This design comes from an exercise in tuning for small area on the open sky130 flow, not from production work. The RTL was checked by simulation tests, not by an equivalence proof against the original design. The series may have gaps, and a smaller design here may also do less where the tests do not look. In runs 7 to 13 the design's own scripts or RTL, not TritonCTS, make the clock network. No driver is modelled on the clock port, so clock power and skew are understated where the tree is cut down; a real chip needs a root buffer or a tree.

==> design/flow/run.sh <==
#!/bin/bash
# synth_recipe.tcl (not shown) runs the flow's synth.tcl, then flattens the netlist and writes it again
# the make line also repeats each setting of config.mk as NAME=value (left out here)
make -C /OpenROAD-flow-scripts/flow DESIGN_CONFIG=/design/flow/config.mk WORK_HOME=/design/flow/orfs CLKGATE_MAP_FILE= SYNTH_SCRIPT=/design/flow/synth_recipe.tcl finish
==> design/flow/config.mk <==
export PLATFORM = sky130hd
export DESIGN_NAME = reuleaux
export DESIGN_NICKNAME = reuleaux
export VERILOG_FILES = /design/flow/design.v
export SDC_FILE = /design/flow/constraint.sdc
export NUM_CORES = 4
export LEC_CHECK = 0
export CAP_MARGIN = 20
export CORE_MARGIN = 2
export CORE_UTILIZATION = 40
export SLEW_MARGIN = 20
==> design/flow/constraint.sdc <==
create_clock -name core_clock -period 18.0 [get_ports {clk}]
set_input_delay 3.6000 -clock core_clock [delete_from_list [all_inputs] [get_ports {clk}]]
set_output_delay 3.6000 -clock core_clock [all_outputs]
set_load 0.01 [all_outputs]
==> design/flow/design.v <==
module reuleaux(input logic clk, input logic rst_n, input logic [2:0] colour,
                input logic [7:0] centre_x, input logic [6:0] centre_y, input logic [7:0] diameter,
                input logic start, output logic done,
                output logic [7:0] vga_x, output logic [6:0] vga_y,
                output logic [2:0] vga_colour, output logic vga_plot);
     localparam logic [15:0] sqrt3_fixed = 16'd444;  
     logic [7:0] c_x1, c_x2, c_x3;
     logic [6:0] c_y1, c_y2, c_y3;
     logic [15:0] diameter_val_fixed;  
     logic [23:0] temp_x1, temp_x2, temp_x3;   
     logic [23:0] temp_y1, temp_y2, temp_y3;
     logic [7:0] offset_y;
     logic [7:0] offset_x ;
     logic signed [15:0] crit;
     logic [7:0] x_count;
     logic [6:0] y_count;
     logic [7:0] centre_x_rst;
     logic [6:0] centre_y_rst;
     logic [7:0] diameter_val;
     enum{s0,s1,s2,s3,s4,s5,s6,s7,s8,s9,s10,s11,s12,s13,s14,s15,s16,s17,s18,s19,s20,s21,s22,s23,s24,s25,s26,s27,s28,s29,s30, start_state} ps;
     always_comb begin 
          diameter_val_fixed = diameter_val << 8;
          temp_x1 = (centre_x_rst << 8) + (diameter_val_fixed >> 1);   
          temp_y1 = (centre_y_rst << 8) + ((diameter_val_fixed * sqrt3_fixed) / 6);   
          temp_x2 = (centre_x_rst << 8) - (diameter_val_fixed >> 1);   
          temp_y2 = (centre_y_rst << 8) + ((diameter_val_fixed * sqrt3_fixed) / 6);   
          temp_x3 = (centre_x_rst << 8);   
          temp_y3 = 120 - ((centre_y_rst << 8) - ((diameter_val * sqrt3_fixed) / 3));   
          c_x1 = (temp_x1 + (1 << 7)) >> 8;   
          c_y1 = (temp_y1 + (1 << 7)) >> 8;   
          c_x2 = (temp_x2 + (1 << 7)) >> 8;   
          c_y2 = (temp_y2 + (1 << 7)) >> 8;   
          c_x3 = (temp_x3 + (1 << 7)) >> 8;   
			 c_y3 = 6'd23;
     end
     always_ff @(posedge clk) begin 
          if(!rst_n) begin 
          	done <= 1'b0;
               vga_plot <= 1'b0;
               x_count <= 8'b0;
               y_count <= 7'b0;
               centre_x_rst <= 8'd80;
               centre_y_rst <= 7'd60;
               diameter_val <= 8'd80;
               ps <= s0;
          end
          else begin 
               case(ps) 
                    s0 : begin 
                         if(x_count < 8'd160) begin  
                    		if(y_count < 7'd120) begin  
                              	vga_colour <= 3'b000;
                              	vga_x <= x_count;
                              	vga_y <= y_count;
                              	y_count <= y_count + 1'b1;
                              	vga_plot <= 1'b1;
                              	ps <= s0;
                            	end
                            	else begin 
                              	x_count <= x_count + 1'b1;
                              	y_count <= 7'b0;
                              	ps <= s0;
                            	end
                        end
                         else begin 
                              vga_plot <= 1'b0;
                         	x_count <= 8'b0;
                         	y_count <= 7'b0;
                              offset_y <= 8'b0;
                              offset_x <= diameter_val;
                              crit <= 1 - diameter_val;
                              ps <= s1;
                         end
                    end
				s1 : begin 
					if(offset_y <= offset_x) begin
                              vga_colour <= colour;
                              done <= 1'b0;
                              if((c_x1 + offset_x) < 8'd160 && (c_y1 + offset_y) < 7'd120 && ((c_x1 + offset_x) <= c_x3 && (c_x1 + offset_x) >= c_x2 && (c_y1 + offset_y) <= c_y2 && (c_y1 + offset_y) >= c_y3)) begin 
                                   vga_plot <= 1'b1;
                                   vga_x <= c_x1 + offset_x;  
                                   vga_y <= c_y1 + offset_y;
                              end
                              else begin 
                                   vga_plot <= 1'b0;
                                   vga_x <= c_x1 + offset_x;  
                                   vga_y <= c_y1 + offset_y;
                              end
                              ps <= s2;
                         end
                         else begin 
                              vga_plot <= 1'b0;
                              offset_y <= 8'b0;
                              offset_x <= diameter_val;
                              crit <= 1 - diameter_val;
                              ps <= s9;
                         end
				end
				s2 : begin 
                         vga_colour <= colour;
                         done <= 1'b0;
                         if((c_x1 + offset_y) < 8'd160 && (c_y1 + offset_x) < 7'd120 && ((c_x1 + offset_y) <= c_x3 && (c_x1 + offset_y) >= c_x2 && (c_y1 + offset_x) <= c_y2 && (c_y1 + offset_x) >= c_y3)) begin 
                              vga_plot <= 1'b1;
                              vga_x <= c_x1 + offset_y;  
                              vga_y <= c_y1 + offset_x;
                         end
                         else begin 
                              vga_plot <= 1'b0;
                              vga_x <= c_x1 + offset_y;  
                              vga_y <= c_y1 + offset_x;
                         end
                         ps <= s3;
				end
				s3 : begin 
                         vga_colour <= colour;
                         done <= 1'b0;
                         if((c_x1 - offset_y) < 8'd160 && (c_y1 + offset_x) < 7'd120 && ((c_x1 - offset_y) <= c_x3 && (c_x1 - offset_y) >= c_x2 && (c_y1 + offset_x) <= c_y2 && (c_y1 + offset_x) >= c_y3)) begin 
                              vga_plot <= 1'b1;
                              vga_x <= c_x1 - offset_y;  
                              vga_y <= c_y1 + offset_x;
                         end
                         else begin 
                              vga_plot <= 1'b0;
                              vga_x <= c_x1 - offset_y;  
                              vga_y <= c_y1 + offset_x;
                         end
                         ps <= s4;
				end
				s4 : begin 
                         vga_colour <= colour;
                         done <= 1'b0;
                         if((c_x1 - offset_x) < 8'd160 && (c_y1 + offset_y) < 7'd120 && ((c_x1 - offset_x) <= c_x3 && (c_x1 - offset_x) >= c_x2 && (c_y1 + offset_y) <= c_y2 && (c_y1 + offset_y) >= c_y3)) begin 
                              vga_plot <= 1'b1;
                              vga_x <= c_x1 - offset_x;  
                              vga_y <= c_y1 + offset_y;
                         end
                         else begin 
                              vga_plot <= 1'b0;
                              vga_x <= c_x1 - offset_x;  
                              vga_y <= c_y1 + offset_y;
                         end
                         ps <= s5;
				end
				s5 : begin 
                         vga_colour <= colour;
                         done <= 1'b0;
                         if((c_x1 - offset_x) < 8'd160 && (c_y1 - offset_y) < 7'd120 && ((c_x1 - offset_x) <= c_x3 && (c_x1 - offset_x) >= c_x2 && (c_y1 - offset_y) <= c_y2 && (c_y1 - offset_y) >= c_y3)) begin 
                              vga_plot <= 1'b1;
                              vga_x <= c_x1 - offset_x;  
                              vga_y <= c_y1 - offset_y;
                         end
                         else begin 
                              vga_plot <= 1'b0;
                              vga_x <= c_x1 - offset_x;  
                              vga_y <= c_y1 - offset_y;
                         end
                         ps <= s6;
				end
				s6 : begin 
                         vga_colour <= colour;
                         done <= 1'b0;
                         vga_x <= c_x1 - offset_y;  
                         vga_y <= c_y1 - offset_x;
                         if((c_x1 - offset_y) < 8'd160 && (c_y1 - offset_x) < 7'd120 && ((c_x1 - offset_y) <= c_x3 && (c_x1 - offset_y) >= c_x2 && (c_y1 - offset_x) <= c_y2 && (c_y1 - offset_x) >= c_y3)) begin 
                              vga_plot <= 1'b1;
                              vga_x <= c_x1 - offset_y;  
                              vga_y <= c_y1 - offset_x;
                         end
                         else begin 
                              vga_plot <= 1'b0;
                              vga_x <= c_x1 - offset_y;  
                              vga_y <= c_y1 - offset_x;
                         end
                         ps <= s7;
				end
				s7 : begin 
                         vga_colour <= colour;
                         done <= 1'b0;
                         if((c_x1 + offset_y) < 8'd160 && (c_y1 - offset_x) < 7'd120 && ((c_x1 + offset_y) <= c_x3 && (c_x1 + offset_y) >= c_x2 && (c_y1 - offset_x) <= c_y2 && (c_y1 - offset_x) >= c_y3)) begin 
                              vga_plot <= 1'b1;
                              vga_x <= c_x1 + offset_y;  
                              vga_y <= c_y1 - offset_x;
                         end
                         else begin 
                              vga_plot <= 1'b0;
                              vga_x <= c_x1 + offset_y;  
                              vga_y <= c_y1 - offset_x;
                         end
                         ps <= s8;
				end
				s8 : begin 
                         vga_colour <= colour;
                         done <= 1'b0;
                         if((c_x1 + offset_x) < 8'd160 && (c_y1 - offset_y) < 7'd120 && ((c_x1 + offset_x) <= c_x3 && (c_x1 + offset_x) >= c_x2 && (c_y1 - offset_y) <= c_y2 && (c_y1 - offset_y) >= c_y3)) begin 
                              vga_plot <= 1'b1;
                              vga_x <= c_x1 + offset_x;  
                              vga_y <= c_y1 - offset_y;
                         end
                         else begin 
                              vga_plot <= 1'b0;
                              vga_x <= c_x1 + offset_x;  
                              vga_y <= c_y1 - offset_y;
                         end
                         offset_y <= (offset_y) + 1;
                         ps <= s25;
				end
                    s25 : begin 
                         if(crit <= 0) begin 
                              crit <= (crit) + 2 * offset_y + 1;
                              ps <= s1;
                         end
                         else begin 
                              offset_x <= offset_x - 1;
                              ps <= s26;
                         end
                    end
                    s26 : begin 
                         crit <= (crit) + 2 * ((offset_y) - (offset_x)) + 1;
                         ps <= s1;
                    end
				s9 : begin 
					if(offset_y <= offset_x) begin
                              vga_colour <= colour;
                              done <= 1'b0;
                              if((c_x2 + offset_x) < 8'd160 && (c_y2 + offset_y) < 7'd120 && ((c_x2 + offset_x) <= c_x1 && (c_x2 + offset_x) >= c_x3 && (c_y2 + offset_y) <= c_y1 && (c_y2 + offset_y) >= c_y3)) begin 
                                   vga_plot <= 1'b1;
                                   vga_x <= c_x2 + offset_x;  
                                   vga_y <= c_y2 + offset_y;
                              end
                              else begin 
                                   vga_plot <= 1'b0;
                                   vga_x <= c_x2 + offset_x;  
                                   vga_y <= c_y2 + offset_y;
                              end
                              ps <= s10;
                         end
                         else begin 
                              vga_plot <= 1'b0;
                              offset_y <= 8'b0;
                              offset_x <= diameter_val;
                              crit <= 1 - diameter_val;
                              ps <= s17;
                         end
				end
				s10 : begin 
                         vga_colour <= colour;
                         done <= 1'b0;
                         if((c_x2 + offset_y) < 8'd160 && (c_y2 + offset_x) < 7'd120 && ((c_x2 + offset_y) <= c_x1 && (c_x2 + offset_y) >= c_x3 && (c_y2 + offset_x) <= c_y1 && (c_y2 + offset_x) >= c_y3)) begin 
                              vga_plot <= 1'b1;
                              vga_x <= c_x2 + offset_y;  
                              vga_y <= c_y2 + offset_x;
                         end
                         else begin 
                              vga_plot <= 1'b0;
                              vga_x <= c_x2 + offset_y;  
                              vga_y <= c_y2 + offset_x;
                         end
                         ps <= s11;
				end
				s11 : begin 
                         vga_colour <= colour;
                         done <= 1'b0;
                         if((c_x2 - offset_y) < 8'd160 && (c_y2 + offset_x) < 7'd120 && ((c_x2 - offset_y) <= c_x1 && (c_x2 - offset_y) >= c_x3 && (c_y2 + offset_x) <= c_y1 && (c_y2 + offset_x) >= c_y3)) begin 
                              vga_plot <= 1'b1;
                              vga_x <= c_x2 - offset_y;  
                              vga_y <= c_y2 + offset_x;
                         end
                         else begin 
                              vga_plot <= 1'b0;
                              vga_x <= c_x2 - offset_y;  
                              vga_y <= c_y2 + offset_x;
                         end
                         ps <= s12;
				end
				s12 : begin 
                         vga_colour <= colour;
                         done <= 1'b0;
                         if((c_x2 - offset_x) < 8'd160 && (c_y2 + offset_y) < 7'd120 && ((c_x2 - offset_x) <= c_x1 && (c_x2 - offset_x) >= c_x3 && (c_y2 + offset_y) <= c_y1 && (c_y2 + offset_y) >= c_y3)) begin 
                              vga_plot <= 1'b1;
                              vga_x <= c_x2 - offset_x;  
                              vga_y <= c_y2 + offset_y;
                         end
                         else begin 
                              vga_plot <= 1'b0;
                              vga_x <= c_x2 - offset_x;  
                              vga_y <= c_y2 + offset_y;
                         end
                         ps <= s13;
				end
				s13 : begin 
                         vga_colour <= colour;
                         done <= 1'b0;
                         if((c_x2 - offset_x) < 8'd160 && (c_y2 - offset_y) < 7'd120 && ((c_x2 - offset_x) <= c_x1 && (c_x2 - offset_x) >= c_x3 && (c_y2 - offset_y) <= c_y1 && (c_y2 - offset_y) >= c_y3)) begin 
                              vga_plot <= 1'b1;
                              vga_x <= c_x2 - offset_x;  
                              vga_y <= c_y2 - offset_y;
                         end
                         else begin 
                              vga_plot <= 1'b0;
                              vga_x <= c_x2 - offset_x;  
                              vga_y <= c_y2 - offset_y;
                         end
                         ps <= s14;
				end
				s14 : begin 
                         vga_colour <= colour;
                         done <= 1'b0;
                         if((c_x2 - offset_y) < 8'd160 && (c_y2 - offset_x) < 7'd120 && ((c_x2 - offset_y) <= c_x1 && (c_x2 - offset_y) >= c_x3 && (c_y2 - offset_x) <= c_y1 && (c_y2 - offset_x) >= c_y3)) begin 
                              vga_plot <= 1'b1;
                              vga_x <= c_x2 - offset_y;  
                              vga_y <= c_y2 - offset_x;
                         end
                         else begin 
                              vga_plot <= 1'b0;
                              vga_x <= c_x2 - offset_y;  
                              vga_y <= c_y2 - offset_x;
                         end
                         ps <= s15;
				end
				s15 : begin 
                         vga_colour <= colour;
                         done <= 1'b0;
                         if((c_x2 + offset_y) < 8'd160 && (c_y2 - offset_x) < 7'd120 && ((c_x2 + offset_y) <= c_x1 && (c_x2 + offset_y) >= c_x3 && (c_y2 - offset_x) <= c_y1 && (c_y2 - offset_x) >= c_y3)) begin 
                              vga_plot <= 1'b1;
                              vga_x <= c_x2 + offset_y;  
                              vga_y <= c_y2 - offset_x;
                         end
                         else begin 
                              vga_plot <= 1'b0;
                              vga_x <= c_x2 + offset_y;  
                              vga_y <= c_y2 - offset_x;
                         end
                         ps <= s16;
				end
				s16 : begin 
                         vga_colour <= colour;
                         done <= 1'b0;
                         if((c_x2 + offset_x) < 8'd160 && (c_y2 - offset_y) < 7'd120 && ((c_x2 + offset_x) <= c_x1 && (c_x2 + offset_x) >= c_x3 && (c_y2 - offset_y) <= c_y1 && (c_y2 - offset_y) >= c_y3)) begin 
                              vga_plot <= 1'b1;
                              vga_x <= c_x2 + offset_x;  
                              vga_y <= c_y2 - offset_y;
                         end
                         else begin 
                              vga_plot <= 1'b0;
                              vga_x <= c_x2 + offset_x;  
                              vga_y <= c_y2 - offset_y;
                         end
                         offset_y <= (offset_y) + 1;
                         ps <= s27;
				end
                    s27 : begin 
                         if(crit <= 0) begin 
                              crit <= (crit) + 2 * offset_y + 1;
                              ps <= s9;
                         end
                         else begin 
                              offset_x <= offset_x - 1;
                              ps <= s28;
                         end
                    end
                    s28 : begin 
                         crit <= (crit) + 2 * ((offset_y) - (offset_x)) + 1;
                         ps <= s9;
                    end
				s17 : begin 
					if(offset_y <= offset_x) begin
                              vga_colour <= colour;
                              done <= 1'b0;
                              if((c_x3 + offset_x) < 8'd160 && (c_y3 + offset_y) < 7'd120 && ((c_x3 + offset_x) <= c_x1 && (c_x3 + offset_x) >= c_x2 && (c_y3 + offset_y) >= c_y1)) begin 
                                   vga_plot <= 1'b1;
                                   vga_x <= c_x3 + offset_x;  
                                   vga_y <= c_y3 + offset_y;
                              end
                              else begin 
                                   vga_plot <= 1'b0;
                                   vga_x <= c_x3 + offset_x;  
                                   vga_y <= c_y3 + offset_y;
                              end
                              ps <= s18;
                         end
                         else begin 
                              done <= 1'b1;
                              vga_plot <= 1'b0;
                              offset_y <= 8'b0;
                              ps <= start_state;
                         end
				end
				s18 : begin 
                         vga_colour <= colour;
                         done <= 1'b0;
                         if((c_x3 + offset_y) < 8'd160 && (c_y3 + offset_x) < 7'd120 && ((c_x3 + offset_y) <= c_x1 && (c_x3 + offset_y) >= c_x2 && (c_y3 + offset_x) >= c_y1)) begin 
                              vga_plot <= 1'b1;
                              vga_x <= c_x3 + offset_y;  
                              vga_y <= c_y3 + offset_x;
                         end
                         else begin 
                              vga_plot <= 1'b0;
                              vga_x <= c_x3 + offset_y;  
                              vga_y <= c_y3 + offset_x;
                         end
                         ps <= s19;
				end
				s19 : begin 
                         vga_colour <= colour;
                         done <= 1'b0;
                         if((c_x3 - offset_y) < 8'd160 && (c_y3 + offset_x) < 7'd120 && ((c_x3 - offset_y) <= c_x1 && (c_x3 - offset_y) >= c_x2 && (c_y3 + offset_x) >= c_y1)) begin 
                              vga_plot <= 1'b1;
                              vga_x <= c_x3 - offset_y;  
                              vga_y <= c_y3 + offset_x;
                         end
                         else begin 
                              vga_plot <= 1'b0;
                              vga_x <= c_x3 - offset_y;  
                              vga_y <= c_y3 + offset_x;
                         end
                         ps <= s20;
				end
				s20 : begin 
                         vga_colour <= colour;
                         done <= 1'b0;
                         if((c_x3 - offset_x) < 8'd160 && (c_y3 + offset_y) < 7'd120 && ((c_x3 - offset_x) <= c_x1 && (c_x3 - offset_x) >= c_x2 && (c_y3 + offset_y) >= c_y1)) begin 
                              vga_plot <= 1'b1;
                              vga_x <= c_x3 - offset_x;  
                              vga_y <= c_y3 + offset_y;
                         end
                         else begin 
                              vga_plot <= 1'b0;
                              vga_x <= c_x3 - offset_x;  
                              vga_y <= c_y3 + offset_y;
                         end
                         ps <= s21;
				end
				s21 : begin 
                         vga_colour <= colour;
                         done <= 1'b0;
                         if((c_x3 - offset_x) < 8'd160 && (c_y3 - offset_y) < 7'd120 && ((c_x3 - offset_x) <= c_x1 && (c_x3 - offset_x) >= c_x2 && (c_y3 - offset_y) >= c_y1)) begin 
                              vga_plot <= 1'b1;
                              vga_x <= c_x3 - offset_x;  
                              vga_y <= c_y3 - offset_y;
                         end
                         else begin 
                              vga_plot <= 1'b0;
                              vga_x <= c_x3 - offset_x;  
                              vga_y <= c_y3 - offset_y;
                         end
                         ps <= s22;
				end
				s22 : begin 
                         vga_colour <= colour;
                         done <= 1'b0;
                         if((c_x3 - offset_y) < 8'd160 && (c_y3 - offset_x) < 7'd120 && ((c_x3 - offset_y) <= c_x1 && (c_x3 - offset_y) >= c_x2 && (c_y3 - offset_x) >= c_y1)) begin 
                              vga_plot <= 1'b1;
                              vga_x <= c_x3 - offset_y;  
                              vga_y <= c_y3 - offset_x;
                         end
                         else begin 
                              vga_plot <= 1'b0;
                              vga_x <= c_x3 - offset_y;  
                              vga_y <= c_y3 - offset_x;
                         end
                         ps <= s23;
				end
				s23 : begin 
                         vga_colour <= colour;
                         done <= 1'b0;
                         if((c_x3 + offset_y) < 8'd160 && (c_y3 - offset_x) < 7'd120 && ((c_x3 + offset_y) <= c_x1 && (c_x3 + offset_y) >= c_x2 && (c_y3 - offset_x) >= c_y1)) begin 
                              vga_plot <= 1'b1;
                              vga_x <= c_x3 + offset_y;  
                              vga_y <= c_y3 - offset_x;
                         end
                         else begin 
                              vga_plot <= 1'b0;
                              vga_x <= c_x3 + offset_y;  
                              vga_y <= c_y3 - offset_x;
                         end
                         ps <= s24;
				end
				s24 : begin 
                         vga_colour <= colour;
                         done <= 1'b0;
                         if((c_x3 + offset_x) < 8'd160 && (c_y3 - offset_y) < 7'd120 && ((c_x3 + offset_x) <= c_x1 && (c_x3 + offset_x) >= c_x2 && (c_y3 - offset_y) >= c_y1)) begin 
                              vga_plot <= 1'b1;
                              vga_x <= c_x3 + offset_x;  
                              vga_y <= c_y3 - offset_y;
                         end
                         else begin 
                              vga_plot <= 1'b0;
                              vga_x <= c_x3 + offset_x;  
                              vga_y <= c_y3 - offset_y;
                         end
                         offset_y <= (offset_y) + 1;
                         ps <= s29;
				end
                    s29 : begin 
                         if(crit <= 0) begin 
                              crit <= (crit) + 2 * offset_y + 1;
                              ps <= s17;
                         end
                         else begin 
                              offset_x <= offset_x - 1;
                              ps <= s30;
                         end
                    end
                    s30 : begin 
                         crit <= (crit) + 2 * ((offset_y) - (offset_x)) + 1;
                         ps <= s17;
                    end
                    start_state : begin 
                         if(start) begin 
                              done <= 1'b0;
                              centre_x_rst <= centre_x;
                              centre_y_rst <= centre_y;
                              diameter_val <= diameter;
                              offset_x <= diameter;
                              crit <= 1 - diameter;
                              ps <= s1;
                         end
                         else begin 
                              ps <= start_state;
                         end
                    end
               endcase
          end
     end
endmodule
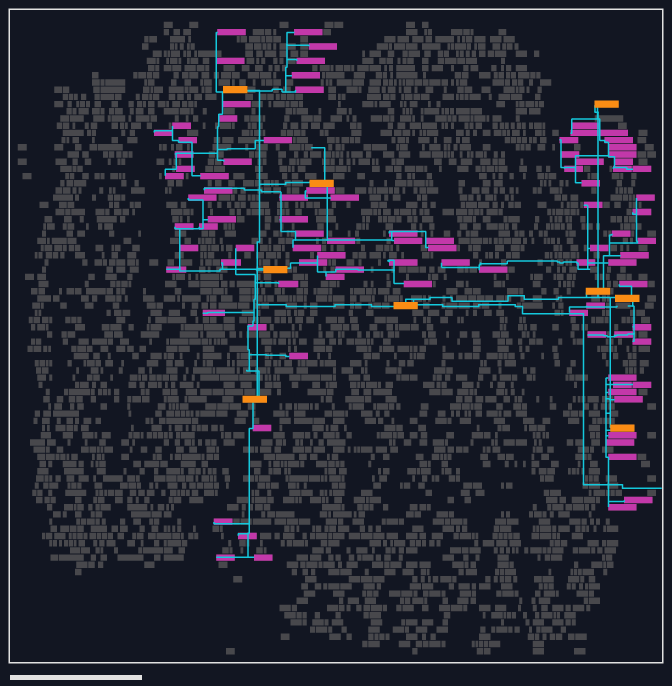
run_1/clock_map.png
The bar under the picture is 50 um long.
[flip-flops] magenta | count: 95
[clock wires] cyan | length: 1790 um
[cells driving clock nets] orange | count: 9
routed clock nets: 10

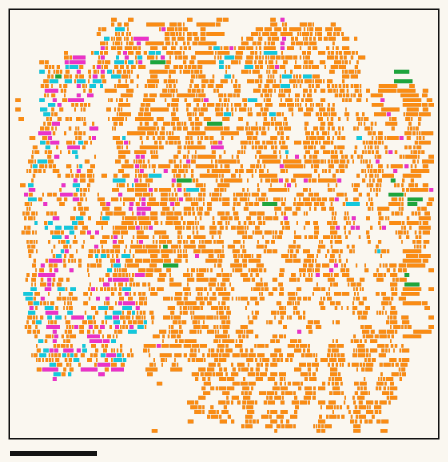
run_1/drive_strength.png
The bar under the picture is 50 um long.
| size | colour | cells | share |
|---|---|---|---|
| drive 3 to 4 | magenta | 156 | 5.0% |
| drive 6 and up | green | 15 | 0.48% |
| drive 2 | cyan | 115 | 3.7% |
| drive 1 or less | orange | 2824 | 91% |
worst setup margin: 0.607 ns
area grow syn2layout: 11.3%

==> results.toml, run 1 <==
[outcome]
outcome = "no timing/DRC/antenna violations"

[cells_and_area]
regMostFlops = "crit"
post-route-util_pct = 45.2
drive_gt1_share_pct = 9.20
final_cell_mix = "458 x ha_1, 298 x nor2_1, 251 x a21oi_1, 206 x nand2_1, 184 x inv_1"
stdcell_area_um2 = 26200
clock_buffers = 9
multi_input_area_um2 = 20400
stdcell_count = 3877
seq_share_pct = 9.21
largest_class = "multi-input gates"
largest_register_ff_count = 16
fin_nets = 3637
buffer_area_share_pct = 5.04

[cts]
clk_pin_slew_ns = 0.09
h-tree-depth = 3
clock-root-buffer = "clkbuf_16"
postCtsSetupBuffers = 4
insertion_delay_ns = 0.40
cts_resized = 8
clock-sinks = 95

[detailed_routing]
wirelength_mm = 93.6
ant_nets = 0
drt-met1-wl_mm = 40.0
vias_per_cell = 6.11
top_layer_used = "met5"
wl_per_cell_um = 24.2
wl_met2_mm = 42.4

[synth]
yosysMostFrequentCell = "ha_1"
ys_top_cells_by_count = "461 x ha_1, 300 x nor2_1, 255 x a21oi_1"
yosys-top-cells-area = "ha_1 25%, edfxtp_1 6.4%, a21oi_1 5.4%"
synth-xor-area-share_pct = 9.06
synthSimpleGateAreaFrac_pct = 21.0
syn_inst = 3031
synth-seq-area-share_pct = 10.2
synth_nets = 3563
synth_compound_area_share_pct = 25.3
syn_area_um2 = 23500
synth_top_family_by_area = "adder cells"
ys_ff_latch = 95
synth_cell_types = 119
ys_warn_count = 1
async_reset_ff_share_pct = 0

[setup_path]
crit_path_end = "vga_plot"
setup.worst_path.start = "diameter_val[3]"
worst-setup-path-type = "reg2reg"
start_kind = "register"
arrival_ns = 17.69
r2r_setup_slack_ns = 0.61
crit_fanout = 11
cpMostUsedCell = "nor2_1"
required_ns = 18.30
path_buf_inv = 11
reg2reg_to = "vga_plot"
reg2reg_from = "diameter_val[3]"
reg2regPathDepth = 77
critical_path.top_delay_family = "compound AO/OA/AOI/OAI gates"
crit_path_max_incr_delay_ns = 0.56

[global_route]
use_met2_pct = 49.5
grt-busiest-layer = "met2"
antenna_found_initial = 5
grt_max_degree = 43
globalRouteTotalUtil_pct = 30.2
grtUsageMet1_pct = 39.3
grt_use_met3_pct = 3.83
grt_pass1_vias = 22800

[die]
die_area_um2 = 60700
dieWidth_um = 246
nWellTaps = 765

[placement]
port_buffers = 48
dpl.cell_count = 3814
dpl_worst_slack_ns = -0.190
place_area_um2 = 25000

[worst_hold_path]
min_path_cells = 2
hold_start = "centre_y_rst[5]"

[flow_run]
maxCapViolations = 0

[sta]
setup_viol = 0
drv_slew = 0
setup_tns_ns = 0
tightest_slew_ns = 1.12
fmax_mhz = 57.5
final_hold_viol_count = 0
skew_ns = 0.0185
slew_headroom_pct = 25.5
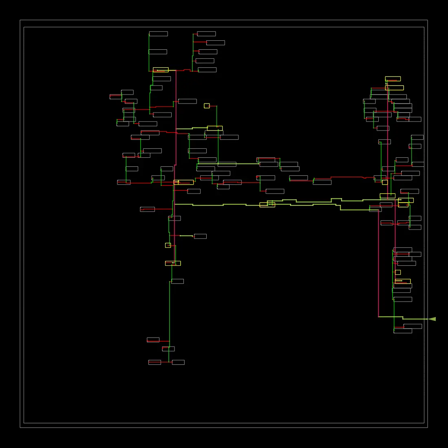
run_1/final_clocks.png
clock buffer count from CTS: 9
FF+latch count: 95

## Run 2: files that changed since run 1, shown whole
==> design/flow/design.v <==
module reuleaux(input logic clk, input logic rst_n, input logic [2:0] colour,
                input logic [7:0] centre_x, input logic [6:0] centre_y, input logic [7:0] diameter,
                input logic start, output logic done,
                output logic [7:0] vga_x, output logic [6:0] vga_y,
                output logic [2:0] vga_colour, output logic vga_plot);
     function automatic logic [8:0] add8(input logic [7:0] x, input logic [7:0] y, input logic ci);
          logic c;
          c = ci;
          for (int i = 0; i < 8; i++) begin
               add8[i] = x[i] ^ y[i] ^ c;
               c = (x[i] & y[i]) | (c & (x[i] ^ y[i]));
          end
          add8[8] = c;
     endfunction
     function automatic logic [9:0] add10(input logic [9:0] x, input logic [9:0] y);
          logic c;
          c = 1'b0;
          for (int i = 0; i < 10; i++) begin
               add10[i] = x[i] ^ y[i] ^ c;
               c = (x[i] & y[i]) | (c & (x[i] ^ y[i]));
          end
     endfunction
     function automatic logic ge8(input logic [7:0] x, input logic [7:0] y);
          logic c;
          c = 1'b1;
          for (int i = 0; i < 8; i++)
               c = (x[i] & ~y[i]) | (c & (x[i] | ~y[i]));
          ge8 = c;
     endfunction
     logic       busy;       
     logic       dflt;       
     logic [1:0] circ;       
     logic [2:0] oct;        
     logic [7:0] ox, oy;
     logic [9:0] k;          
     logic [7:0] d, cx;
     logic [6:0] cy;
     assign d  = dflt ? 8'd80 : diameter;
     assign cx = dflt ? 8'd80 : centre_x;
     assign cy = dflt ? 7'd60 : centre_y;
     logic [7:0] cx1, cx2;
     logic [6:0] cy1;
     assign cx1 = add8(cx, {1'b0, d[7:1]}, d[0]);
     assign cx2 = add8(cx, {1'b1, ~d[7:1]}, 1'b1);
     logic [8:0] cy_t, cy_u;    
     assign cy_t = add8({2'b0, cy[6:1]}, {2'b0, d[5:0]}, 1'b0);
     assign cy_u = add8({2'b0, cy_t[5:0]}, {2'b0, d[3] ^ d[0], d[2:0], 2'b0}, 1'b0);
     assign cy1  = {cy_u[5:0], cy[0]};
     logic clr;
     assign clr = (circ == 2'd3);
     logic [7:0] ccx;
     logic [6:0] ccy;
     always_comb begin
          case (circ)
               2'd0: begin ccx = cx1; ccy = cy1; end
               2'd1: begin ccx = cx2; ccy = cy1; end
               2'd2: begin ccx = cx;  ccy = 7'd23; end
               default: begin ccx = 8'd0; ccy = 7'd0; end
          endcase
     end
     logic [7:0] a, b, px, py;
     assign a  = oct[0] ? oy : ox;
     assign b  = oct[0] ? ox : oy;
     assign px = add8(ccx, a ^ {8{oct[1]}}, oct[1]);
     assign py = add8({1'b0, ccy}, b ^ {8{oct[2]}}, oct[2]);
     logic [7:0] lo, hi;
     assign lo = (circ == 2'd1) ? cx : cx2;
     assign hi = (circ == 2'd0) ? cx : cx1;
     logic inx, iny, onscr, loop_ok;
     assign inx   = ge8(px, lo) && ge8(hi, px);
     assign iny   = circ[1] ? ge8(py, {1'b0, cy1}) : (ge8({1'b0, cy1}, py) && (py >= 8'd23));
     assign onscr = (px < 8'd160) && (py < 8'd120);
     assign loop_ok = ge8(ox, oy);
     assign vga_x      = px;
     assign vga_y      = py[6:0];
     assign vga_colour = clr ? 3'b000 : colour;
     assign vga_plot   = busy && onscr && (clr || (inx && iny && loop_ok));
     assign done       = !busy;
     logic [7:0] oy_inc, ox_dec;
     assign oy_inc = add8(oy, 8'd0, 1'b1);
     assign ox_dec = add8(ox, 8'hff, 1'b0);
     logic [9:0] k_sum;
     assign k_sum = add10(k, (oct == 3'd0) ? {2'b11, ~oy, 1'b1} : {2'b00, ox_dec, 1'b0});
     always_ff @(posedge clk) begin
          if (!rst_n) begin
               busy <= 1'b1;
               dflt <= 1'b1;
               circ <= 2'd3;
               oct  <= 3'd0;
               ox[7] <= 1'b1;
               ox[5] <= 1'b1;
          end else if (!busy) begin
               if (start) begin
                    busy <= 1'b1;
                    circ <= 2'd0;
                    oct  <= 3'd0;
                    ox   <= d;
                    oy   <= 8'd0;
                    k    <= {2'b00, d};
               end
          end else if (clr) begin
               oy <= oy_inc;
               if (oy == 8'hff) begin
                    ox <= ox_dec;
                    if (ox == 8'd0) begin
                         circ <= 2'd0;
                         oct  <= 3'd0;
                         ox   <= d;
                         oy   <= 8'd0;
                         k    <= {2'b00, d};
                    end
               end
          end else if (!loop_ok) begin
               if (circ == 2'd2) begin
                    busy <= 1'b0;
                    dflt <= 1'b0;
               end
               circ <= circ + 2'd1;
               oct  <= 3'd0;
               ox   <= d;
               oy   <= 8'd0;
               k    <= {2'b00, d};
          end else begin
               oct <= oct + 3'd1;
               if (oct == 3'd0) k <= k_sum;
               if (oct == 3'd7) begin
                    oy <= oy_inc;
                    if (k[9]) begin
                         ox <= ox_dec;
                         k  <= k_sum;
                    end
               end
          end
     end
endmodule
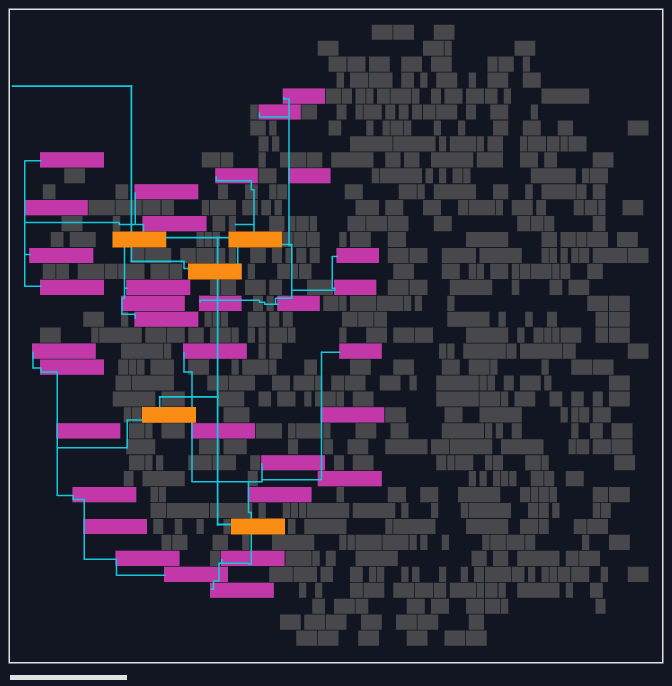
run_2/clock_map.png
The bar under the picture is 20 um long.
Clock Latency Late Sink: 0.28 ns

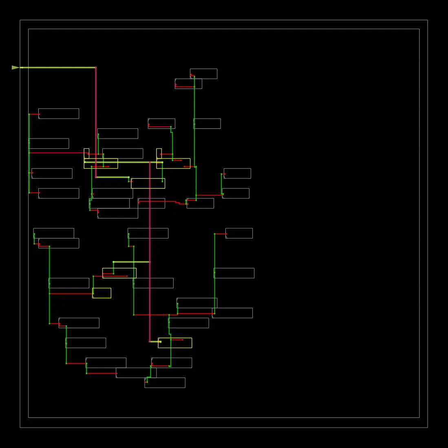
run_2/final_clocks.png
clock buffer count from CTS: 5
skew final: 0.00317 ns

==> results.toml, run 2 <==
[global_route]
grt_pass1_vias = 3906
grt-busiest-layer = "met2"
grt_max_degree = 25
grt_use_met3_pct = 2.13
antenna_found_initial = 0

[setup_path]
crit_path_end = "vga_plot"
path_buf_inv = 6
arrival_ns = 10.41
reg2regPathDepth = 15
crit_fanout = 5
setup.worst_path.start = "diameter[1]"
start_kind = "input pin"
worst-setup-path-type = "in2out"
required_ns = 14.40

[cells_and_area]
clock_buffers = 8
regMostFlops = "k"
nFlopsAndLatches = 33
fin_nets = 661
stdcell_area_um2 = 5370
post-route-util_pct = 47.4
largest_register_ff_count = 10
multi_input_area_um2 = 3350
final_cell_mix = "70 x inv_1, 51 x nand2_1, 48 x clkdlybuf4s50_1, 38 x fa_1, 35 x nor2_1"

[detailed_routing]
ant_nets = 0
drt-met1-wl_mm = 5.59
top_layer_used = "met4"
vias_per_cell = 5.49
wl_per_cell_um = 16.9
wl_met2_mm = 5.73

[synth]
synth_nets = 620
synth-xor-area-share_pct = 6.42
ys_warn_count = 1
ys_top_cells_by_count = "70 x inv_1, 51 x nand2_1, 38 x fa_1"
async_reset_ff_share_pct = 0
ys_ff_latch = 33
synthSimpleGateAreaFrac_pct = 15.4
syn_inst = 529

[cts]
clock-sinks = 33
h-tree-depth = 2
cts_resized = 0

[die]
nWellTaps = 143
dieWidth_um = 111

[sta]
tightest_slew_ns = 0.941
timing.final.ws_setup_ns = 3.99
drv_slew = 0

[placement]
dpl_worst_slack_ns = 4.00

[flow_run]
maxCapViolations = 0

[worst_hold_path]
min_path_cells = 2

[outcome]
outcome = "no timing/DRC/antenna violations"
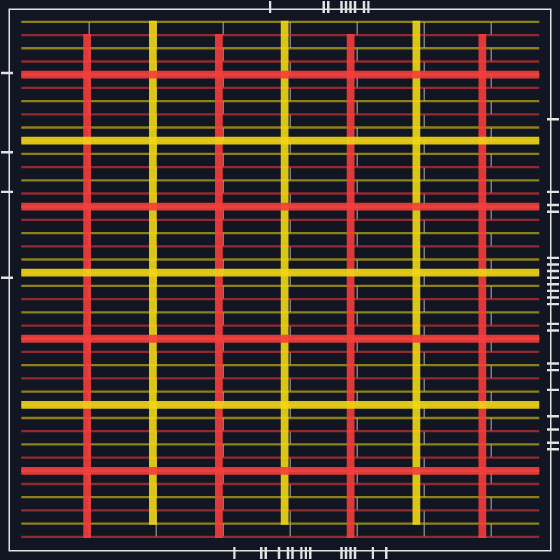
run_2/pdn.png
Pins as bars on the die edge. Tap cells in grey.
| net | colour |
|---|---|
| VSS | red |
| VDD | yellow |
met1 rails: 40
met4 straps: 7
signal pins: 49
tap cells: 143
rows: 39

--- run 3 (changed files replaced; the others as in run 2) ---
==> design/flow/design.v <==
module reuleaux(input logic clk, input logic rst_n, input logic [2:0] colour,
                input logic [7:0] centre_x, input logic [6:0] centre_y, input logic [7:0] diameter,
                input logic start, output logic done,
                output logic [7:0] vga_x, output logic [6:0] vga_y,
                output logic [2:0] vga_colour, output logic vga_plot);
     logic       busy;       
     logic       dflt;       
     logic [1:0] circ;       
     logic       ini;        
     logic [2:0] oct;        
     logic [2:0] bc;         
     logic [7:0] ox, oy, m;  
     logic       ms;         
     logic [6:0] srx, sry;   
     logic       e;          
     logic [3:0] dl;         
     logic       c1, c2, ca, cb, cx_c, cy_c, cm, ci, bi;   
     logic       gl, gh, gy, lp;                           
     logic clr, b0, b7;
     assign clr = (circ == 2'd3);
     assign b0  = (bc == 3'd0);
     assign b7  = (bc == 3'd7);
     logic [7:0] dv, xv;
     logic [6:0] yv;
     assign dv = dflt ? 8'd80 : diameter;
     assign xv = dflt ? 8'd80 : centre_x;
     assign yv = dflt ? 7'd60 : centre_y;
     logic dn, xb, yb, d0, hb;
     assign dn = dv[bc + 3'd1];           
     assign xb = xv[bc];
     assign yb = b7 ? 1'b0 : yv[bc];
     assign d0 = dv[0];
     assign hb = b7 ? 1'b0 : dn;          
     logic x1b, x2b, k1, k2, ta, tb, ty, yc, y1b;
     assign k1  = b0 ? d0 : c1;
     assign x1b = xb ^ hb ^ k1;
     assign k2  = b0 ? 1'b1 : c2;
     assign x2b = xb ^ ~hb ^ k2;
     assign ta  = b0 ? 1'b0 : dl[1];                      
     assign ty  = yb ^ ta ^ (ca & !b0);
     assign tb  = (bc >= 3'd3) ? dl[3] : 1'b0;            
     assign yc  = cb & !b0;
     assign y1b = b7 ? 1'b0 : (ty ^ tb ^ yc ^ ((bc == 3'd6) & d0));    
     logic cxb, cyb, lob, hib;
     always_comb begin
          case (circ)
               2'd0: begin cxb = x1b; cyb = y1b; end
               2'd1: begin cxb = x2b; cyb = y1b; end
               default: begin cxb = xb; cyb = (bc == 3'd0) | (bc == 3'd1) | (bc == 3'd2) | (bc == 3'd4); end   
          endcase
     end
     assign lob = (circ == 2'd1) ? xb : x2b;
     assign hib = (circ == 2'd0) ? xb : x1b;
     logic ab, bb, sx, sy, kx, ky, pxb, pyb, ax, by;
     assign sx  = oct[1];
     assign sy  = oct[2];
     assign ab  = oct[0] ? oy[0] : ox[0];
     assign bb  = oct[0] ? ox[0] : oy[0];
     assign ax  = ab ^ sx;
     assign by  = bb ^ sy;
     assign kx  = b0 ? sx : cx_c;
     assign ky  = b0 ? sy : cy_c;
     assign pxb = cxb ^ ax ^ kx;
     assign pyb = cyb ^ by ^ ky;
     logic gl_n, gh_n, gy_n, lp_n, yp, yq;
     assign gl_n = (pxb ^ lob) ? pxb : (b0 | gl);           
     assign gh_n = (pxb ^ hib) ? hib : (b0 | gh);           
     assign yp   = circ[1] ? pyb : y1b;
     assign yq   = circ[1] ? y1b : pyb;
     assign gy_n = (yp ^ yq) ? yp : (b0 | gy);              
     assign lp_n = (ox[0] ^ oy[0]) ? ox[0] : (b0 | lp);     
     logic x_on, y_on, y_23, draw_ok;
     assign x_on = !pxb | (!srx[6] & !srx[5]);                     
     assign y_on = !pyb & !(sry[6] & sry[5] & sry[4] & sry[3]);    
     assign y_23 = pyb | sry[6] | sry[5] | (sry[4] & (sry[3] | (sry[2] & sry[1] & sry[0])));
     assign draw_ok = b7 && !ini && x_on && y_on && gl_n && gh_n && gy_n && lp_n && (circ[1] || y_23);
     logic c_on, lz;
     assign c_on = (!e | (!srx[6] & !srx[5])) & !(sry[6] & sry[5] & sry[4] & sry[3]);
     assign lz   = !e && (srx == 7'd0) && (sry == 7'd0);
     assign vga_x      = {clr ? e : pxb, srx};
     assign vga_y      = sry;
     assign vga_colour = clr ? 3'b000 : colour;
     assign vga_plot   = busy && (clr ? c_on : draw_ok);
     assign done       = !busy;
     logic o7, o0, kc, kb, oy_n, ox_n, mop, mk, m_n, mc;
     assign o7   = !ini && (oct == 3'd7);
     assign o0   = !ini && (oct == 3'd0);
     assign kc   = b0 ? o7 : ci;
     assign kb   = b0 ? (o7 & ms) : bi;
     assign oy_n = oy[0] ^ kc;
     assign ox_n = ox[0] ^ kb;
     assign mop  = o0 ? !oy[0] : (o7 & ms & ox_n);
     assign mk   = b0 ? (o0 & (d0 ^ oy[0])) : cm;
     assign m_n  = m[0] ^ mop ^ mk;
     assign mc   = (m[0] & mop) | (mk & (m[0] ^ mop));
     always_ff @(posedge clk) begin
          bc   <= bc + 3'd1;
          dl   <= {dl[2:0], dn};
          c1   <= (xb & hb) | (k1 & (xb ^ hb));
          c2   <= (xb & ~hb) | (k2 & (xb ^ ~hb));
          ca   <= (yb & ta) | ((ca & !b0) & (yb ^ ta));
          cb   <= (ty & tb) | (yc & (ty ^ tb));
          cx_c <= (cxb & ax) | (kx & (cxb ^ ax));
          cy_c <= (cyb & by) | (ky & (cyb ^ by));
          gl   <= gl_n;
          gh   <= gh_n;
          gy   <= gy_n;
          lp   <= lp_n;
          ci   <= oy[0] & kc;
          bi   <= !ox[0] & kb;
          cm   <= mc;
          oy   <= {ini ? 1'b0 : oy_n, oy[7:1]};
          ox   <= {ini ? (b0 ? d0 : dl[0]) : ox_n, ox[7:1]};
          m    <= {ini ? hb : m_n, m[7:1]};
          if (ini) ms <= 1'b0;
          else if (b7) ms <= ms ^ o0 ^ mc;
          srx  <= {clr ? sry[0] : pxb, srx[6:1]};
          sry  <= {clr ? !(e ^ srx[0]) : pyb, sry[6:1]};
          e    <= srx[0];
          if (!rst_n) begin
               busy   <= 1'b1;
               dflt   <= 1'b1;
               circ   <= 2'd3;
               oct[0] <= 1'b0;
               e      <= 1'b0;
          end else if (!busy) begin
               if (start) begin
                    busy <= 1'b1;
                    dflt <= 1'b0;
                    circ <= 2'd0;
                    ini  <= 1'b1;
                    oct  <= 3'd0;
                    bc   <= 3'd0;
               end
          end else if (clr) begin
               if (lz) begin
                    oct[0] <= 1'b1;
                    if (oct[0]) begin
                         circ <= 2'd0;
                         ini  <= 1'b1;
                         oct  <= 3'd0;
                         bc   <= 3'd0;
                    end
               end
          end else if (b7) begin
               if (ini) begin
                    ini <= 1'b0;
               end else if (oct == 3'd0 && !lp_n) begin
                    if (circ == 2'd2) busy <= 1'b0;
                    circ <= circ + 2'd1;
                    ini  <= 1'b1;
               end else begin
                    oct <= oct + 3'd1;
               end
          end
     end
endmodule
==> design/flow/config.mk <==
export PLATFORM = sky130hd
export DESIGN_NAME = reuleaux
export DESIGN_NICKNAME = reuleaux
export VERILOG_FILES = /design/flow/design.v
export SDC_FILE = /design/flow/constraint.sdc
export NUM_CORES = 4
export LEC_CHECK = 0
export CAP_MARGIN = 0
export CORE_MARGIN = 2
export CORE_UTILIZATION = 40
export CTS_BUF_LIST = sky130_fd_sc_hd__clkbuf_4
export SLEW_MARGIN = 0
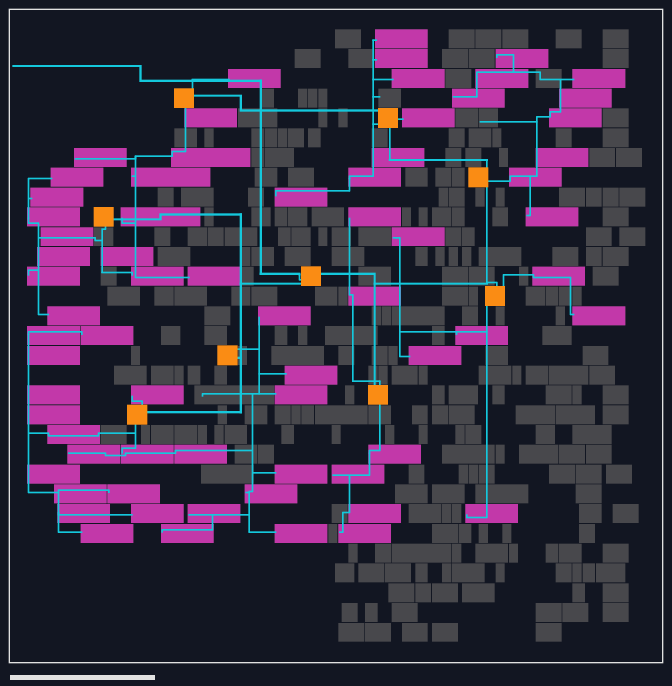
run_3/clock_map.png
The bar under the picture is 20 um long.
[clock wires] cyan | length: 797 um
[flip-flops] magenta | count: 68
[cells driving clock nets] orange | count: 9
flops lie: all over the die
routed clock nets: 10
skew final: 0.0155 ns
Clock Latency Late Sink: 0.43 ns

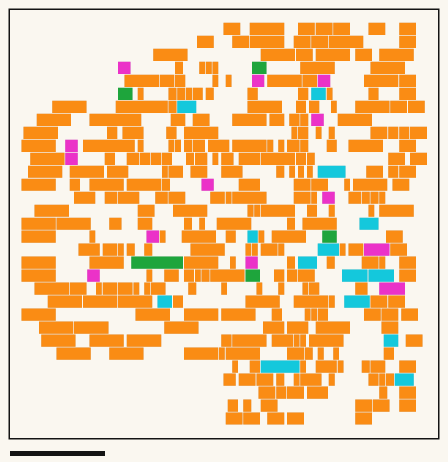
run_3/drive_strength.png
The bar under the picture is 20 um long.
Design Area, Final: 3640 um2
area grow syn2layout: 23.9%

==> results.toml, run 3 <==
[outcome]
outcome = "no timing/DRC/antenna violations"

[synth]
yosysMostFrequentCell = "dfxtp_1"
synth_compound_area_share_pct = 13.0
yosys-top-cells-area = "dfxtp_1 44%, ha_1 6.4%, fa_1 4.8%"
ys_warn_count = 1
synth_cell_types = 53
synth-seq-area-share_pct = 47.4
synth_nets = 332
synthSimpleGateAreaFrac_pct = 15.8

[cts]
numCtsBuffers = 9
clk_pin_slew_ns = 0.12
clock-sinks = 68

[setup_path]
setup.worst_path.start = "centre_y[0]"
crit_path_max_incr_delay_ns = 0.59
critical_path.top_delay_family = "adder cells"
crit_fanout = 3
reg2reg_from = "bc[0]"
reg2reg_to = "gy"
cpMostUsedCell = "fa_1"
path_buf_inv = 3
crit_path_end = "vga_plot"

[detailed_routing]
top_layer_used = "met4"
vias_per_cell = 4.89
wl_per_cell_um = 13.2
ant_nets = 0
wl_met2_mm = 2.58

[global_route]
grt_pass1_vias = 2029
grt_use_met3_pct = 5.30
grt_max_degree = 16
grt-busiest-layer = "met2"
globalRouteTotalUtil_pct = 15.9
use_met2_pct = 25.5

[sta]
setup_tns_ns = 0
slew_headroom_pct = 61.5
timing.final.ws_setup_ns = 6.24
drv_slew = 0
fmax_mhz = 85.0
final_hold_viol_count = 0

[cells_and_area]
buffer_area_share_pct = 13.2
fin_nets = 384
stdcell_count = 437
nFlopsAndLatches = 68
multi_input_area_um2 = 1400
seq_share_pct = 38.3
post-route-util_pct = 50.7
clock_buffers = 9

[worst_hold_path]
hold_start = "ox[1]"
min_path_cells = 0

[die]
dieWidth_um = 89.6
die_area_um2 = 8040
nWellTaps = 99

[placement]
dpl.cell_count = 421
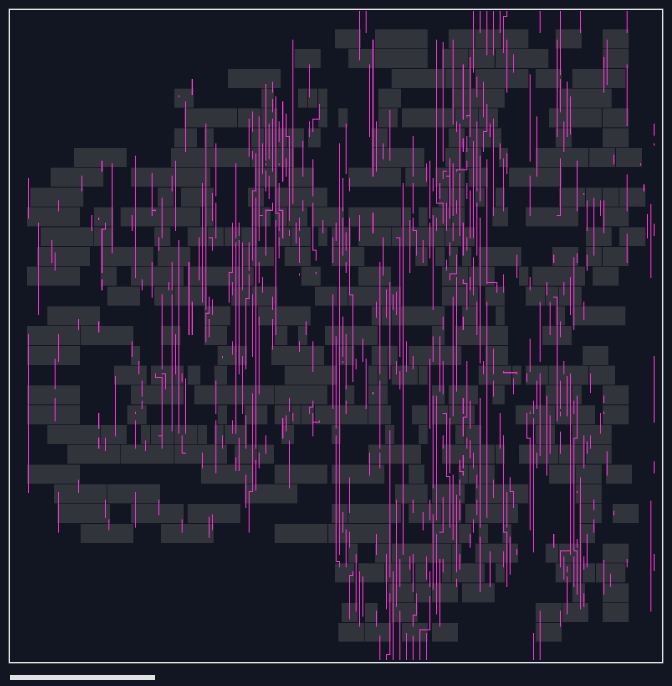
run_3/met2.png
The bar under the picture is 20 um long.
share of all routed wire: 45%
wire length on this layer: 2580 um

## Run 4: what changed since run 3
--- a/design/flow/config.mk
+++ b/design/flow/config.mk
@@ -7,6 +7,5 @@
 export LEC_CHECK = 0
-export CAP_MARGIN = 0
+export CAP_MARGIN = 20
 export CORE_MARGIN = 2
 export CORE_UTILIZATION = 40
-export CTS_BUF_LIST = sky130_fd_sc_hd__clkbuf_4
-export SLEW_MARGIN = 0
+export SLEW_MARGIN = 20
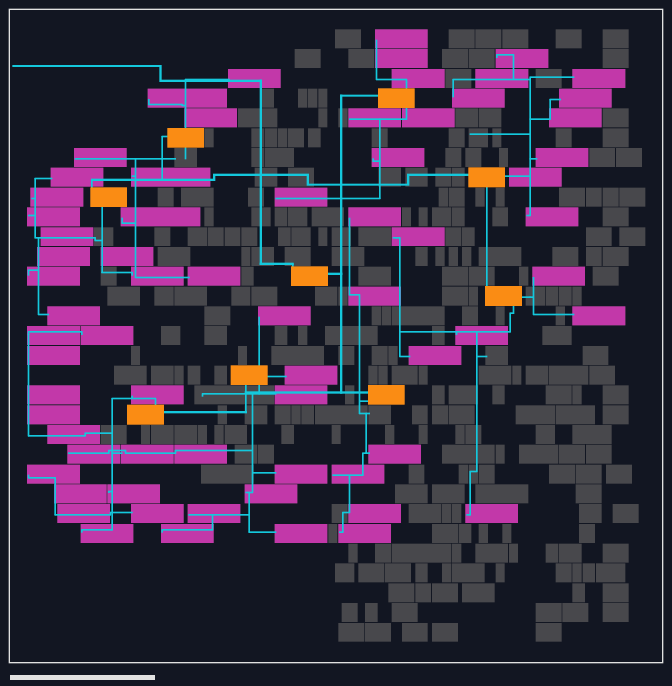
run_4/clock_map.png
The bar under the picture is 20 um long.
[cells driving clock nets] orange | count: 9
[flip-flops] magenta | count: 68
[clock wires] cyan | length: 792 um
routed clock nets: 10
flops lie: all over the die
Clock Latency Late Sink: 0.34 ns

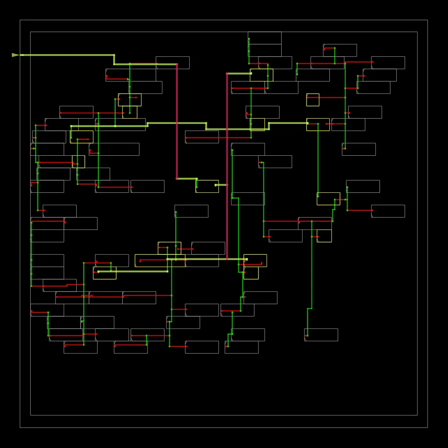
run_4/final_clocks.png
clock buffer count from CTS: 9
final-layout clock buffer total: 9
skew final: 0.00832 ns
clock sink count: 68
FF+latch count: 68

==> results.toml, run 4 <==
[worst_hold_path]
min_path_cells = 0
hold_start = "ox[1]"

[synth]
synth_nets = 332
synth_top_family_by_area = "simple AND/OR/NAND/NOR gates"
ys_top_cells_by_count = "65 x dfxtp_1, 24 x inv_1, 24 x nand2_1"
syn_inst = 281
ys_ff_latch = 68
yosys-top-cells-area = "dfxtp_1 44%, ha_1 6.4%, fa_1 4.8%"
postSynthAreaPerCell_um2 = 10.4
synth_compound_area_share_pct = 13.0
synth_cell_types = 53
syn_area_um2 = 2930
async_reset_ff_share_pct = 0
yosysMostFrequentCell = "dfxtp_1"
synthSimpleGateAreaFrac_pct = 15.8
synth-seq-area-share_pct = 47.4
ys_warn_count = 1
synth-xor-area-share_pct = 1.79

[global_route]
grt_max_degree = 16
grtUsageMet1_pct = 20.1
overflow = 0
grt_pass1_vias = 2025
use_met2_pct = 25.7
grt-busiest-layer = "met2"
antenna_found_initial = 0
grt_use_met3_pct = 5.30
globalRouteTotalUtil_pct = 16.0

[cts]
postCtsSetupBuffers = 0
cts_hold_buf = 0
cts_tree = "done"
clock-root-buffer = "clkbuf_8"
h-tree-depth = 3
cts_resized = 0
clk_pin_slew_ns = 0.08

[sta]
setup_viol = 0
drv_slew = 0
tightest_slew_ns = 0.570
setup_tns_ns = 0
period_minus_slack_ns = 11.76
final_hold_viol_count = 0
timing.final.ws_setup_ns = 6.24
fmax_mhz = 85.0
slew_headroom_pct = 61.9
whs_ns = 0.321

[detailed_routing]
vias_per_cell = 4.88
drt-met1-wl_mm = 2.78
drt_iter0_drc = 47
drc = 0
met3_length_um = 301
top_layer_used = "met4"
wirelength_mm = 5.79
wl_per_cell_um = 13.2
wl_met2_mm = 2.64
ant_nets = 0

[cells_and_area]
stdcell_area_um2 = 3690
reg.largest.list = "m x8, ox x8, oy x8"
seq_share_pct = 37.7
multi_input_area_um2 = 1400
inverters = 24
post-route-util_pct = 51.5
multi_input_cells = 182
buffer_area_share_pct = 13.0
stdcell_count = 437
largest_class = "multi-input gates"
fin_nets = 384
nFillCells = 654
drive_gt1_share_pct = 9.47
final_cell_mix = "65 x dfxtp_1, 48 x clkdlybuf4s50_1, 24 x inv_1, 24 x nand2_1, 16 x nor2_1"
mostFrequentLayoutCell = "dfxtp_1"

[setup_path]
reg2reg_from = "bc[0]"
setup.worst_path.start = "centre_y[0]"
reg2regPathDepth = 15
reg2reg_to = "gy"
required_ns = 14.40
arrival_ns = 8.16
r2r_setup_slack_ns = 13.49
crit_path_max_incr_delay_ns = 0.59
crit_path_top_delay_cell = "fa_1"
crit_fanout = 3
path_buf_inv = 3
crit_path_end = "vga_plot"
cpMostUsedCell = "fa_1"
worst-setup-path-type = "in2out"
critical_path.top_delay_family = "adder cells"
cp-end-kind = "output port"
start_kind = "input pin"

[placement]
port_buffers = 48
dpl.cell_count = 421
place_area_um2 = 3490
dpl_worst_slack_ns = 6.19

[die]
die_h_um = 89.6
die_area_um2 = 8040
dieWidth_um = 89.6
nWellTaps = 99
fp-row-count = 31

[outcome]
outcome = "no timing/DRC/antenna violations"

[flow_run]
maxCapViolations = 0
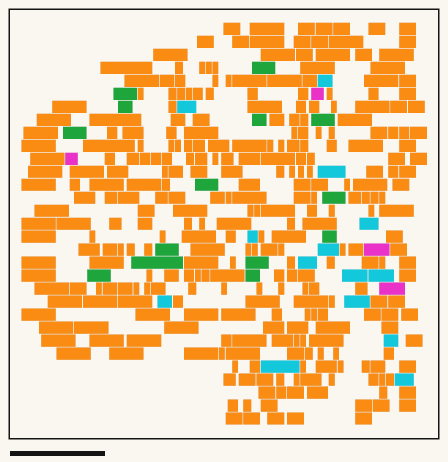
run_4/drive_strength.png
The bar under the picture is 20 um long.
| size | colour | cells | share |
|---|---|---|---|
| drive 2 | cyan | 14 | 4.1% |
| drive 1 or less | orange | 306 | 91% |
| drive 3 to 4 | magenta | 4 | 1.2% |
| drive 6 and up | green | 14 | 4.1% |
Non-clock buffers: 48
area grow syn2layout: 25.8%

## Run 5: what changed since run 4
--- a/design/flow/config.mk
+++ b/design/flow/config.mk
@@ -10,2 +10,4 @@
 export CORE_UTILIZATION = 40
+export CTS_CLUSTER_DIAMETER = 200
+export CTS_CLUSTER_SIZE = 30
 export SLEW_MARGIN = 20
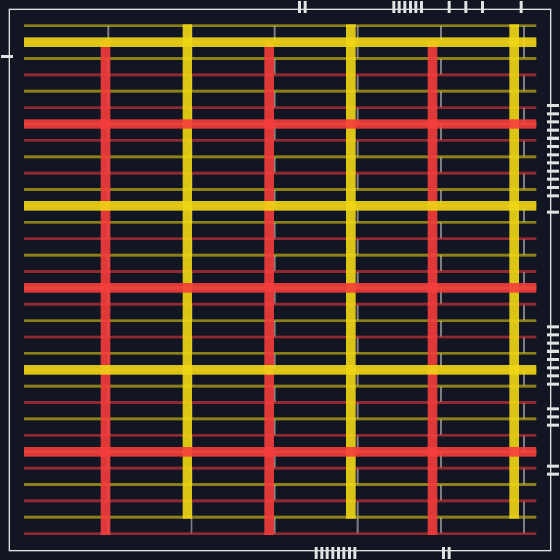
run_5/pdn.png
Pins as bars on the die edge. Tap cells in grey.
Core Area: 7180 um2
Die H: 89.6 um
Die X: 89.6 um

==> results.toml, run 5 <==
[outcome]
outcome = "no timing/DRC/antenna violations"

[setup_path]
arrival_ns = 8.16
crit_path_end = "vga_plot"
cpMostUsedCell = "fa_1"
reg2regPathDepth = 15
crit_path_max_incr_delay_ns = 0.59
setup.worst_path.start = "centre_y[0]"
critical_path.top_delay_family = "adder cells"
crit_path_top_delay_cell = "fa_1"
worst-setup-path-type = "in2out"

[synth]
synth-xor-area-share_pct = 1.79
synthSimpleGateAreaFrac_pct = 15.8
synth_top_family_by_area = "simple AND/OR/NAND/NOR gates"
synth_cell_types = 53
synth_compound_area_share_pct = 13.0
ys_ff_latch = 68
async_reset_ff_share_pct = 0
syn_area_um2 = 2930
ys_top_cells_by_count = "65 x dfxtp_1, 24 x inv_1, 24 x nand2_1"

[worst_hold_path]
min_path_cells = 0
hold_start = "ox[1]"

[global_route]
grt_use_met3_pct = 5.30
antenna_found_initial = 0
overflow = 0
grtUsageMet1_pct = 20.1
grt_max_degree = 16

[placement]
place_area_um2 = 3490
dpl_worst_slack_ns = 6.19

[cells_and_area]
multi_input_cells = 182
buffer_area_share_pct = 13.0
nNonClkBuffers = 48
mostFrequentLayoutCell = "dfxtp_1"
nFillCells = 654
largest_class = "multi-input gates"
fin_nets = 384
area_growth_pct = 25.8
multi_input_area_um2 = 1400
nFlopsAndLatches = 68
inverters = 24

[die]
nWellTaps = 99

[detailed_routing]
wl_met2_mm = 2.64
drc = 0
drt-met1-wl_mm = 2.78
wl_per_cell_um = 13.2

[sta]
setup_viol = 0
setup_tns_ns = 0
timing.final.ws_setup_ns = 6.24
skew_ns = 0.00832
period_minus_slack_ns = 11.76
fmax_mhz = 85.0
slew_headroom_pct = 61.9
tightest_slew_ns = 0.570
whs_ns = 0.321

[cts]
cts_tree = "done"
postCtsSetupBuffers = 0
clock-root-buffer = "clkbuf_8"
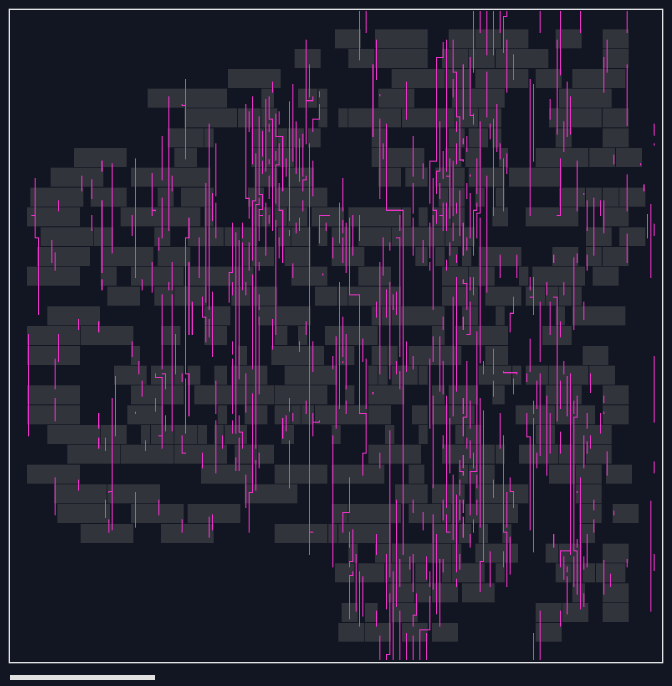
run_5/met2.png
The bar under the picture is 20 um long.
longest straight run: 56.4 um
wire length on this layer: 2640 um
share of all routed wire: 46%
nets with wire on the layer: 316
DR vias: 2132
drt total wl: 5.79 mm
met2 Resource Use GR: 25.7%

## Run 6: what changed since run 5
==> design/flow/flow/run.sh (new file) <==
#!/bin/bash
# Standard layout, with the port buffers made of the smallest buffer cell.
set -euo pipefail
bash standard.sh 'BUFFER_PORTS_ARGS=-buffer_cell sky130_fd_sc_hd__buf_1' finish > standard_flow.log 2>&1
==> design/flow/standard.sh (new file) <==
#!/bin/bash
# synth_recipe.tcl (not shown) runs the flow's synth.tcl, then flattens the netlist and writes it again
# the make line also repeats each setting of config.mk as NAME=value (left out here)
make -C /OpenROAD-flow-scripts/flow DESIGN_CONFIG=/design/flow/config.mk WORK_HOME=/design/flow/orfs CLKGATE_MAP_FILE= SYNTH_SCRIPT=/design/flow/synth_recipe.tcl "${@:-finish}"
--- a/design/flow/config.mk
+++ b/design/flow/config.mk
@@ -10,4 +10,2 @@
 export CORE_UTILIZATION = 40
-export CTS_CLUSTER_DIAMETER = 200
-export CTS_CLUSTER_SIZE = 30
 export SLEW_MARGIN = 20
removed: design/flow/run.sh
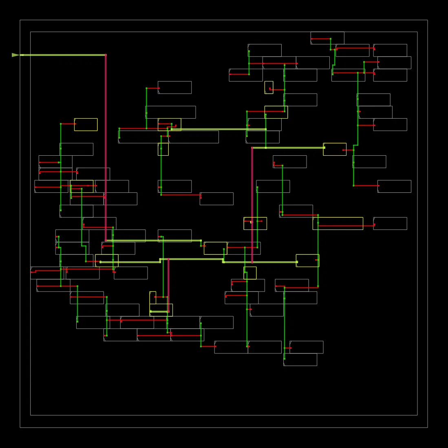
run_6/final_clocks.png
Clock Latency Late Sink: 0.33 ns

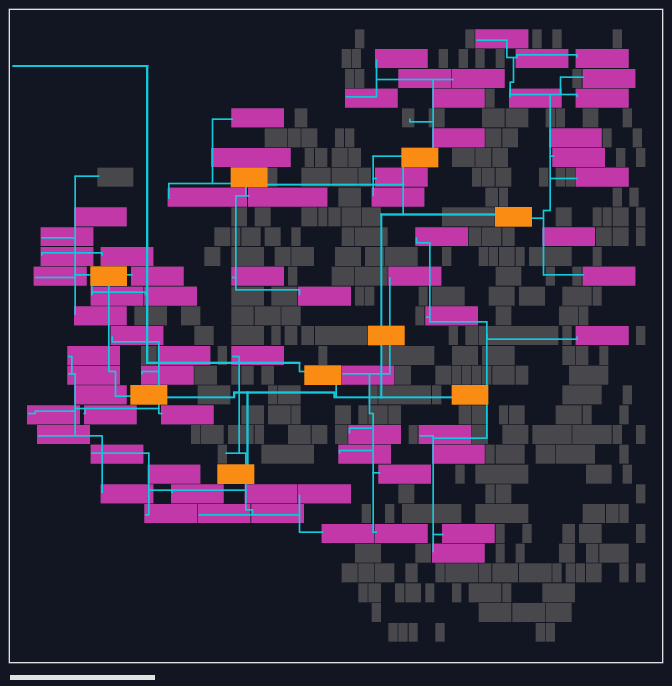
run_6/clock_map.png
The bar under the picture is 20 um long.
[cells driving clock nets] orange | count: 9
[flip-flops] magenta | count: 68
[clock wires] cyan | length: 759 um
flops lie: all over the die
routed clock nets: 10
skew final: 0.00648 ns

==> results.toml, run 6 <==
[synth]
syn_area_um2 = 2930
synth-xor-area-share_pct = 1.79
postSynthAreaPerCell_um2 = 10.4
ys_top_cells_by_count = "65 x dfxtp_1, 24 x inv_1, 24 x nand2_1"
syn_inst = 281
synth_top_family_by_area = "simple AND/OR/NAND/NOR gates"
synth_nets = 332
synth_cell_types = 53
async_reset_ff_share_pct = 0

[setup_path]
setup.worst_path.start = "centre_y[1]"
crit_path_end = "vga_plot"
worst-setup-path-type = "in2out"
cp-end-kind = "output port"
crit_path_max_incr_delay_ns = 0.60
path_buf_inv = 3
arrival_ns = 7.48

[cts]
cts_hold_buf = 0
numCtsBuffers = 9
clock-root-buffer = "clkbuf_8"
cts_tree = "done"

[cells_and_area]
stdcell_count = 436
stdcell_area_um2 = 3380
largest_class = "multi-input gates"
inverters = 24
multi_input_cells = 182
mostFrequentLayoutCell = "dfxtp_1"
area_growth_pct = 15.1
final_cell_mix = "65 x dfxtp_1, 48 x buf_1, 24 x inv_1, 24 x nand2_1, 16 x nor2_1"
post-route-util_pct = 47.1
fin_nets = 384
drive_gt1_share_pct = 8.90

[detailed_routing]
wl_met2_mm = 2.68
vias_per_cell = 4.91
vias = 2141
top_layer_used = "met4"
drt_iter0_drc = 51
ant_nets = 0
met3_length_um = 306

[global_route]
globalRouteTotalUtil_pct = 15.3
use_met2_pct = 25.4
grt-busiest-layer = "met2"
grtUsageMet1_pct = 18.2

[die]
fp.coreArea_um2 = 7180
die_h_um = 89.6
die_area_um2 = 8040
fp-row-count = 31

[flow_run]
maxCapViolations = 0

[sta]
period_minus_slack_ns = 11.08
whs_ns = 0.325
setup_tns_ns = 0

[outcome]
outcome = "no timing/DRC/antenna violations"

[placement]
dpl_worst_slack_ns = 6.92
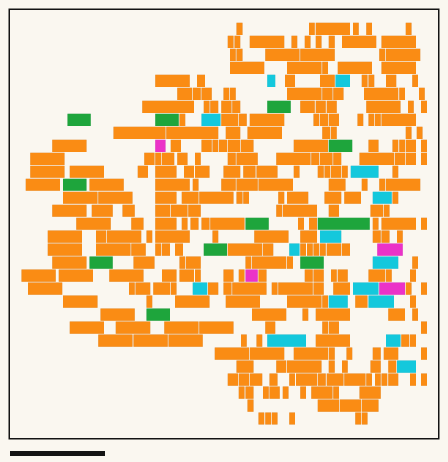
run_6/drive_strength.png
The bar under the picture is 20 um long.
| size | colour | cells | share |
|---|---|---|---|
| drive 2 | cyan | 15 | 4.5% |
| drive 3 to 4 | magenta | 4 | 1.2% |
| drive 1 or less | orange | 307 | 91% |
| drive 6 and up | green | 11 | 3.3% |

## Run 7: what changed since run 6
--- a/design/flow/design.v
+++ b/design/flow/design.v
@@ -5,3 +5,2 @@
                 output logic [2:0] vga_colour, output logic vga_plot);
-     logic       busy;       
      logic       dflt;       
@@ -14,3 +13,2 @@
      logic [6:0] srx, sry;   
-     logic       e;          
      logic [3:0] dl;         
@@ -18,4 +16,5 @@
      logic       gl, gh, gy, lp;                           
-     logic clr, b0, b7;
-     assign clr = (circ == 2'd3);
+     logic clr, idle, b0, b7;
+     assign clr  = (circ == 2'd3) & !oct[2];
+     assign idle = (circ == 2'd3) & oct[2];
      assign b0  = (bc == 3'd0);
@@ -75,11 +74,11 @@
      assign y_23 = pyb | sry[6] | sry[5] | (sry[4] & (sry[3] | (sry[2] & sry[1] & sry[0])));
-     assign draw_ok = b7 && !ini && x_on && y_on && gl_n && gh_n && gy_n && lp_n && (circ[1] || y_23);
+     assign draw_ok = (circ != 2'd3) && b7 && !ini && x_on && y_on && gl_n && gh_n && gy_n && lp_n && (circ[1] || y_23);
      logic c_on, lz;
-     assign c_on = (!e | (!srx[6] & !srx[5])) & !(sry[6] & sry[5] & sry[4] & sry[3]);
-     assign lz   = !e && (srx == 7'd0) && (sry == 7'd0);
-     assign vga_x      = {clr ? e : pxb, srx};
+     assign c_on = (!bc[0] | (!srx[6] & !srx[5])) & !(sry[6] & sry[5] & sry[4] & sry[3]);
+     assign lz   = !bc[0] && (srx == 7'd0) && (sry == 7'd0);
+     assign vga_x      = {clr ? bc[0] : pxb, srx};
      assign vga_y      = sry;
      assign vga_colour = clr ? 3'b000 : colour;
-     assign vga_plot   = busy && (clr ? c_on : draw_ok);
-     assign done       = !busy;
+     assign vga_plot   = clr ? c_on : draw_ok;
+     assign done       = idle;
      logic o7, o0, kc, kb, oy_n, ox_n, mop, mk, m_n, mc;
@@ -117,13 +116,11 @@
           srx  <= {clr ? sry[0] : pxb, srx[6:1]};
-          sry  <= {clr ? !(e ^ srx[0]) : pyb, sry[6:1]};
-          e    <= srx[0];
+          sry  <= {clr ? !(srx[0] ^ srx[1] ^ srx[2] ^ sry[5]) : pyb, sry[6:1]};
           if (!rst_n) begin
-               busy   <= 1'b1;
                dflt   <= 1'b1;
                circ   <= 2'd3;
+               oct[2] <= 1'b0;
                oct[0] <= 1'b0;
-               e      <= 1'b0;
-          end else if (!busy) begin
+               srx[0] <= 1'b0;
+          end else if (idle) begin
                if (start) begin
-                    busy <= 1'b1;
                     dflt <= 1'b0;
@@ -148,5 +145,5 @@
                end else if (oct == 3'd0 && !lp_n) begin
-                    if (circ == 2'd2) busy <= 1'b0;
                     circ <= circ + 2'd1;
-                    ini  <= 1'b1;
+                    if (circ == 2'd2) oct <= 3'b100;
+                    else ini <= 1'b1;
                end else begin
==> design/flow/flow/run.sh (replaced) <==
#!/bin/bash
# Standard layout, except: the port buffers are the smallest buffer cell, and
# the clock tree is built by flow/cts.tcl in place of TritonCTS.
set -euo pipefail
B='BUFFER_PORTS_ARGS=-buffer_cell sky130_fd_sc_hd__buf_1'
bash standard.sh "$B" place > standard_place.log 2>&1
RDIR="$PWD/orfs/results/$FLOW_PLATFORM/reuleaux/base" LEAVES=4 LEAFBUF=sky130_fd_sc_hd__clkbuf_8 ROOTBUF=none \
  openroad -exit flow/cts.tcl > cts.log 2>&1
bash standard.sh "$B" finish > standard_finish.log 2>&1
==> design/flow/flow/cts.tcl (new file) <==
# Clock tree: the registers are split by place into groups (halves, then
# quarters); each group gets a leaf buffer at its centre, and the leaves hang
# off one root buffer at their centre (or, with no root, off the clock port).
set pdir $::env(FLOW_HOME)/platforms/sky130hd
set rdir $::env(RDIR)
read_liberty $pdir/lib/sky130_fd_sc_hd__tt_025C_1v80.lib
read_db $rdir/3_place.odb
read_sdc $rdir/3_place.sdc
source $pdir/setRC.tcl
set block [ord::get_db_block]
set db [ord::get_db]
set clk [$block findNet clk]

proc centre {its} {
  set sx 0; set sy 0
  foreach it $its {
    set bb [[$it getInst] getBBox]
    set sx [expr {$sx + ([$bb xMin] + [$bb xMax]) / 2}]
    set sy [expr {$sy + ([$bb yMin] + [$bb yMax]) / 2}]
  }
  set n [llength $its]
  return [list [expr {$sx / $n}] [expr {$sy / $n}]]
}
# split a list of iterms in two by the median of x (axis 0) or y (axis 1)
proc split2 {its axis} {
  set keyed {}
  foreach it $its {
    set bb [[$it getInst] getBBox]
    if {$axis == 0} { set k [expr {[$bb xMin] + [$bb xMax]}] } else { set k [expr {[$bb yMin] + [$bb yMax]}] }
    lappend keyed [list $k $it]
  }
  set keyed [lsort -integer -index 0 $keyed]
  set h [expr {[llength $keyed] / 2}]
  set a {}; set b {}
  foreach p [lrange $keyed 0 [expr {$h - 1}]] { lappend a [lindex $p 1] }
  foreach p [lrange $keyed $h end] { lappend b [lindex $p 1] }
  return [list $a $b]
}
proc add_buf {name master its loc} {
  set block [ord::get_db_block]
  set buf [odb::dbInst_create $block [[ord::get_db] findMaster $master] $name]
  set net [odb::dbNet_create $block net_$name]
  $net setSigType CLOCK
  foreach it $its { $it disconnect; $it connect $net }
  [$buf findITerm X] connect $net
  $buf setLocation [lindex $loc 0] [lindex $loc 1]
  $buf setPlacementStatus PLACED
  return $buf
}

set sinks [$clk getITerms]
set groups [list $sinks]
set nl $::env(LEAVES)
if {$nl >= 2} { set groups [split2 $sinks 0] }
if {$nl >= 4} {
  set g {}
  foreach grp $groups { foreach s [split2 $grp 1] { lappend g $s } }
  set groups $g
}
set leaves {}
set i 0
foreach grp $groups {
  set b [add_buf clkbuf_leaf_$i $::env(LEAFBUF) $grp [centre $grp]]
  lappend leaves [$b findITerm A]
  puts "leaf $i: [llength $grp] registers"
  incr i
}
if {$::env(ROOTBUF) ne "none"} {
  set r [add_buf clkbuf_root $::env(ROOTBUF) $leaves [centre $leaves]]
  [$r findITerm A] connect $clk
} else {
  foreach a $leaves { $a connect $clk }
}
detailed_placement
check_placement -verbose
set_propagated_clock [all_clocks]
estimate_parasitics -placement
report_clock_skew
write_db $rdir/4_1_cts.odb
write_sdc $rdir/4_cts.sdc
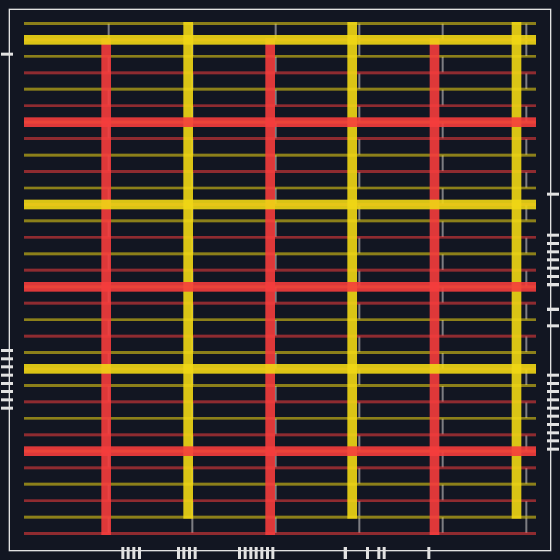
run_7/pdn.png
Pins as bars on the die edge. Tap cells in grey.
Core Area: 7140 um2
Die X: 89.3 um
Die H: 89.3 um

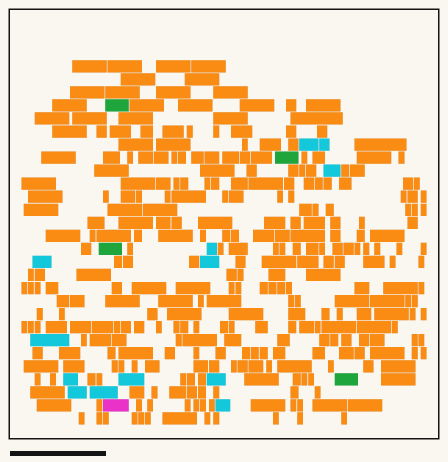
run_7/drive_strength.png
The bar under the picture is 20 um long.
| size | colour | cells | share |
|---|---|---|---|
| drive 3 to 4 | magenta | 1 | 0.30% |
| drive 2 | cyan | 13 | 3.9% |
| drive 6 and up | green | 4 | 1.2% |
| drive 1 or less | orange | 313 | 95% |

==> results.toml, run 7 <==
[outcome]
outcome = "no timing/DRC/antenna violations"

[cells_and_area]
largest_class = "multi-input gates"
nFillCells = 743
drive_gt1_share_pct = 5.44
area_growth_pct = 10.6
nFlopsAndLatches = 66
stdcell_area_um2 = 3220
mostFrequentLayoutCell = "dfxtp_1"
reg.largest.list = "m x8, ox x8, oy x8"
stdcell_count = 430
fin_nets = 385

[worst_hold_path]
hold_start = "ox[4]"
min_path_cells = 0

[detailed_routing]
vias_per_cell = 4.98
wl_per_cell_um = 13.8
drt_iter0_drc = 65
met3_length_um = 242

[synth]
ys_top_cells_by_count = "64 x dfxtp_1, 21 x inv_1, 21 x nor2_1"
ys_warn_count = 1
yosys-top-cells-area = "dfxtp_1 44%, ha_1 6.9%, fa_1 4.8%"
async_reset_ff_share_pct = 0
synthSimpleGateAreaFrac_pct = 16.8
synth-xor-area-share_pct = 2.11
synth_nets = 341
ys_ff_latch = 66
synth_compound_area_share_pct = 14.3

[sta]
period_minus_slack_ns = 11.18
whs_ns = 0.318
setup_tns_ns = 0
timing.final.ws_setup_ns = 6.82
skew_ns = 0.0132
final_hold_viol_count = 0

[flow_run]
maxCapViolations = 0

[global_route]
grt_pass1_vias = 2064
grt_max_degree = 18
overflow = 0

[setup_path]
crit_path_max_incr_delay_ns = 0.67
reg2reg_from = "bc[0]"
crit_path_top_delay_cell = "fa_1"
worst-setup-path-type = "in2out"
start_kind = "input pin"
critical_path.top_delay_family = "adder cells"
cp-end-kind = "output port"

[die]
nWellTaps = 99
fp-row-count = 31
die_area_um2 = 7970
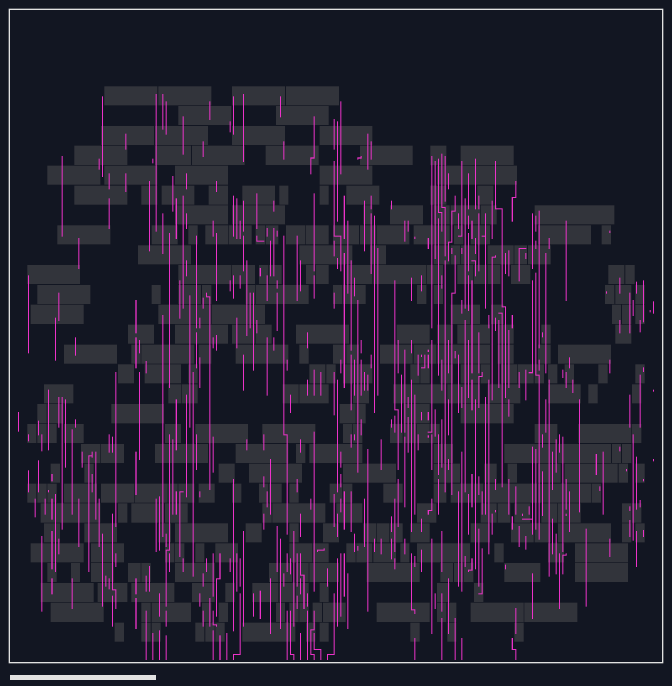
run_7/met2.png
The bar under the picture is 20 um long.
nets with wire on the layer: 322
longest straight run: 31.6 um
drt total wl: 5.94 mm
met2 Resource Use GR: 27.3%
DR vias: 2142

## Run 8: what changed since run 7
--- a/design/flow/flow/run.sh
+++ b/design/flow/flow/run.sh
@@ -6,3 +6,3 @@
 bash standard.sh "$B" place > standard_place.log 2>&1
-RDIR="$PWD/orfs/results/$FLOW_PLATFORM/reuleaux/base" LEAVES=4 LEAFBUF=sky130_fd_sc_hd__clkbuf_8 ROOTBUF=none \
+RDIR="$PWD/orfs/results/$FLOW_PLATFORM/reuleaux/base" LEAVES=4 LEAFBUF=sky130_fd_sc_hd__clkbuf_8 ROOTBUF=sky130_fd_sc_hd__clkbuf_4 \
   openroad -exit flow/cts.tcl > cts.log 2>&1
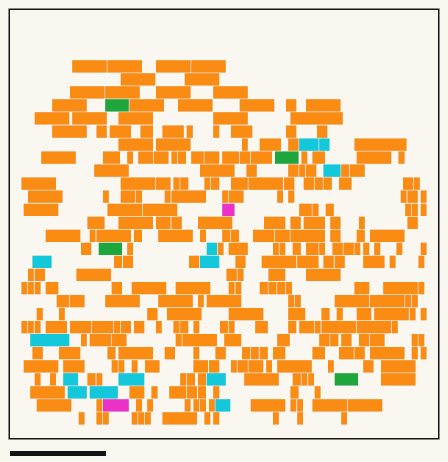
run_8/drive_strength.png
The bar under the picture is 20 um long.
| size | colour | cells | share |
|---|---|---|---|
| drive 3 to 4 | magenta | 2 | 0.60% |
| drive 6 and up | green | 4 | 1.2% |
| drive 2 | cyan | 13 | 3.9% |
| drive 1 or less | orange | 313 | 94% |

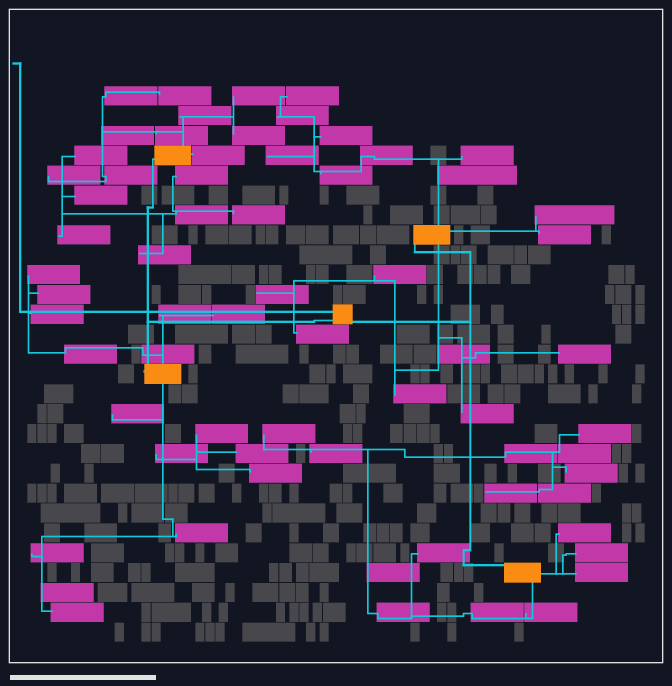
run_8/clock_map.png
The bar under the picture is 20 um long.
[cells driving clock nets] orange | count: 5
[clock wires] cyan | length: 779 um
[flip-flops] magenta | count: 66
flops lie: all over the die
Clock Latency Late Sink: 0.39 ns
skew final: 0.0149 ns

==> results.toml, run 8 <==
[detailed_routing]
top_layer_used = "met4"
ant_nets = 0
vias_per_cell = 5.03
drt-met1-wl_mm = 2.88
drt_iter0_drc = 77
met3_length_um = 292
wl_met2_mm = 2.73
wl_per_cell_um = 13.9
drc = 0

[setup_path]
cp-end-kind = "output port"
cpMostUsedCell = "fa_1"
crit_path_end = "vga_plot"
reg2reg_from = "bc[0]"
critical_path.top_delay_family = "adder cells"
crit_fanout = 7
path_buf_inv = 3
worst-setup-path-type = "in2out"
reg2reg_to = "gy"
reg2regPathDepth = 14
required_ns = 14.40
crit_path_max_incr_delay_ns = 0.67
crit_path_top_delay_cell = "fa_1"
r2r_setup_slack_ns = 13.32
setup.worst_path.start = "centre_y[0]"
start_kind = "input pin"

[synth]
async_reset_ff_share_pct = 0
yosys-top-cells-area = "dfxtp_1 44%, ha_1 6.9%, fa_1 4.8%"
yosysTopAreaCellShare_pct = 44.1
ys_top_cells_by_count = "64 x dfxtp_1, 21 x inv_1, 21 x nor2_1"
syn_area_um2 = 2910
synth_nets = 341
synth_cell_types = 55
ys_warn_count = 1
ys_ff_latch = 66
yosysMostFrequentCell = "dfxtp_1"
synthSimpleGateAreaFrac_pct = 16.8
synth-seq-area-share_pct = 46.1
synth_top_family_by_area = "simple AND/OR/NAND/NOR gates"
postSynthAreaPerCell_um2 = 10.1
synth_edf_count = 2
synth_compound_area_share_pct = 14.3
synth-xor-area-share_pct = 2.11
syn_inst = 289

[sta]
period_minus_slack_ns = 11.18
drv_slew = 0
tightest_slew_ns = 0.610
whs_ns = 0.316
slew_headroom_pct = 59.3
setup_viol = 0
setup_tns_ns = 0
fmax_mhz = 89.5
final_hold_viol_count = 0
timing.final.ws_setup_ns = 6.82

[cells_and_area]
seq_share_pct = 41.6
final_cell_mix = "64 x dfxtp_1, 48 x buf_1, 21 x inv_1, 21 x nor2_1, 19 x nand2_1"
reg.largest.list = "m x8, ox x8, oy x8"
stdcell_area_um2 = 3220
drive_gt1_share_pct = 5.72
fin_nets = 386
mostFrequentLayoutCell = "dfxtp_1"
area_growth_pct = 10.8
nFlopsAndLatches = 66
multi_input_area_um2 = 1440
stdcell_count = 431
nFillCells = 742
largest_class = "multi-input gates"
inverters = 21
post-route-util_pct = 45.2

[placement]
port_buffers = 48
dpl_worst_slack_ns = 6.81
place_area_um2 = 3160
dpl.cell_count = 426
place_congestion = 0.802

[die]
fp-row-count = 31
fp.coreArea_um2 = 7140
die_area_um2 = 7970
die_h_um = 89.3
dieWidth_um = 89.3
nWellTaps = 99

[global_route]
globalRouteTotalUtil_pct = 15.6
use_met2_pct = 27.3
overflow = 0
antenna_found_initial = 0
grt_use_met3_pct = 1.29
grt_pass1_vias = 2077
grt_max_degree = 18
grt-busiest-layer = "met2"
grtUsageMet1_pct = 21.6

[cts]
clk_pin_slew_ns = 0.11

[worst_hold_path]
hold_start = "ox[4]"
min_path_cells = 0

[flow_run]
maxCapViolations = 0

[outcome]
outcome = "no timing/DRC/antenna violations"
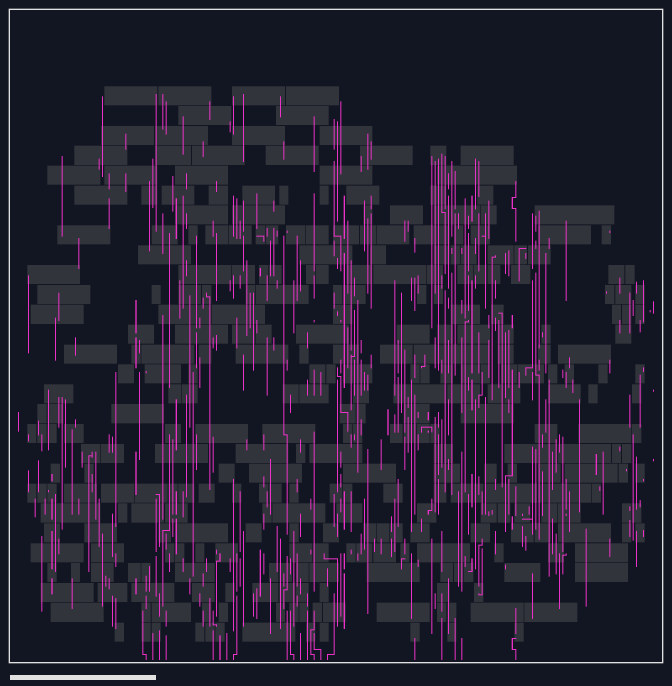
run_8/met2.png
The bar under the picture is 20 um long.
longest straight run: 30.3 um
share of all routed wire: 45%
wire length on this layer: 2730 um
drt total wl: 6.00 mm
DR vias: 2166

## Run 9: what changed since run 8
==> design/flow/flow/run.sh (replaced) <==
#!/bin/bash
# The standard layout (standard.sh), with three changes:
#  - synthesis maps the logic with an area-oriented ABC script (flow/abc_area.script)
#    and leaves adders to ABC instead of mapping them to full-adder cells first;
#    registers are mapped exactly as in the standard synthesis;
#  - the port buffers are the smallest buffer cell;
#  - the clock tree is built by flow/cts.tcl in place of TritonCTS: one root
#    buffer and four leaf buffers, one per quarter of the registers.
# Each step's output goes to its own log file here.
set -euo pipefail
rm -rf synth_scripts
cp -r "$FLOW_HOME/scripts" synth_scripts
cp flow/abc_area.script synth_scripts/abc_speed.script
bash standard.sh "SCRIPTS_DIR=$PWD/synth_scripts" 'ADDER_MAP_FILE=' synth > standard_synth.log 2>&1
B='BUFFER_PORTS_ARGS=-buffer_cell sky130_fd_sc_hd__buf_1'
bash standard.sh "$B" place > standard_place.log 2>&1
RDIR="$PWD/orfs/results/$FLOW_PLATFORM/reuleaux/base" LEAVES=4 LEAFBUF=sky130_fd_sc_hd__clkbuf_8 \
  ROOTBUF=sky130_fd_sc_hd__clkbuf_4 openroad -exit flow/cts.tcl > cts.log 2>&1
bash standard.sh "$B" finish > standard_finish.log 2>&1
==> design/flow/flow/abc_area.script (new file) <==
strash
&get -n
&deepsyn -T 20
&put
dch -f
amap
topo
dnsize -c
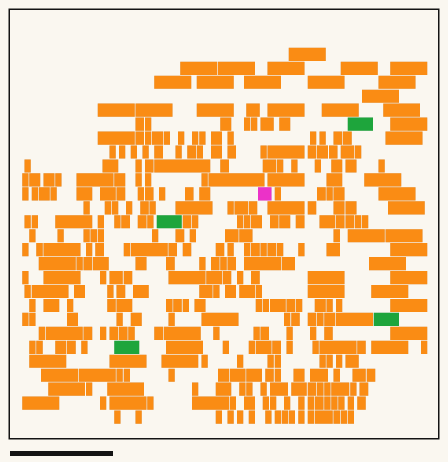
run_9/drive_strength.png
The bar under the picture is 20 um long.
| size | colour | cells | share |
|---|---|---|---|
| drive 3 to 4 | magenta | 1 | 0.28% |
| drive 1 or less | orange | 347 | 99% |
| drive 6 and up | green | 4 | 1.1% |
Design Area, Final: 2860 um2
area grow syn2layout: 13.3%

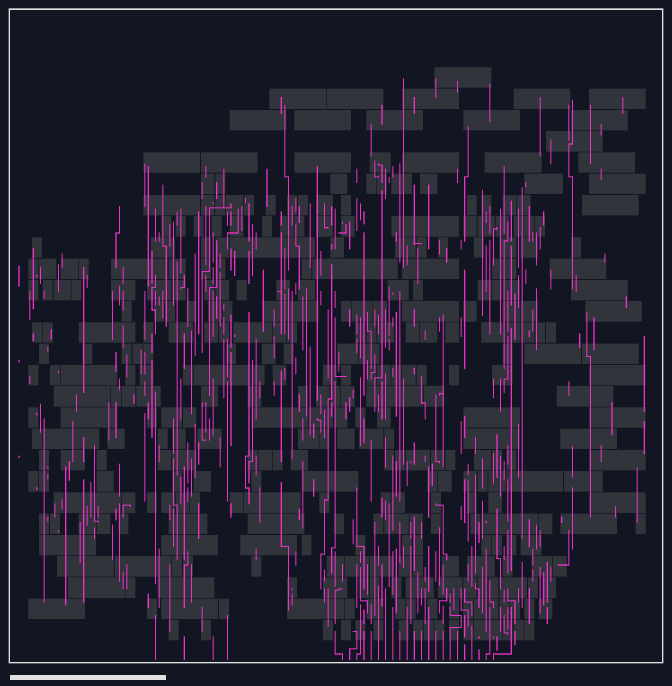
run_9/met2.png
The bar under the picture is 20 um long.
main direction: vertical
nets with wire on the layer: 322
share of all routed wire: 45%
met2 Resource Use GR: 26.5%
DR vias: 2203
drt total wl: 5.50 mm

==> results.toml, run 9 <==
[detailed_routing]
ant_nets = 0
vias_per_cell = 5.16
wl_met2_mm = 2.45
met3_length_um = 275
drc = 0
drt_iter0_drc = 96
wl_per_cell_um = 12.9
top_layer_used = "met4"

[synth]
synth_nets = 328
async_reset_ff_share_pct = 0
postSynthAreaPerCell_um2 = 8.44
synth-seq-area-share_pct = 53.1
synth_cell_types = 34
synthSimpleGateAreaFrac_pct = 17.1
synth_edf_count = 2
ys_warn_count = 1
synth_top_family_by_area = "compound AO/OA/AOI/OAI gates"
ys_top_cells_by_count = "64 x dfxtp_1, 53 x nor2_1, 40 x clkinv_1"
yosysTopAreaCellShare_pct = 50.7
synth-xor-area-share_pct = 0.347
synth_compound_area_share_pct = 23.4
ys_ff_latch = 66

[die]
die_h_um = 83.5
die_area_um2 = 6960
nWellTaps = 75
fp-row-count = 28
dieWidth_um = 83.5
fp.coreArea_um2 = 6030

[placement]
port_buffers = 48
place_area_um2 = 2800
place_congestion = 0.893
dpl.cell_count = 422
dpl_worst_slack_ns = 7.66

[sta]
final_hold_viol_count = 0
tightest_slew_ns = 0.432
whs_ns = 0.334
period_minus_slack_ns = 10.40
slew_headroom_pct = 71.0
fmax_mhz = 96.1
setup_tns_ns = 0
drv_slew = 0

[cts]
clk_pin_slew_ns = 0.09
insertion_delay_ns = 0.38

[cells_and_area]
inverters = 40
mostFrequentLayoutCell = "dfxtp_1"
nFlopsAndLatches = 66
final_cell_mix = "64 x dfxtp_1, 53 x nor2_1, 48 x buf_1, 40 x clkinv_1"
multi_input_cells = 193
largest_class = "registers"
reg.largest.list = "m x8, ox x8, oy x8"
seq_share_pct = 46.9
stdcell_count = 427
nFillCells = 634
drive_gt1_share_pct = 1.42
fin_nets = 383

[setup_path]
crit_path_end = "vga_plot"
crit_path_max_incr_delay_ns = 0.33
reg2reg_to = "gh"
crit_path_top_delay_cell = "a221o_1"
path_buf_inv = 4
required_ns = 14.40
reg2regPathDepth = 24
cp-end-kind = "output port"
arrival_ns = 6.80
critical_path.top_delay_family = "compound AO/OA/AOI/OAI gates"
setup.worst_path.start = "diameter[1]"
reg2reg_from = "bc[1]"
path_cells = "buf_1 -> a221o_1 -> nand3_1 -> o211ai_1 -> o32ai_1 -> nor2_1 -> clkinv_1 -> nor3_1 -> nor2b_1 -> clkinv_1 -> a21oi_1 -> or2_0 -> nor2_1 -> a211oi_1 -> nor2_1 -> a21oi_1 -> nor2_1 -> nor2_1 -> a21oi_1 -> o22a_1 -> a41oi_1 -> buf_1"
start_kind = "input pin"

[outcome]
outcome = "no timing/DRC/antenna violations"

[worst_hold_path]
min_path_cells = 0
hold_start = "oy[2]"

[global_route]
grt_pass1_vias = 2019
grt-busiest-layer = "met2"
grt_max_degree = 18
globalRouteTotalUtil_pct = 15.6
antenna_found_initial = 0
grtUsageMet1_pct = 22.0
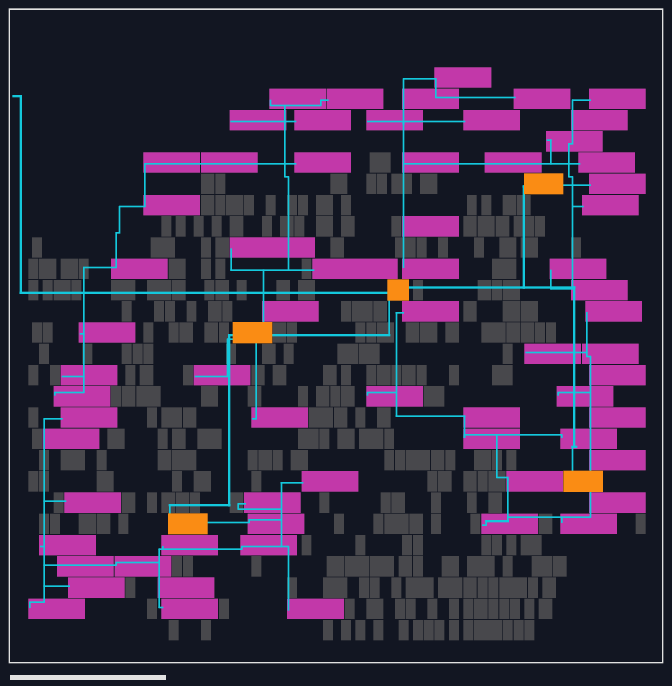
run_9/clock_map.png
The bar under the picture is 20 um long.
[clock wires] cyan | length: 682 um
[flip-flops] magenta | count: 66
[cells driving clock nets] orange | count: 5
flops lie: all over the die
routed clock nets: 6

## Run 10: what changed since run 9
--- a/design/flow/design.v
+++ b/design/flow/design.v
@@ -13,6 +13,7 @@
      logic [6:0] srx, sry;   
-     logic [3:0] dl;         
-     logic       c1, c2, ca, cb, cx_c, cy_c, cm, ci, bi;   
-     logic       gl, gh, gy, lp;                           
-     logic clr, idle, b0, b7;
+     logic [1:0] dl;         
+     logic       c1, c2, ca, cb, cx_c, cy_c, cm;       
+     logic       gl, gh, gy;                           
+     logic       lb;         
+     logic clr, idle, b0, b7, o0, o1, o7;
      assign clr  = (circ == 2'd3) & !oct[2];
@@ -21,12 +22,14 @@
      assign b7  = (bc == 3'd7);
-     logic [7:0] dv, xv;
-     logic [6:0] yv;
-     assign dv = dflt ? 8'd80 : diameter;
-     assign xv = dflt ? 8'd80 : centre_x;
-     assign yv = dflt ? 7'd60 : centre_y;
-     logic dn, xb, yb, d0, hb;
-     assign dn = dv[bc + 3'd1];           
-     assign xb = xv[bc];
-     assign yb = b7 ? 1'b0 : yv[bc];
-     assign d0 = dv[0];
+     assign o0  = !ini && (oct == 3'd0);    
+     assign o1  = !ini && (oct == 3'd1);
+     assign o7  = !ini && (oct == 3'd7);
+     logic [2:0] bn;
+     logic k80, k80n, dn, xb, yb, d0, hb;
+     assign bn   = bc + 3'd1;
+     assign k80  = (bc == 3'd4) | (bc == 3'd6);             
+     assign k80n = (bn == 3'd4) | (bn == 3'd6);
+     assign dn = dflt ? k80n : diameter[bn];              
+     assign xb = dflt ? k80 : centre_x[bc];
+     assign yb = b7 ? 1'b0 : (dflt ? ((bc >= 3'd2) & (bc <= 3'd5)) : centre_y[bc]);    
+     assign d0 = !dflt & diameter[0];
      assign hb = b7 ? 1'b0 : dn;          
@@ -39,3 +42,3 @@
      assign ty  = yb ^ ta ^ (ca & !b0);
-     assign tb  = (bc >= 3'd3) ? dl[3] : 1'b0;            
+     assign tb  = (bc >= 3'd3) & !dflt & diameter[{1'b0, bn[1:0]}];    
      assign yc  = cb & !b0;
@@ -69,3 +72,3 @@
      assign gy_n = (yp ^ yq) ? yp : (b0 | gy);              
-     assign lp_n = (ox[0] ^ oy[0]) ? ox[0] : (b0 | lp);     
+     assign lp_n = (ox[0] ^ oy[0]) ? ox[0] : (b0 | lb);     
      logic x_on, y_on, y_23, draw_ok;
@@ -74,3 +77,3 @@
      assign y_23 = pyb | sry[6] | sry[5] | (sry[4] & (sry[3] | (sry[2] & sry[1] & sry[0])));
-     assign draw_ok = (circ != 2'd3) && b7 && !ini && x_on && y_on && gl_n && gh_n && gy_n && lp_n && (circ[1] || y_23);
+     assign draw_ok = (circ != 2'd3) && b7 && !ini && x_on && y_on && gl_n && gh_n && gy_n && (lp_n || !o0) && (circ[1] || y_23);
      logic c_on, lz;
@@ -83,11 +86,9 @@
      assign done       = idle;
-     logic o7, o0, kc, kb, oy_n, ox_n, mop, mk, m_n, mc;
-     assign o7   = !ini && (oct == 3'd7);
-     assign o0   = !ini && (oct == 3'd0);
-     assign kc   = b0 ? o7 : ci;
-     assign kb   = b0 ? (o7 & ms) : bi;
+     logic kc, kb, oy_n, ox_n, mop, mk, m_n, mc;
+     assign kc   = o7 & (b0 | cm);
+     assign kb   = o7 & (b0 ? ms : lb);
      assign oy_n = oy[0] ^ kc;
      assign ox_n = ox[0] ^ kb;
-     assign mop  = o0 ? !oy[0] : (o7 & ms & ox_n);
-     assign mk   = b0 ? (o0 & (d0 ^ oy[0])) : cm;
+     assign mop  = o1 ? !oy[0] : (o0 & ms & ox[0]);
+     assign mk   = b0 ? (o1 & (d0 ^ oy[0])) : (cm & !o7);
      assign m_n  = m[0] ^ mop ^ mk;
@@ -96,3 +97,3 @@
           bc   <= bc + 3'd1;
-          dl   <= {dl[2:0], dn};
+          dl   <= {dl[0], dn};
           c1   <= (xb & hb) | (k1 & (xb ^ hb));
@@ -106,6 +107,4 @@
           gy   <= gy_n;
-          lp   <= lp_n;
-          ci   <= oy[0] & kc;
-          bi   <= !ox[0] & kb;
-          cm   <= mc;
+          lb   <= o7 ? (!ox[0] & kb) : lp_n;
+          cm   <= o7 ? (oy[0] & kc) : mc;
           oy   <= {ini ? 1'b0 : oy_n, oy[7:1]};
@@ -114,3 +113,3 @@
           if (ini) ms <= 1'b0;
-          else if (b7) ms <= ms ^ o0 ^ mc;
+          else if (b7) ms <= ms ^ o1 ^ mc;
           srx  <= {clr ? sry[0] : pxb, srx[6:1]};
==> design/flow/flow/abc_area.script (replaced) <==
strash
dch -f
amap
strash
dch -f
amap
strash
dch -f
amap
topo
dnsize -c
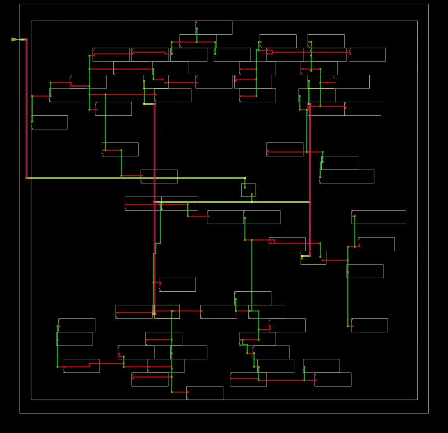
run_10/final_clocks.png
FF+latch count: 62
skew final: 0.00473 ns
Clock Latency Late Sink: 0.37 ns

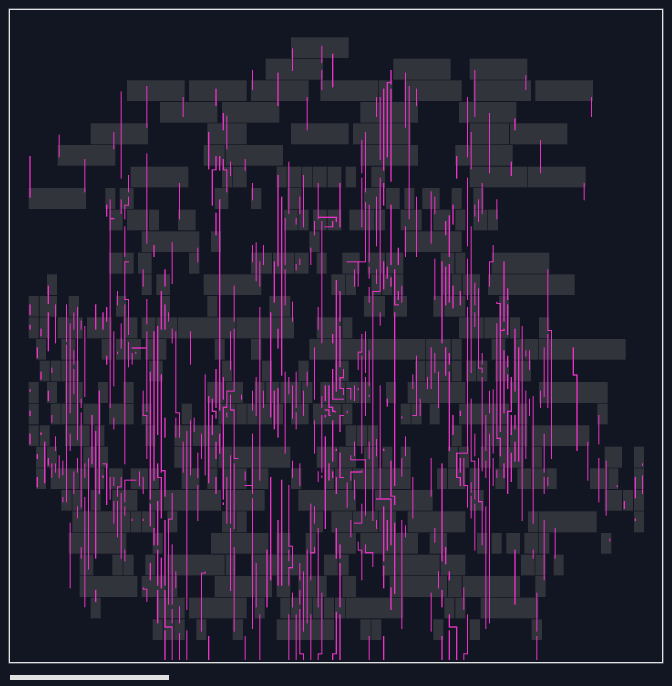
run_10/met2.png
The bar under the picture is 20 um long.
DR vias: 2242
met2 Resource Use GR: 28.7%
drt total wl: 5.57 mm

==> results.toml, run 10 <==
[synth]
synth-seq-area-share_pct = 51.5
synth_top_family_by_area = "compound AO/OA/AOI/OAI gates"
ys_warn_count = 1
synth_edf_count = 2
synth_cell_types = 35
yosysTopAreaCellShare_pct = 49.0
postSynthAreaPerCell_um2 = 8.17
synth_nets = 329
syn_area_um2 = 2450
yosys-top-cells-area = "dfxtp_1 49%, nor2_1 8.3%, clkinv_1 5.5%"
synthSimpleGateAreaFrac_pct = 20.0
synth_compound_area_share_pct = 23.0

[detailed_routing]
drc = 0
top_layer_used = "met4"
wl_per_cell_um = 13.0
drt-met1-wl_mm = 2.66
vias_per_cell = 5.24
wl_met2_mm = 2.41
drt_iter0_drc = 97

[cells_and_area]
stdcell_area_um2 = 2790
stdcell_count = 428
multi_input_area_um2 = 1050
multi_input_cells = 202
reg.largest.list = "m x8, ox x8, oy x8"
nFillCells = 617
largest_class = "registers"
post-route-util_pct = 47.1
seq_share_pct = 45.3
final_cell_mix = "60 x dfxtp_1, 54 x nor2_1, 48 x buf_1, 36 x clkinv_1, 27 x nand2_1"
mostFrequentLayoutCell = "dfxtp_1"
drive_gt1_share_pct = 1.42

[flow_run]
maxCapViolations = 0

[sta]
whs_ns = 0.333
final_hold_viol_count = 0
setup_viol = 0
timing.final.ws_setup_ns = 6.98
period_minus_slack_ns = 11.02
setup_tns_ns = 0
fmax_mhz = 90.8
drv_slew = 0
tightest_slew_ns = 0.926
slew_headroom_pct = 38.0

[global_route]
antenna_found_initial = 0
overflow = 0
grt_use_met3_pct = 1.30
globalRouteTotalUtil_pct = 17.2
grt_max_degree = 17
grt-busiest-layer = "met2"
grt_pass1_vias = 2043

[setup_path]
path_buf_inv = 3
crit_path_top_delay_cell = "o21ai_0"
cpMostUsedCell = "o21ai_0"
required_ns = 14.40
start_kind = "input pin"
crit_path_end = "vga_plot"
reg2regPathDepth = 20
reg2reg_from = "bc[0]"
reg2reg_to = "gy"
crit_fanout = 4
arrival_ns = 7.42
setup.worst_path.start = "centre_y[0]"
cp-end-kind = "output port"

[placement]
place_area_um2 = 2720
port_buffers = 48
dpl.cell_count = 423

[cts]
clk_pin_slew_ns = 0.09

[worst_hold_path]
min_path_cells = 0
hold_start = "oy[3]"

[die]
nWellTaps = 75
die_area_um2 = 6770

[outcome]
outcome = "no timing/DRC/antenna violations"
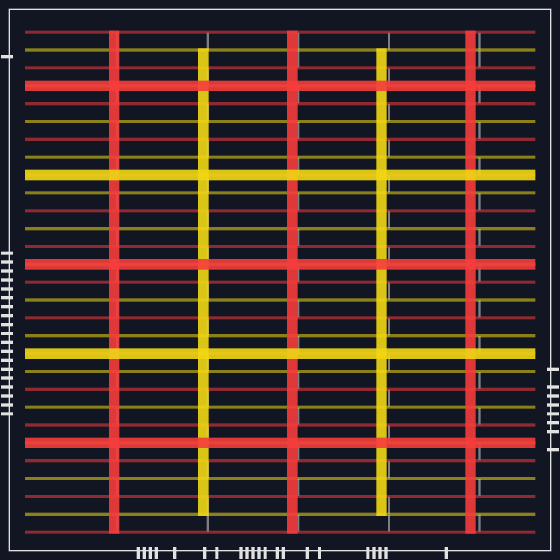
run_10/pdn.png
Pins as bars on the die edge. Tap cells in grey.
Die X: 82.3 um
Die H: 82.3 um
Core Area: 5920 um2

## Run 11: what changed since run 10
--- a/design/flow/design.v
+++ b/design/flow/design.v
@@ -80,3 +80,3 @@
      assign c_on = (!bc[0] | (!srx[6] & !srx[5])) & !(sry[6] & sry[5] & sry[4] & sry[3]);
-     assign lz   = !bc[0] && (srx == 7'd0) && (sry == 7'd0);
+     assign lz   = bc[0] && (srx == 7'd1) && (sry == 7'd0);
      assign vga_x      = {clr ? bc[0] : pxb, srx};
@@ -120,4 +120,5 @@
                oct[2] <= 1'b0;
-               oct[0] <= 1'b0;
-               srx[0] <= 1'b0;
+               bc     <= 3'd0;
+               srx    <= 7'd0;
+               sry    <= 7'd0;
           end else if (idle) begin
@@ -132,9 +133,6 @@
                if (lz) begin
-                    oct[0] <= 1'b1;
-                    if (oct[0]) begin
-                         circ <= 2'd0;
-                         ini  <= 1'b1;
-                         oct  <= 3'd0;
-                         bc   <= 3'd0;
-                    end
+                    circ <= 2'd0;
+                    ini  <= 1'b1;
+                    oct  <= 3'd0;
+                    bc   <= 3'd0;
                end
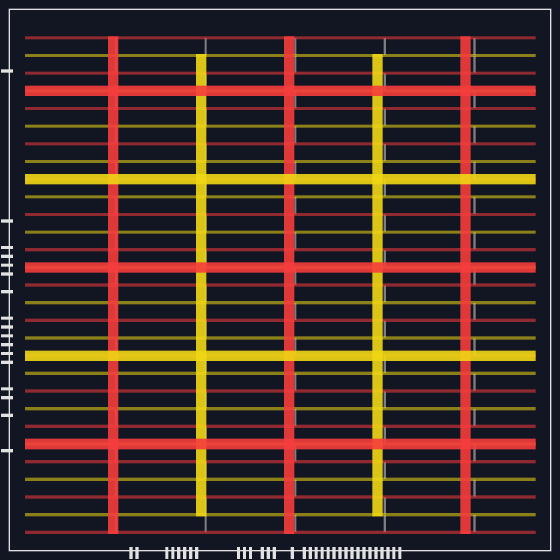
run_11/pdn.png
Pins as bars on the die edge. Tap cells in grey.
| net | colour |
|---|---|
| VDD | yellow |
| VSS | red |
met4 straps: 5
signal pins: 49

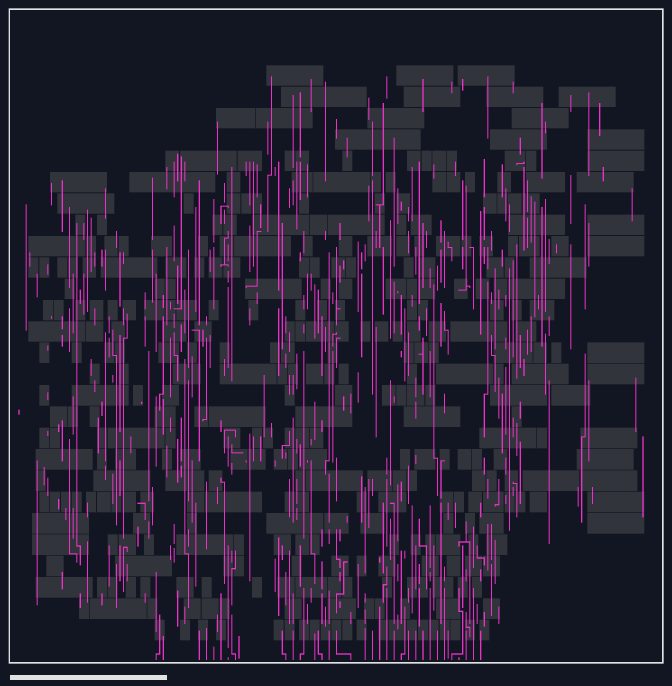
run_11/met2.png
The bar under the picture is 20 um long.
longest straight run: 41.1 um
nets with wire on the layer: 331
DR vias: 2270
drt total wl: 5.74 mm
met2 Resource Use GR: 28.2%

==> results.toml, run 11 <==
[detailed_routing]
wl_met2_mm = 2.61
drt-met1-wl_mm = 2.79
top_layer_used = "met4"
met3_length_um = 236
vias_per_cell = 5.19

[outcome]
outcome = "no timing/DRC/antenna violations"

[worst_hold_path]
min_path_cells = 0

[synth]
syn_area_um2 = 2510
synth_edf_count = 3
synth_cell_types = 34
yosysTopAreaCellShare_pct = 47.1

[setup_path]
crit_path_max_incr_delay_ns = 0.60
crit_path_top_delay_cell = "o21ai_0"
worst-setup-path-type = "in2out"
arrival_ns = 7.67
reg2reg_from = "bc[0]"
required_ns = 14.40

[sta]
tightest_slew_ns = 0.758
fmax_mhz = 88.7
slew_headroom_pct = 48.9
skew_ns = 0.0127
whs_ns = 0.333
setup_viol = 0

[die]
fp-row-count = 28
nWellTaps = 75
fp.coreArea_um2 = 5990
die_h_um = 83.2

[cells_and_area]
nFillCells = 629
multi_input_area_um2 = 1080
multi_input_cells = 206
fin_nets = 393
seq_share_pct = 44.6

[global_route]
overflow = 0
globalRouteTotalUtil_pct = 16.4
grtUsageMet1_pct = 22.1

[cts]
clk_pin_slew_ns = 0.08

[placement]
dpl_worst_slack_ns = 6.74
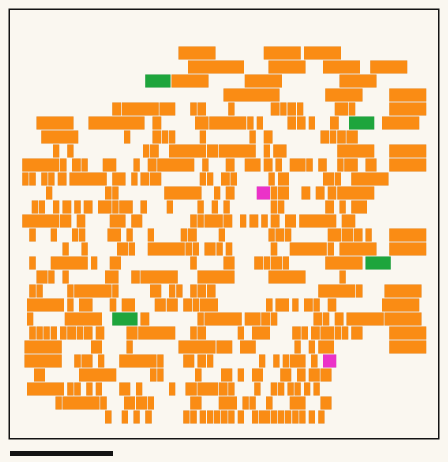
run_11/drive_strength.png
The bar under the picture is 20 um long.
| size | colour | cells | share |
|---|---|---|---|
| drive 6 and up | green | 4 | 1.1% |
| drive 1 or less | orange | 356 | 98% |
| drive 3 to 4 | magenta | 2 | 0.55% |
worst setup margin: 6.73 ns
Design Area, Final: 2850 um2
area grow syn2layout: 13.7%

## Run 12: what changed since run 11
--- a/design/flow/design.v
+++ b/design/flow/design.v
@@ -84,3 +84,3 @@
      assign vga_colour = clr ? 3'b000 : colour;
-     assign vga_plot   = clr ? c_on : draw_ok;
+     assign vga_plot   = rst_n && (clr ? c_on : draw_ok);    
      assign done       = idle;
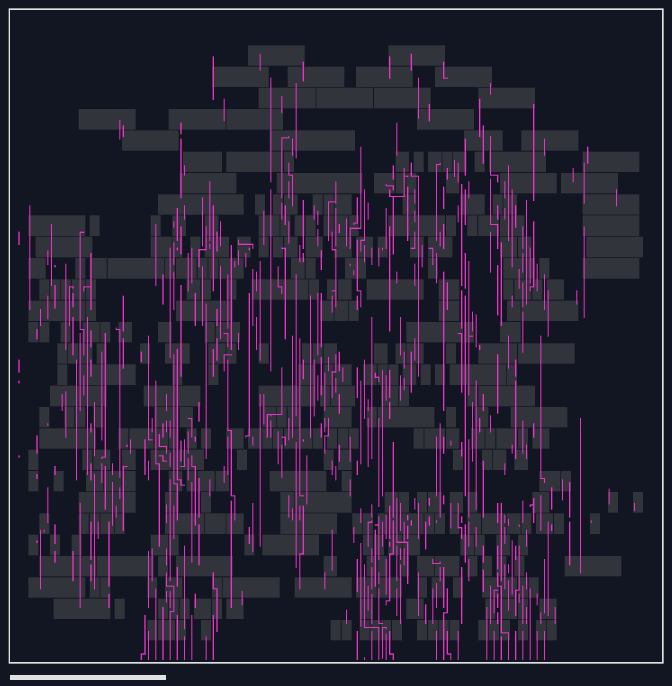
run_12/met2.png
The bar under the picture is 20 um long.
main direction: vertical
longest straight run: 25.6 um
share of all routed wire: 42%
drt total wl: 5.66 mm
DR vias: 2319
met2 Resource Use GR: 25.8%

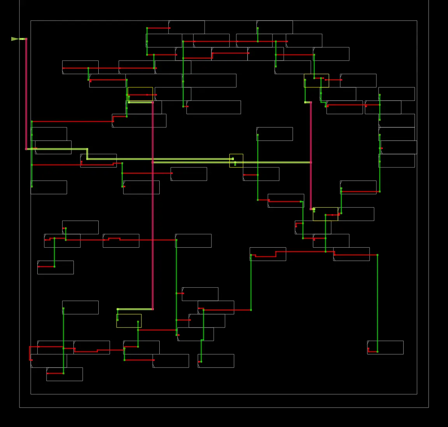
run_12/final_clocks.png
skew final: 0.00973 ns

==> results.toml, run 12 <==
[cells_and_area]
area_growth_pct = 13.7
seq_share_pct = 44.4
fin_nets = 400
stdcell_area_um2 = 2860
inverters = 43
multi_input_area_um2 = 1080
nFillCells = 610
mostFrequentLayoutCell = "nor2_1"
largest_class = "registers"
stdcell_count = 444

[placement]
port_buffers = 48
place_area_um2 = 2800
dpl.cell_count = 439
place_congestion = 0.883

[worst_hold_path]
min_path_cells = 0
hold_start = "ox[3]"

[synth]
async_reset_ff_share_pct = 0
yosys-top-cells-area = "dfxtp_1 47%, nor2_1 9.2%, clkinv_1 6.4%"
synth-seq-area-share_pct = 50.5
syn_inst = 315
synth_compound_area_share_pct = 22.3
synth_edf_count = 3
postSynthAreaPerCell_um2 = 7.99
synth-xor-area-share_pct = 0
synthSimpleGateAreaFrac_pct = 20.8
synth_nets = 344
synth_cell_types = 32
yosysTopAreaCellShare_pct = 46.9

[global_route]
grt-busiest-layer = "met2"
antenna_found_initial = 0
grtUsageMet1_pct = 23.9
overflow = 0
grt_pass1_vias = 2117
grt_use_met3_pct = 1.79

[setup_path]
setup.worst_path.start = "centre_x[5]"
path_cells = "buf_1 -> and3_1 -> a2111oi_0 -> nor3_1 -> a21oi_1 -> nor2_1 -> a21oi_1 -> clkinv_1 -> o21ai_0 -> o22a_1 -> o21ai_0 -> nand2_1 -> o21ai_0 -> o21ai_0 -> clkinv_1 -> a222oi_1 -> nor2_1 -> nor4_1 -> a21oi_1 -> a2111oi_0 -> buf_1"
path_buf_inv = 4
crit_path_end = "vga_plot"
r2r_setup_slack_ns = 13.41
cpMostUsedCell = "o21ai_0"
arrival_ns = 7.98
worst-setup-path-type = "in2out"
crit_fanout = 7
required_ns = 14.40
critical_path.top_delay_family = "compound AO/OA/AOI/OAI gates"

[detailed_routing]
top_layer_used = "met4"
ant_nets = 0
met3_length_um = 333
wl_met2_mm = 2.39

[sta]
drv_slew = 0
final_hold_viol_count = 0
setup_tns_ns = 0
setup_viol = 0
tightest_slew_ns = 0.608

[flow_run]
maxCapViolations = 0

[die]
fp.coreArea_um2 = 5990
die_h_um = 83.3
die_area_um2 = 6940
dieWidth_um = 83.3
nWellTaps = 75

[outcome]
outcome = "no timing/DRC/antenna violations"

[cts]
clk_pin_slew_ns = 0.10
insertion_delay_ns = 0.37
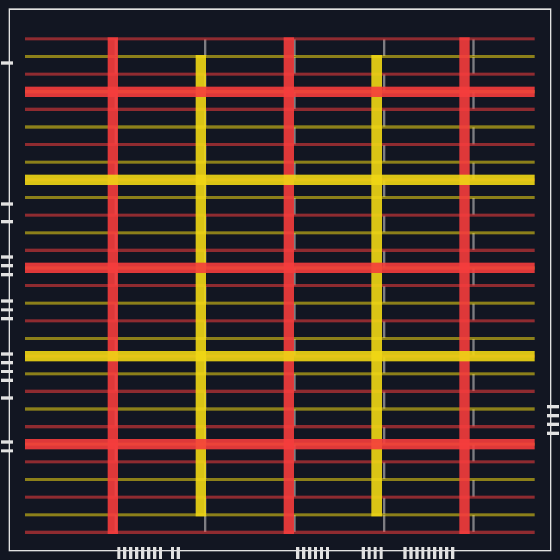
run_12/pdn.png
Pins as bars on the die edge. Tap cells in grey.
| net | colour |
|---|---|
| VSS | red |
| VDD | yellow |
tap cells: 75
rows: 28
met1 rails: 29

## Run 13: what changed since run 12
--- a/design/flow/design.v
+++ b/design/flow/design.v
@@ -7,3 +7,2 @@
      logic [1:0] circ;       
-     logic       ini;        
      logic [2:0] oct;        
@@ -17,10 +16,11 @@
      logic       lb;         
-     logic clr, idle, b0, b7, o0, o1, o7;
-     assign clr  = (circ == 2'd3) & !oct[2];
+     logic clr, idle, ini, b0, b7, o0, o1, o7;
+     assign clr  = (circ == 2'd3) & !oct[2] & !oct[1];
      assign idle = (circ == 2'd3) & oct[2];
+     assign ini  = (circ == 2'd3) & oct[1];
      assign b0  = (bc == 3'd0);
      assign b7  = (bc == 3'd7);
-     assign o0  = !ini && (oct == 3'd0);    
-     assign o1  = !ini && (oct == 3'd1);
-     assign o7  = !ini && (oct == 3'd7);
+     assign o0  = (circ == 2'd0) && (oct == 3'd0);    
+     assign o1  = (circ == 2'd0) && (oct == 3'd1);
+     assign o7  = (circ == 2'd2) && (oct == 3'd7);
      logic [2:0] bn;
@@ -77,6 +77,6 @@
      assign y_23 = pyb | sry[6] | sry[5] | (sry[4] & (sry[3] | (sry[2] & sry[1] & sry[0])));
-     assign draw_ok = (circ != 2'd3) && b7 && !ini && x_on && y_on && gl_n && gh_n && gy_n && (lp_n || !o0) && (circ[1] || y_23);
+     assign draw_ok = (circ != 2'd3) && b7 && x_on && y_on && gl_n && gh_n && gy_n && (lp_n || !o0) && (circ[1] || y_23);
      logic c_on, lz;
      assign c_on = (!bc[0] | (!srx[6] & !srx[5])) & !(sry[6] & sry[5] & sry[4] & sry[3]);
-     assign lz   = bc[0] && (srx == 7'd1) && (sry == 7'd0);
+     assign lz   = !bc[0] && (srx == 7'd0) && (sry == 7'd0);
      assign vga_x      = {clr ? bc[0] : pxb, srx};
@@ -84,3 +84,3 @@
      assign vga_colour = clr ? 3'b000 : colour;
-     assign vga_plot   = rst_n && (clr ? c_on : draw_ok);    
+     assign vga_plot   = clr ? c_on : draw_ok;
      assign done       = idle;
@@ -119,6 +119,4 @@
                circ   <= 2'd3;
-               oct[2] <= 1'b0;
-               bc     <= 3'd0;
-               srx    <= 7'd0;
-               sry    <= 7'd0;
+               oct    <= 3'd0;
+               srx[0] <= 1'b0;
           end else if (idle) begin
@@ -126,5 +124,3 @@
                     dflt <= 1'b0;
-                    circ <= 2'd0;
-                    ini  <= 1'b1;
-                    oct  <= 3'd0;
+                    oct  <= 3'b010;
                     bc   <= 3'd0;
@@ -133,6 +129,7 @@
                if (lz) begin
-                    circ <= 2'd0;
-                    ini  <= 1'b1;
-                    oct  <= 3'd0;
-                    bc   <= 3'd0;
+                    oct[0] <= 1'b1;
+                    if (oct[0]) begin
+                         oct  <= 3'b010;
+                         bc   <= 3'd0;
+                    end
                end
@@ -140,9 +137,10 @@
                if (ini) begin
-                    ini <= 1'b0;
-               end else if (oct == 3'd0 && !lp_n) begin
-                    circ <= circ + 2'd1;
-                    if (circ == 2'd2) oct <= 3'b100;
-                    else ini <= 1'b1;
+                    circ <= 2'd0;
+                    oct  <= 3'd0;
+               end else if (o0 && !lp_n) begin
+                    circ <= 2'd3;
+                    oct  <= 3'b100;
                end else begin
                     oct <= oct + 3'd1;
+                    if (oct == 3'd7) circ <= (circ == 2'd2) ? 2'd0 : circ + 2'd1;
                end
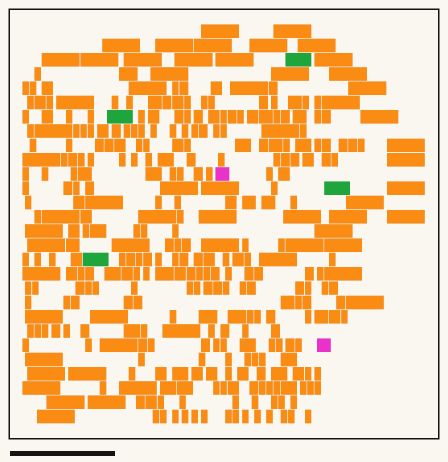
run_13/drive_strength.png
The bar under the picture is 20 um long.
| size | colour | cells | share |
|---|---|---|---|
| drive 1 or less | orange | 348 | 98% |
| drive 3 to 4 | magenta | 2 | 0.56% |
| drive 6 and up | green | 4 | 1.1% |

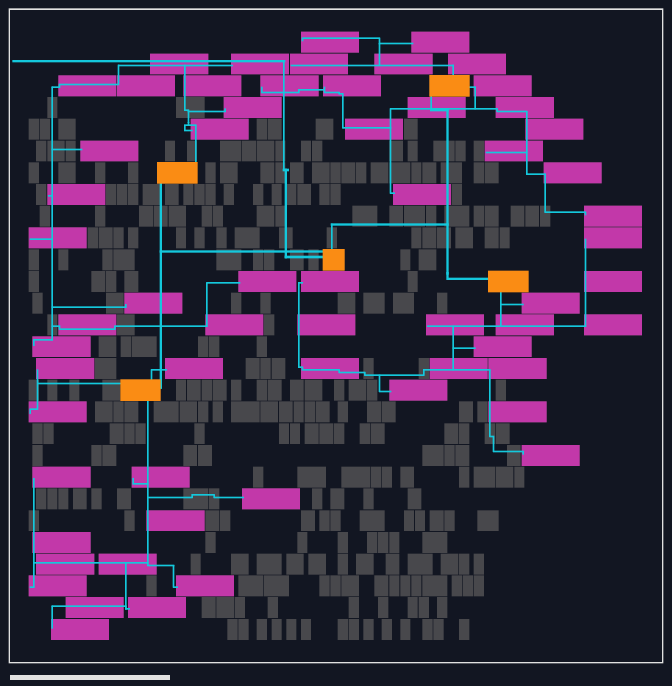
run_13/clock_map.png
The bar under the picture is 20 um long.
[flip-flops] magenta | count: 61
[cells driving clock nets] orange | count: 5
[clock wires] cyan | length: 638 um
routed clock nets: 6
flops lie: all over the die
Clock Latency Late Sink: 0.36 ns
skew final: 0.00628 ns

==> results.toml, run 13 <==
[outcome]
outcome = "no timing/DRC/antenna violations"

[cells_and_area]
area_growth_pct = 14.3
seq_share_pct = 44.4
nFlopsAndLatches = 61
stdcell_area_um2 = 2750
reg.largest.list = "m x8, ox x8, oy x8"
multi_input_cells = 200
mostFrequentLayoutCell = "dfxtp_1"
stdcell_count = 429
multi_input_area_um2 = 1040
fin_nets = 385
inverters = 39

[sta]
period_minus_slack_ns = 11.24
slew_headroom_pct = 46.2
timing.final.ws_setup_ns = 6.76
drv_slew = 0
whs_ns = 0.332
tightest_slew_ns = 0.800

[placement]
place_area_um2 = 2690
port_buffers = 48

[synth]
synth_edf_count = 0
yosys-top-cells-area = "dfxtp_1 51%, nor2_1 8.1%, clkinv_1 6.1%"
ys_warn_count = 1
postSynthAreaPerCell_um2 = 8.02
yosysTopAreaCellShare_pct = 50.8
synth_cell_types = 26
syn_inst = 300
synth-seq-area-share_pct = 50.8
synthSimpleGateAreaFrac_pct = 19.4

[worst_hold_path]
min_path_cells = 0

[setup_path]
path_buf_inv = 3
crit_fanout = 3
crit_path_top_delay_cell = "a211oi_1"
critical_path.top_delay_family = "compound AO/OA/AOI/OAI gates"
crit_path_end = "vga_plot"
reg2reg_from = "bc[0]"
cpMostUsedCell = "nor2_1"
crit_path_max_incr_delay_ns = 0.44

[global_route]
grt-busiest-layer = "met2"
grt_use_met3_pct = 1.87
grtUsageMet1_pct = 22.5
grt_max_degree = 17

[detailed_routing]
vias_per_cell = 5.14
drc = 0
top_layer_used = "met4"
wl_per_cell_um = 12.8

[die]
fp.coreArea_um2 = 5850
die_h_um = 81.6

[flow_run]
maxCapViolations = 0
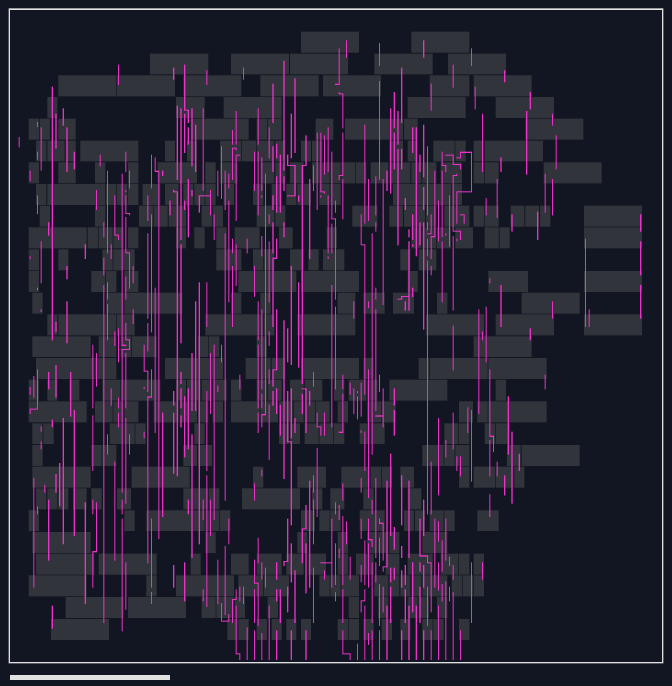
run_13/met2.png
The bar under the picture is 20 um long.
nets with wire on the layer: 320
longest straight run: 45.9 um
drt total wl: 5.49 mm
DR vias: 2206
met2 Resource Use GR: 29.0%

## static timing again, ports no longer ideal
How much do the figures lean on ideal ports? The routed layouts below were timed once more, with nothing changed but the port constraints. Step 1 (the two cells are an assumption about what drives the block):
set clk [get_ports {clk}]
set_driving_cell -lib_cell sky130_fd_sc_hd__clkbuf_16 $clk
set_driving_cell -lib_cell sky130_fd_sc_hd__buf_2 [delete_from_list [all_inputs] $clk]
Step 2, shift: input delay + t, output delay - t, t = (earliest + latest rising clock arrival at the registers) / 2. This alone moves slack from input paths to output paths. Slacks: ideal ports / drivers / drivers and shift; pairs: ideal ports / drivers.
| run | t (ns) | setup WS [ns] | worst hold slack (ns) | worst register clock-pin slew, ns | worst data-port slew with drivers (ns) |
|---|---|---|---|---|---|
| run 1 | 0.447 | 0.607 / 0.607 / 0.607 | 0.492 / 0.492 / 0.492 | 0.09 / 0.09 | 0.08 |
| run 2 | 0.308 | 3.985 / 3.963 / 3.963 | 0.604 / 0.604 / 0.604 | 0.05 / 0.05 | 0.04 |
| run 3 | 0.449 | 6.238 / 6.211 / 6.211 | 0.324 / 0.324 / 0.324 | 0.13 / 0.13 | 0.05 |
| run 4 | 0.369 | 6.237 / 6.211 / 6.211 | 0.321 / 0.321 / 0.321 | 0.08 / 0.08 | 0.05 |
| run 5 | 0.369 | 6.237 / 6.211 / 6.211 | 0.321 / 0.321 / 0.321 | 0.08 / 0.08 | 0.05 |
| run 6 | 0.358 | 6.918 / 6.899 / 6.899 | 0.325 / 0.325 / 0.325 | 0.07 / 0.07 | 0.03 |
| run 7 | 0.216 | 6.825 / 6.805 / 6.805 | 0.318 / 0.318 / 0.318 | 0.11 / 0.11 | 0.03 |
| run 8 | 0.407 | 6.825 / 6.804 / 6.804 | 0.316 / 0.316 / 0.316 | 0.11 / 0.11 | 0.03 |
| run 9 | 0.397 | 7.597 / 7.574 / 7.574 | 0.334 / 0.334 / 0.334 | 0.10 / 0.10 | 0.03 |
| run 10 | 0.390 | 6.982 / 6.958 / 6.958 | 0.333 / 0.333 / 0.333 | 0.09 / 0.09 | 0.03 |
| run 11 | 0.397 | 6.726 / 6.706 / 6.706 | 0.333 / 0.333 / 0.333 | 0.10 / 0.10 | 0.04 |
| run 12 | 0.395 | 6.417 / 6.393 / 6.393 | 0.328 / 0.328 / 0.328 | 0.10 / 0.10 | 0.04 |
| run 13 | 0.384 | 6.761 / 6.739 / 6.739 | 0.332 / 0.332 / 0.332 | 0.09 / 0.09 | 0.03 |
After both steps every run listed still meets setup and hold. The setup slack of run 3, which loses most, moves by -0.027 ns with the drivers and by -0.027 ns with both steps.
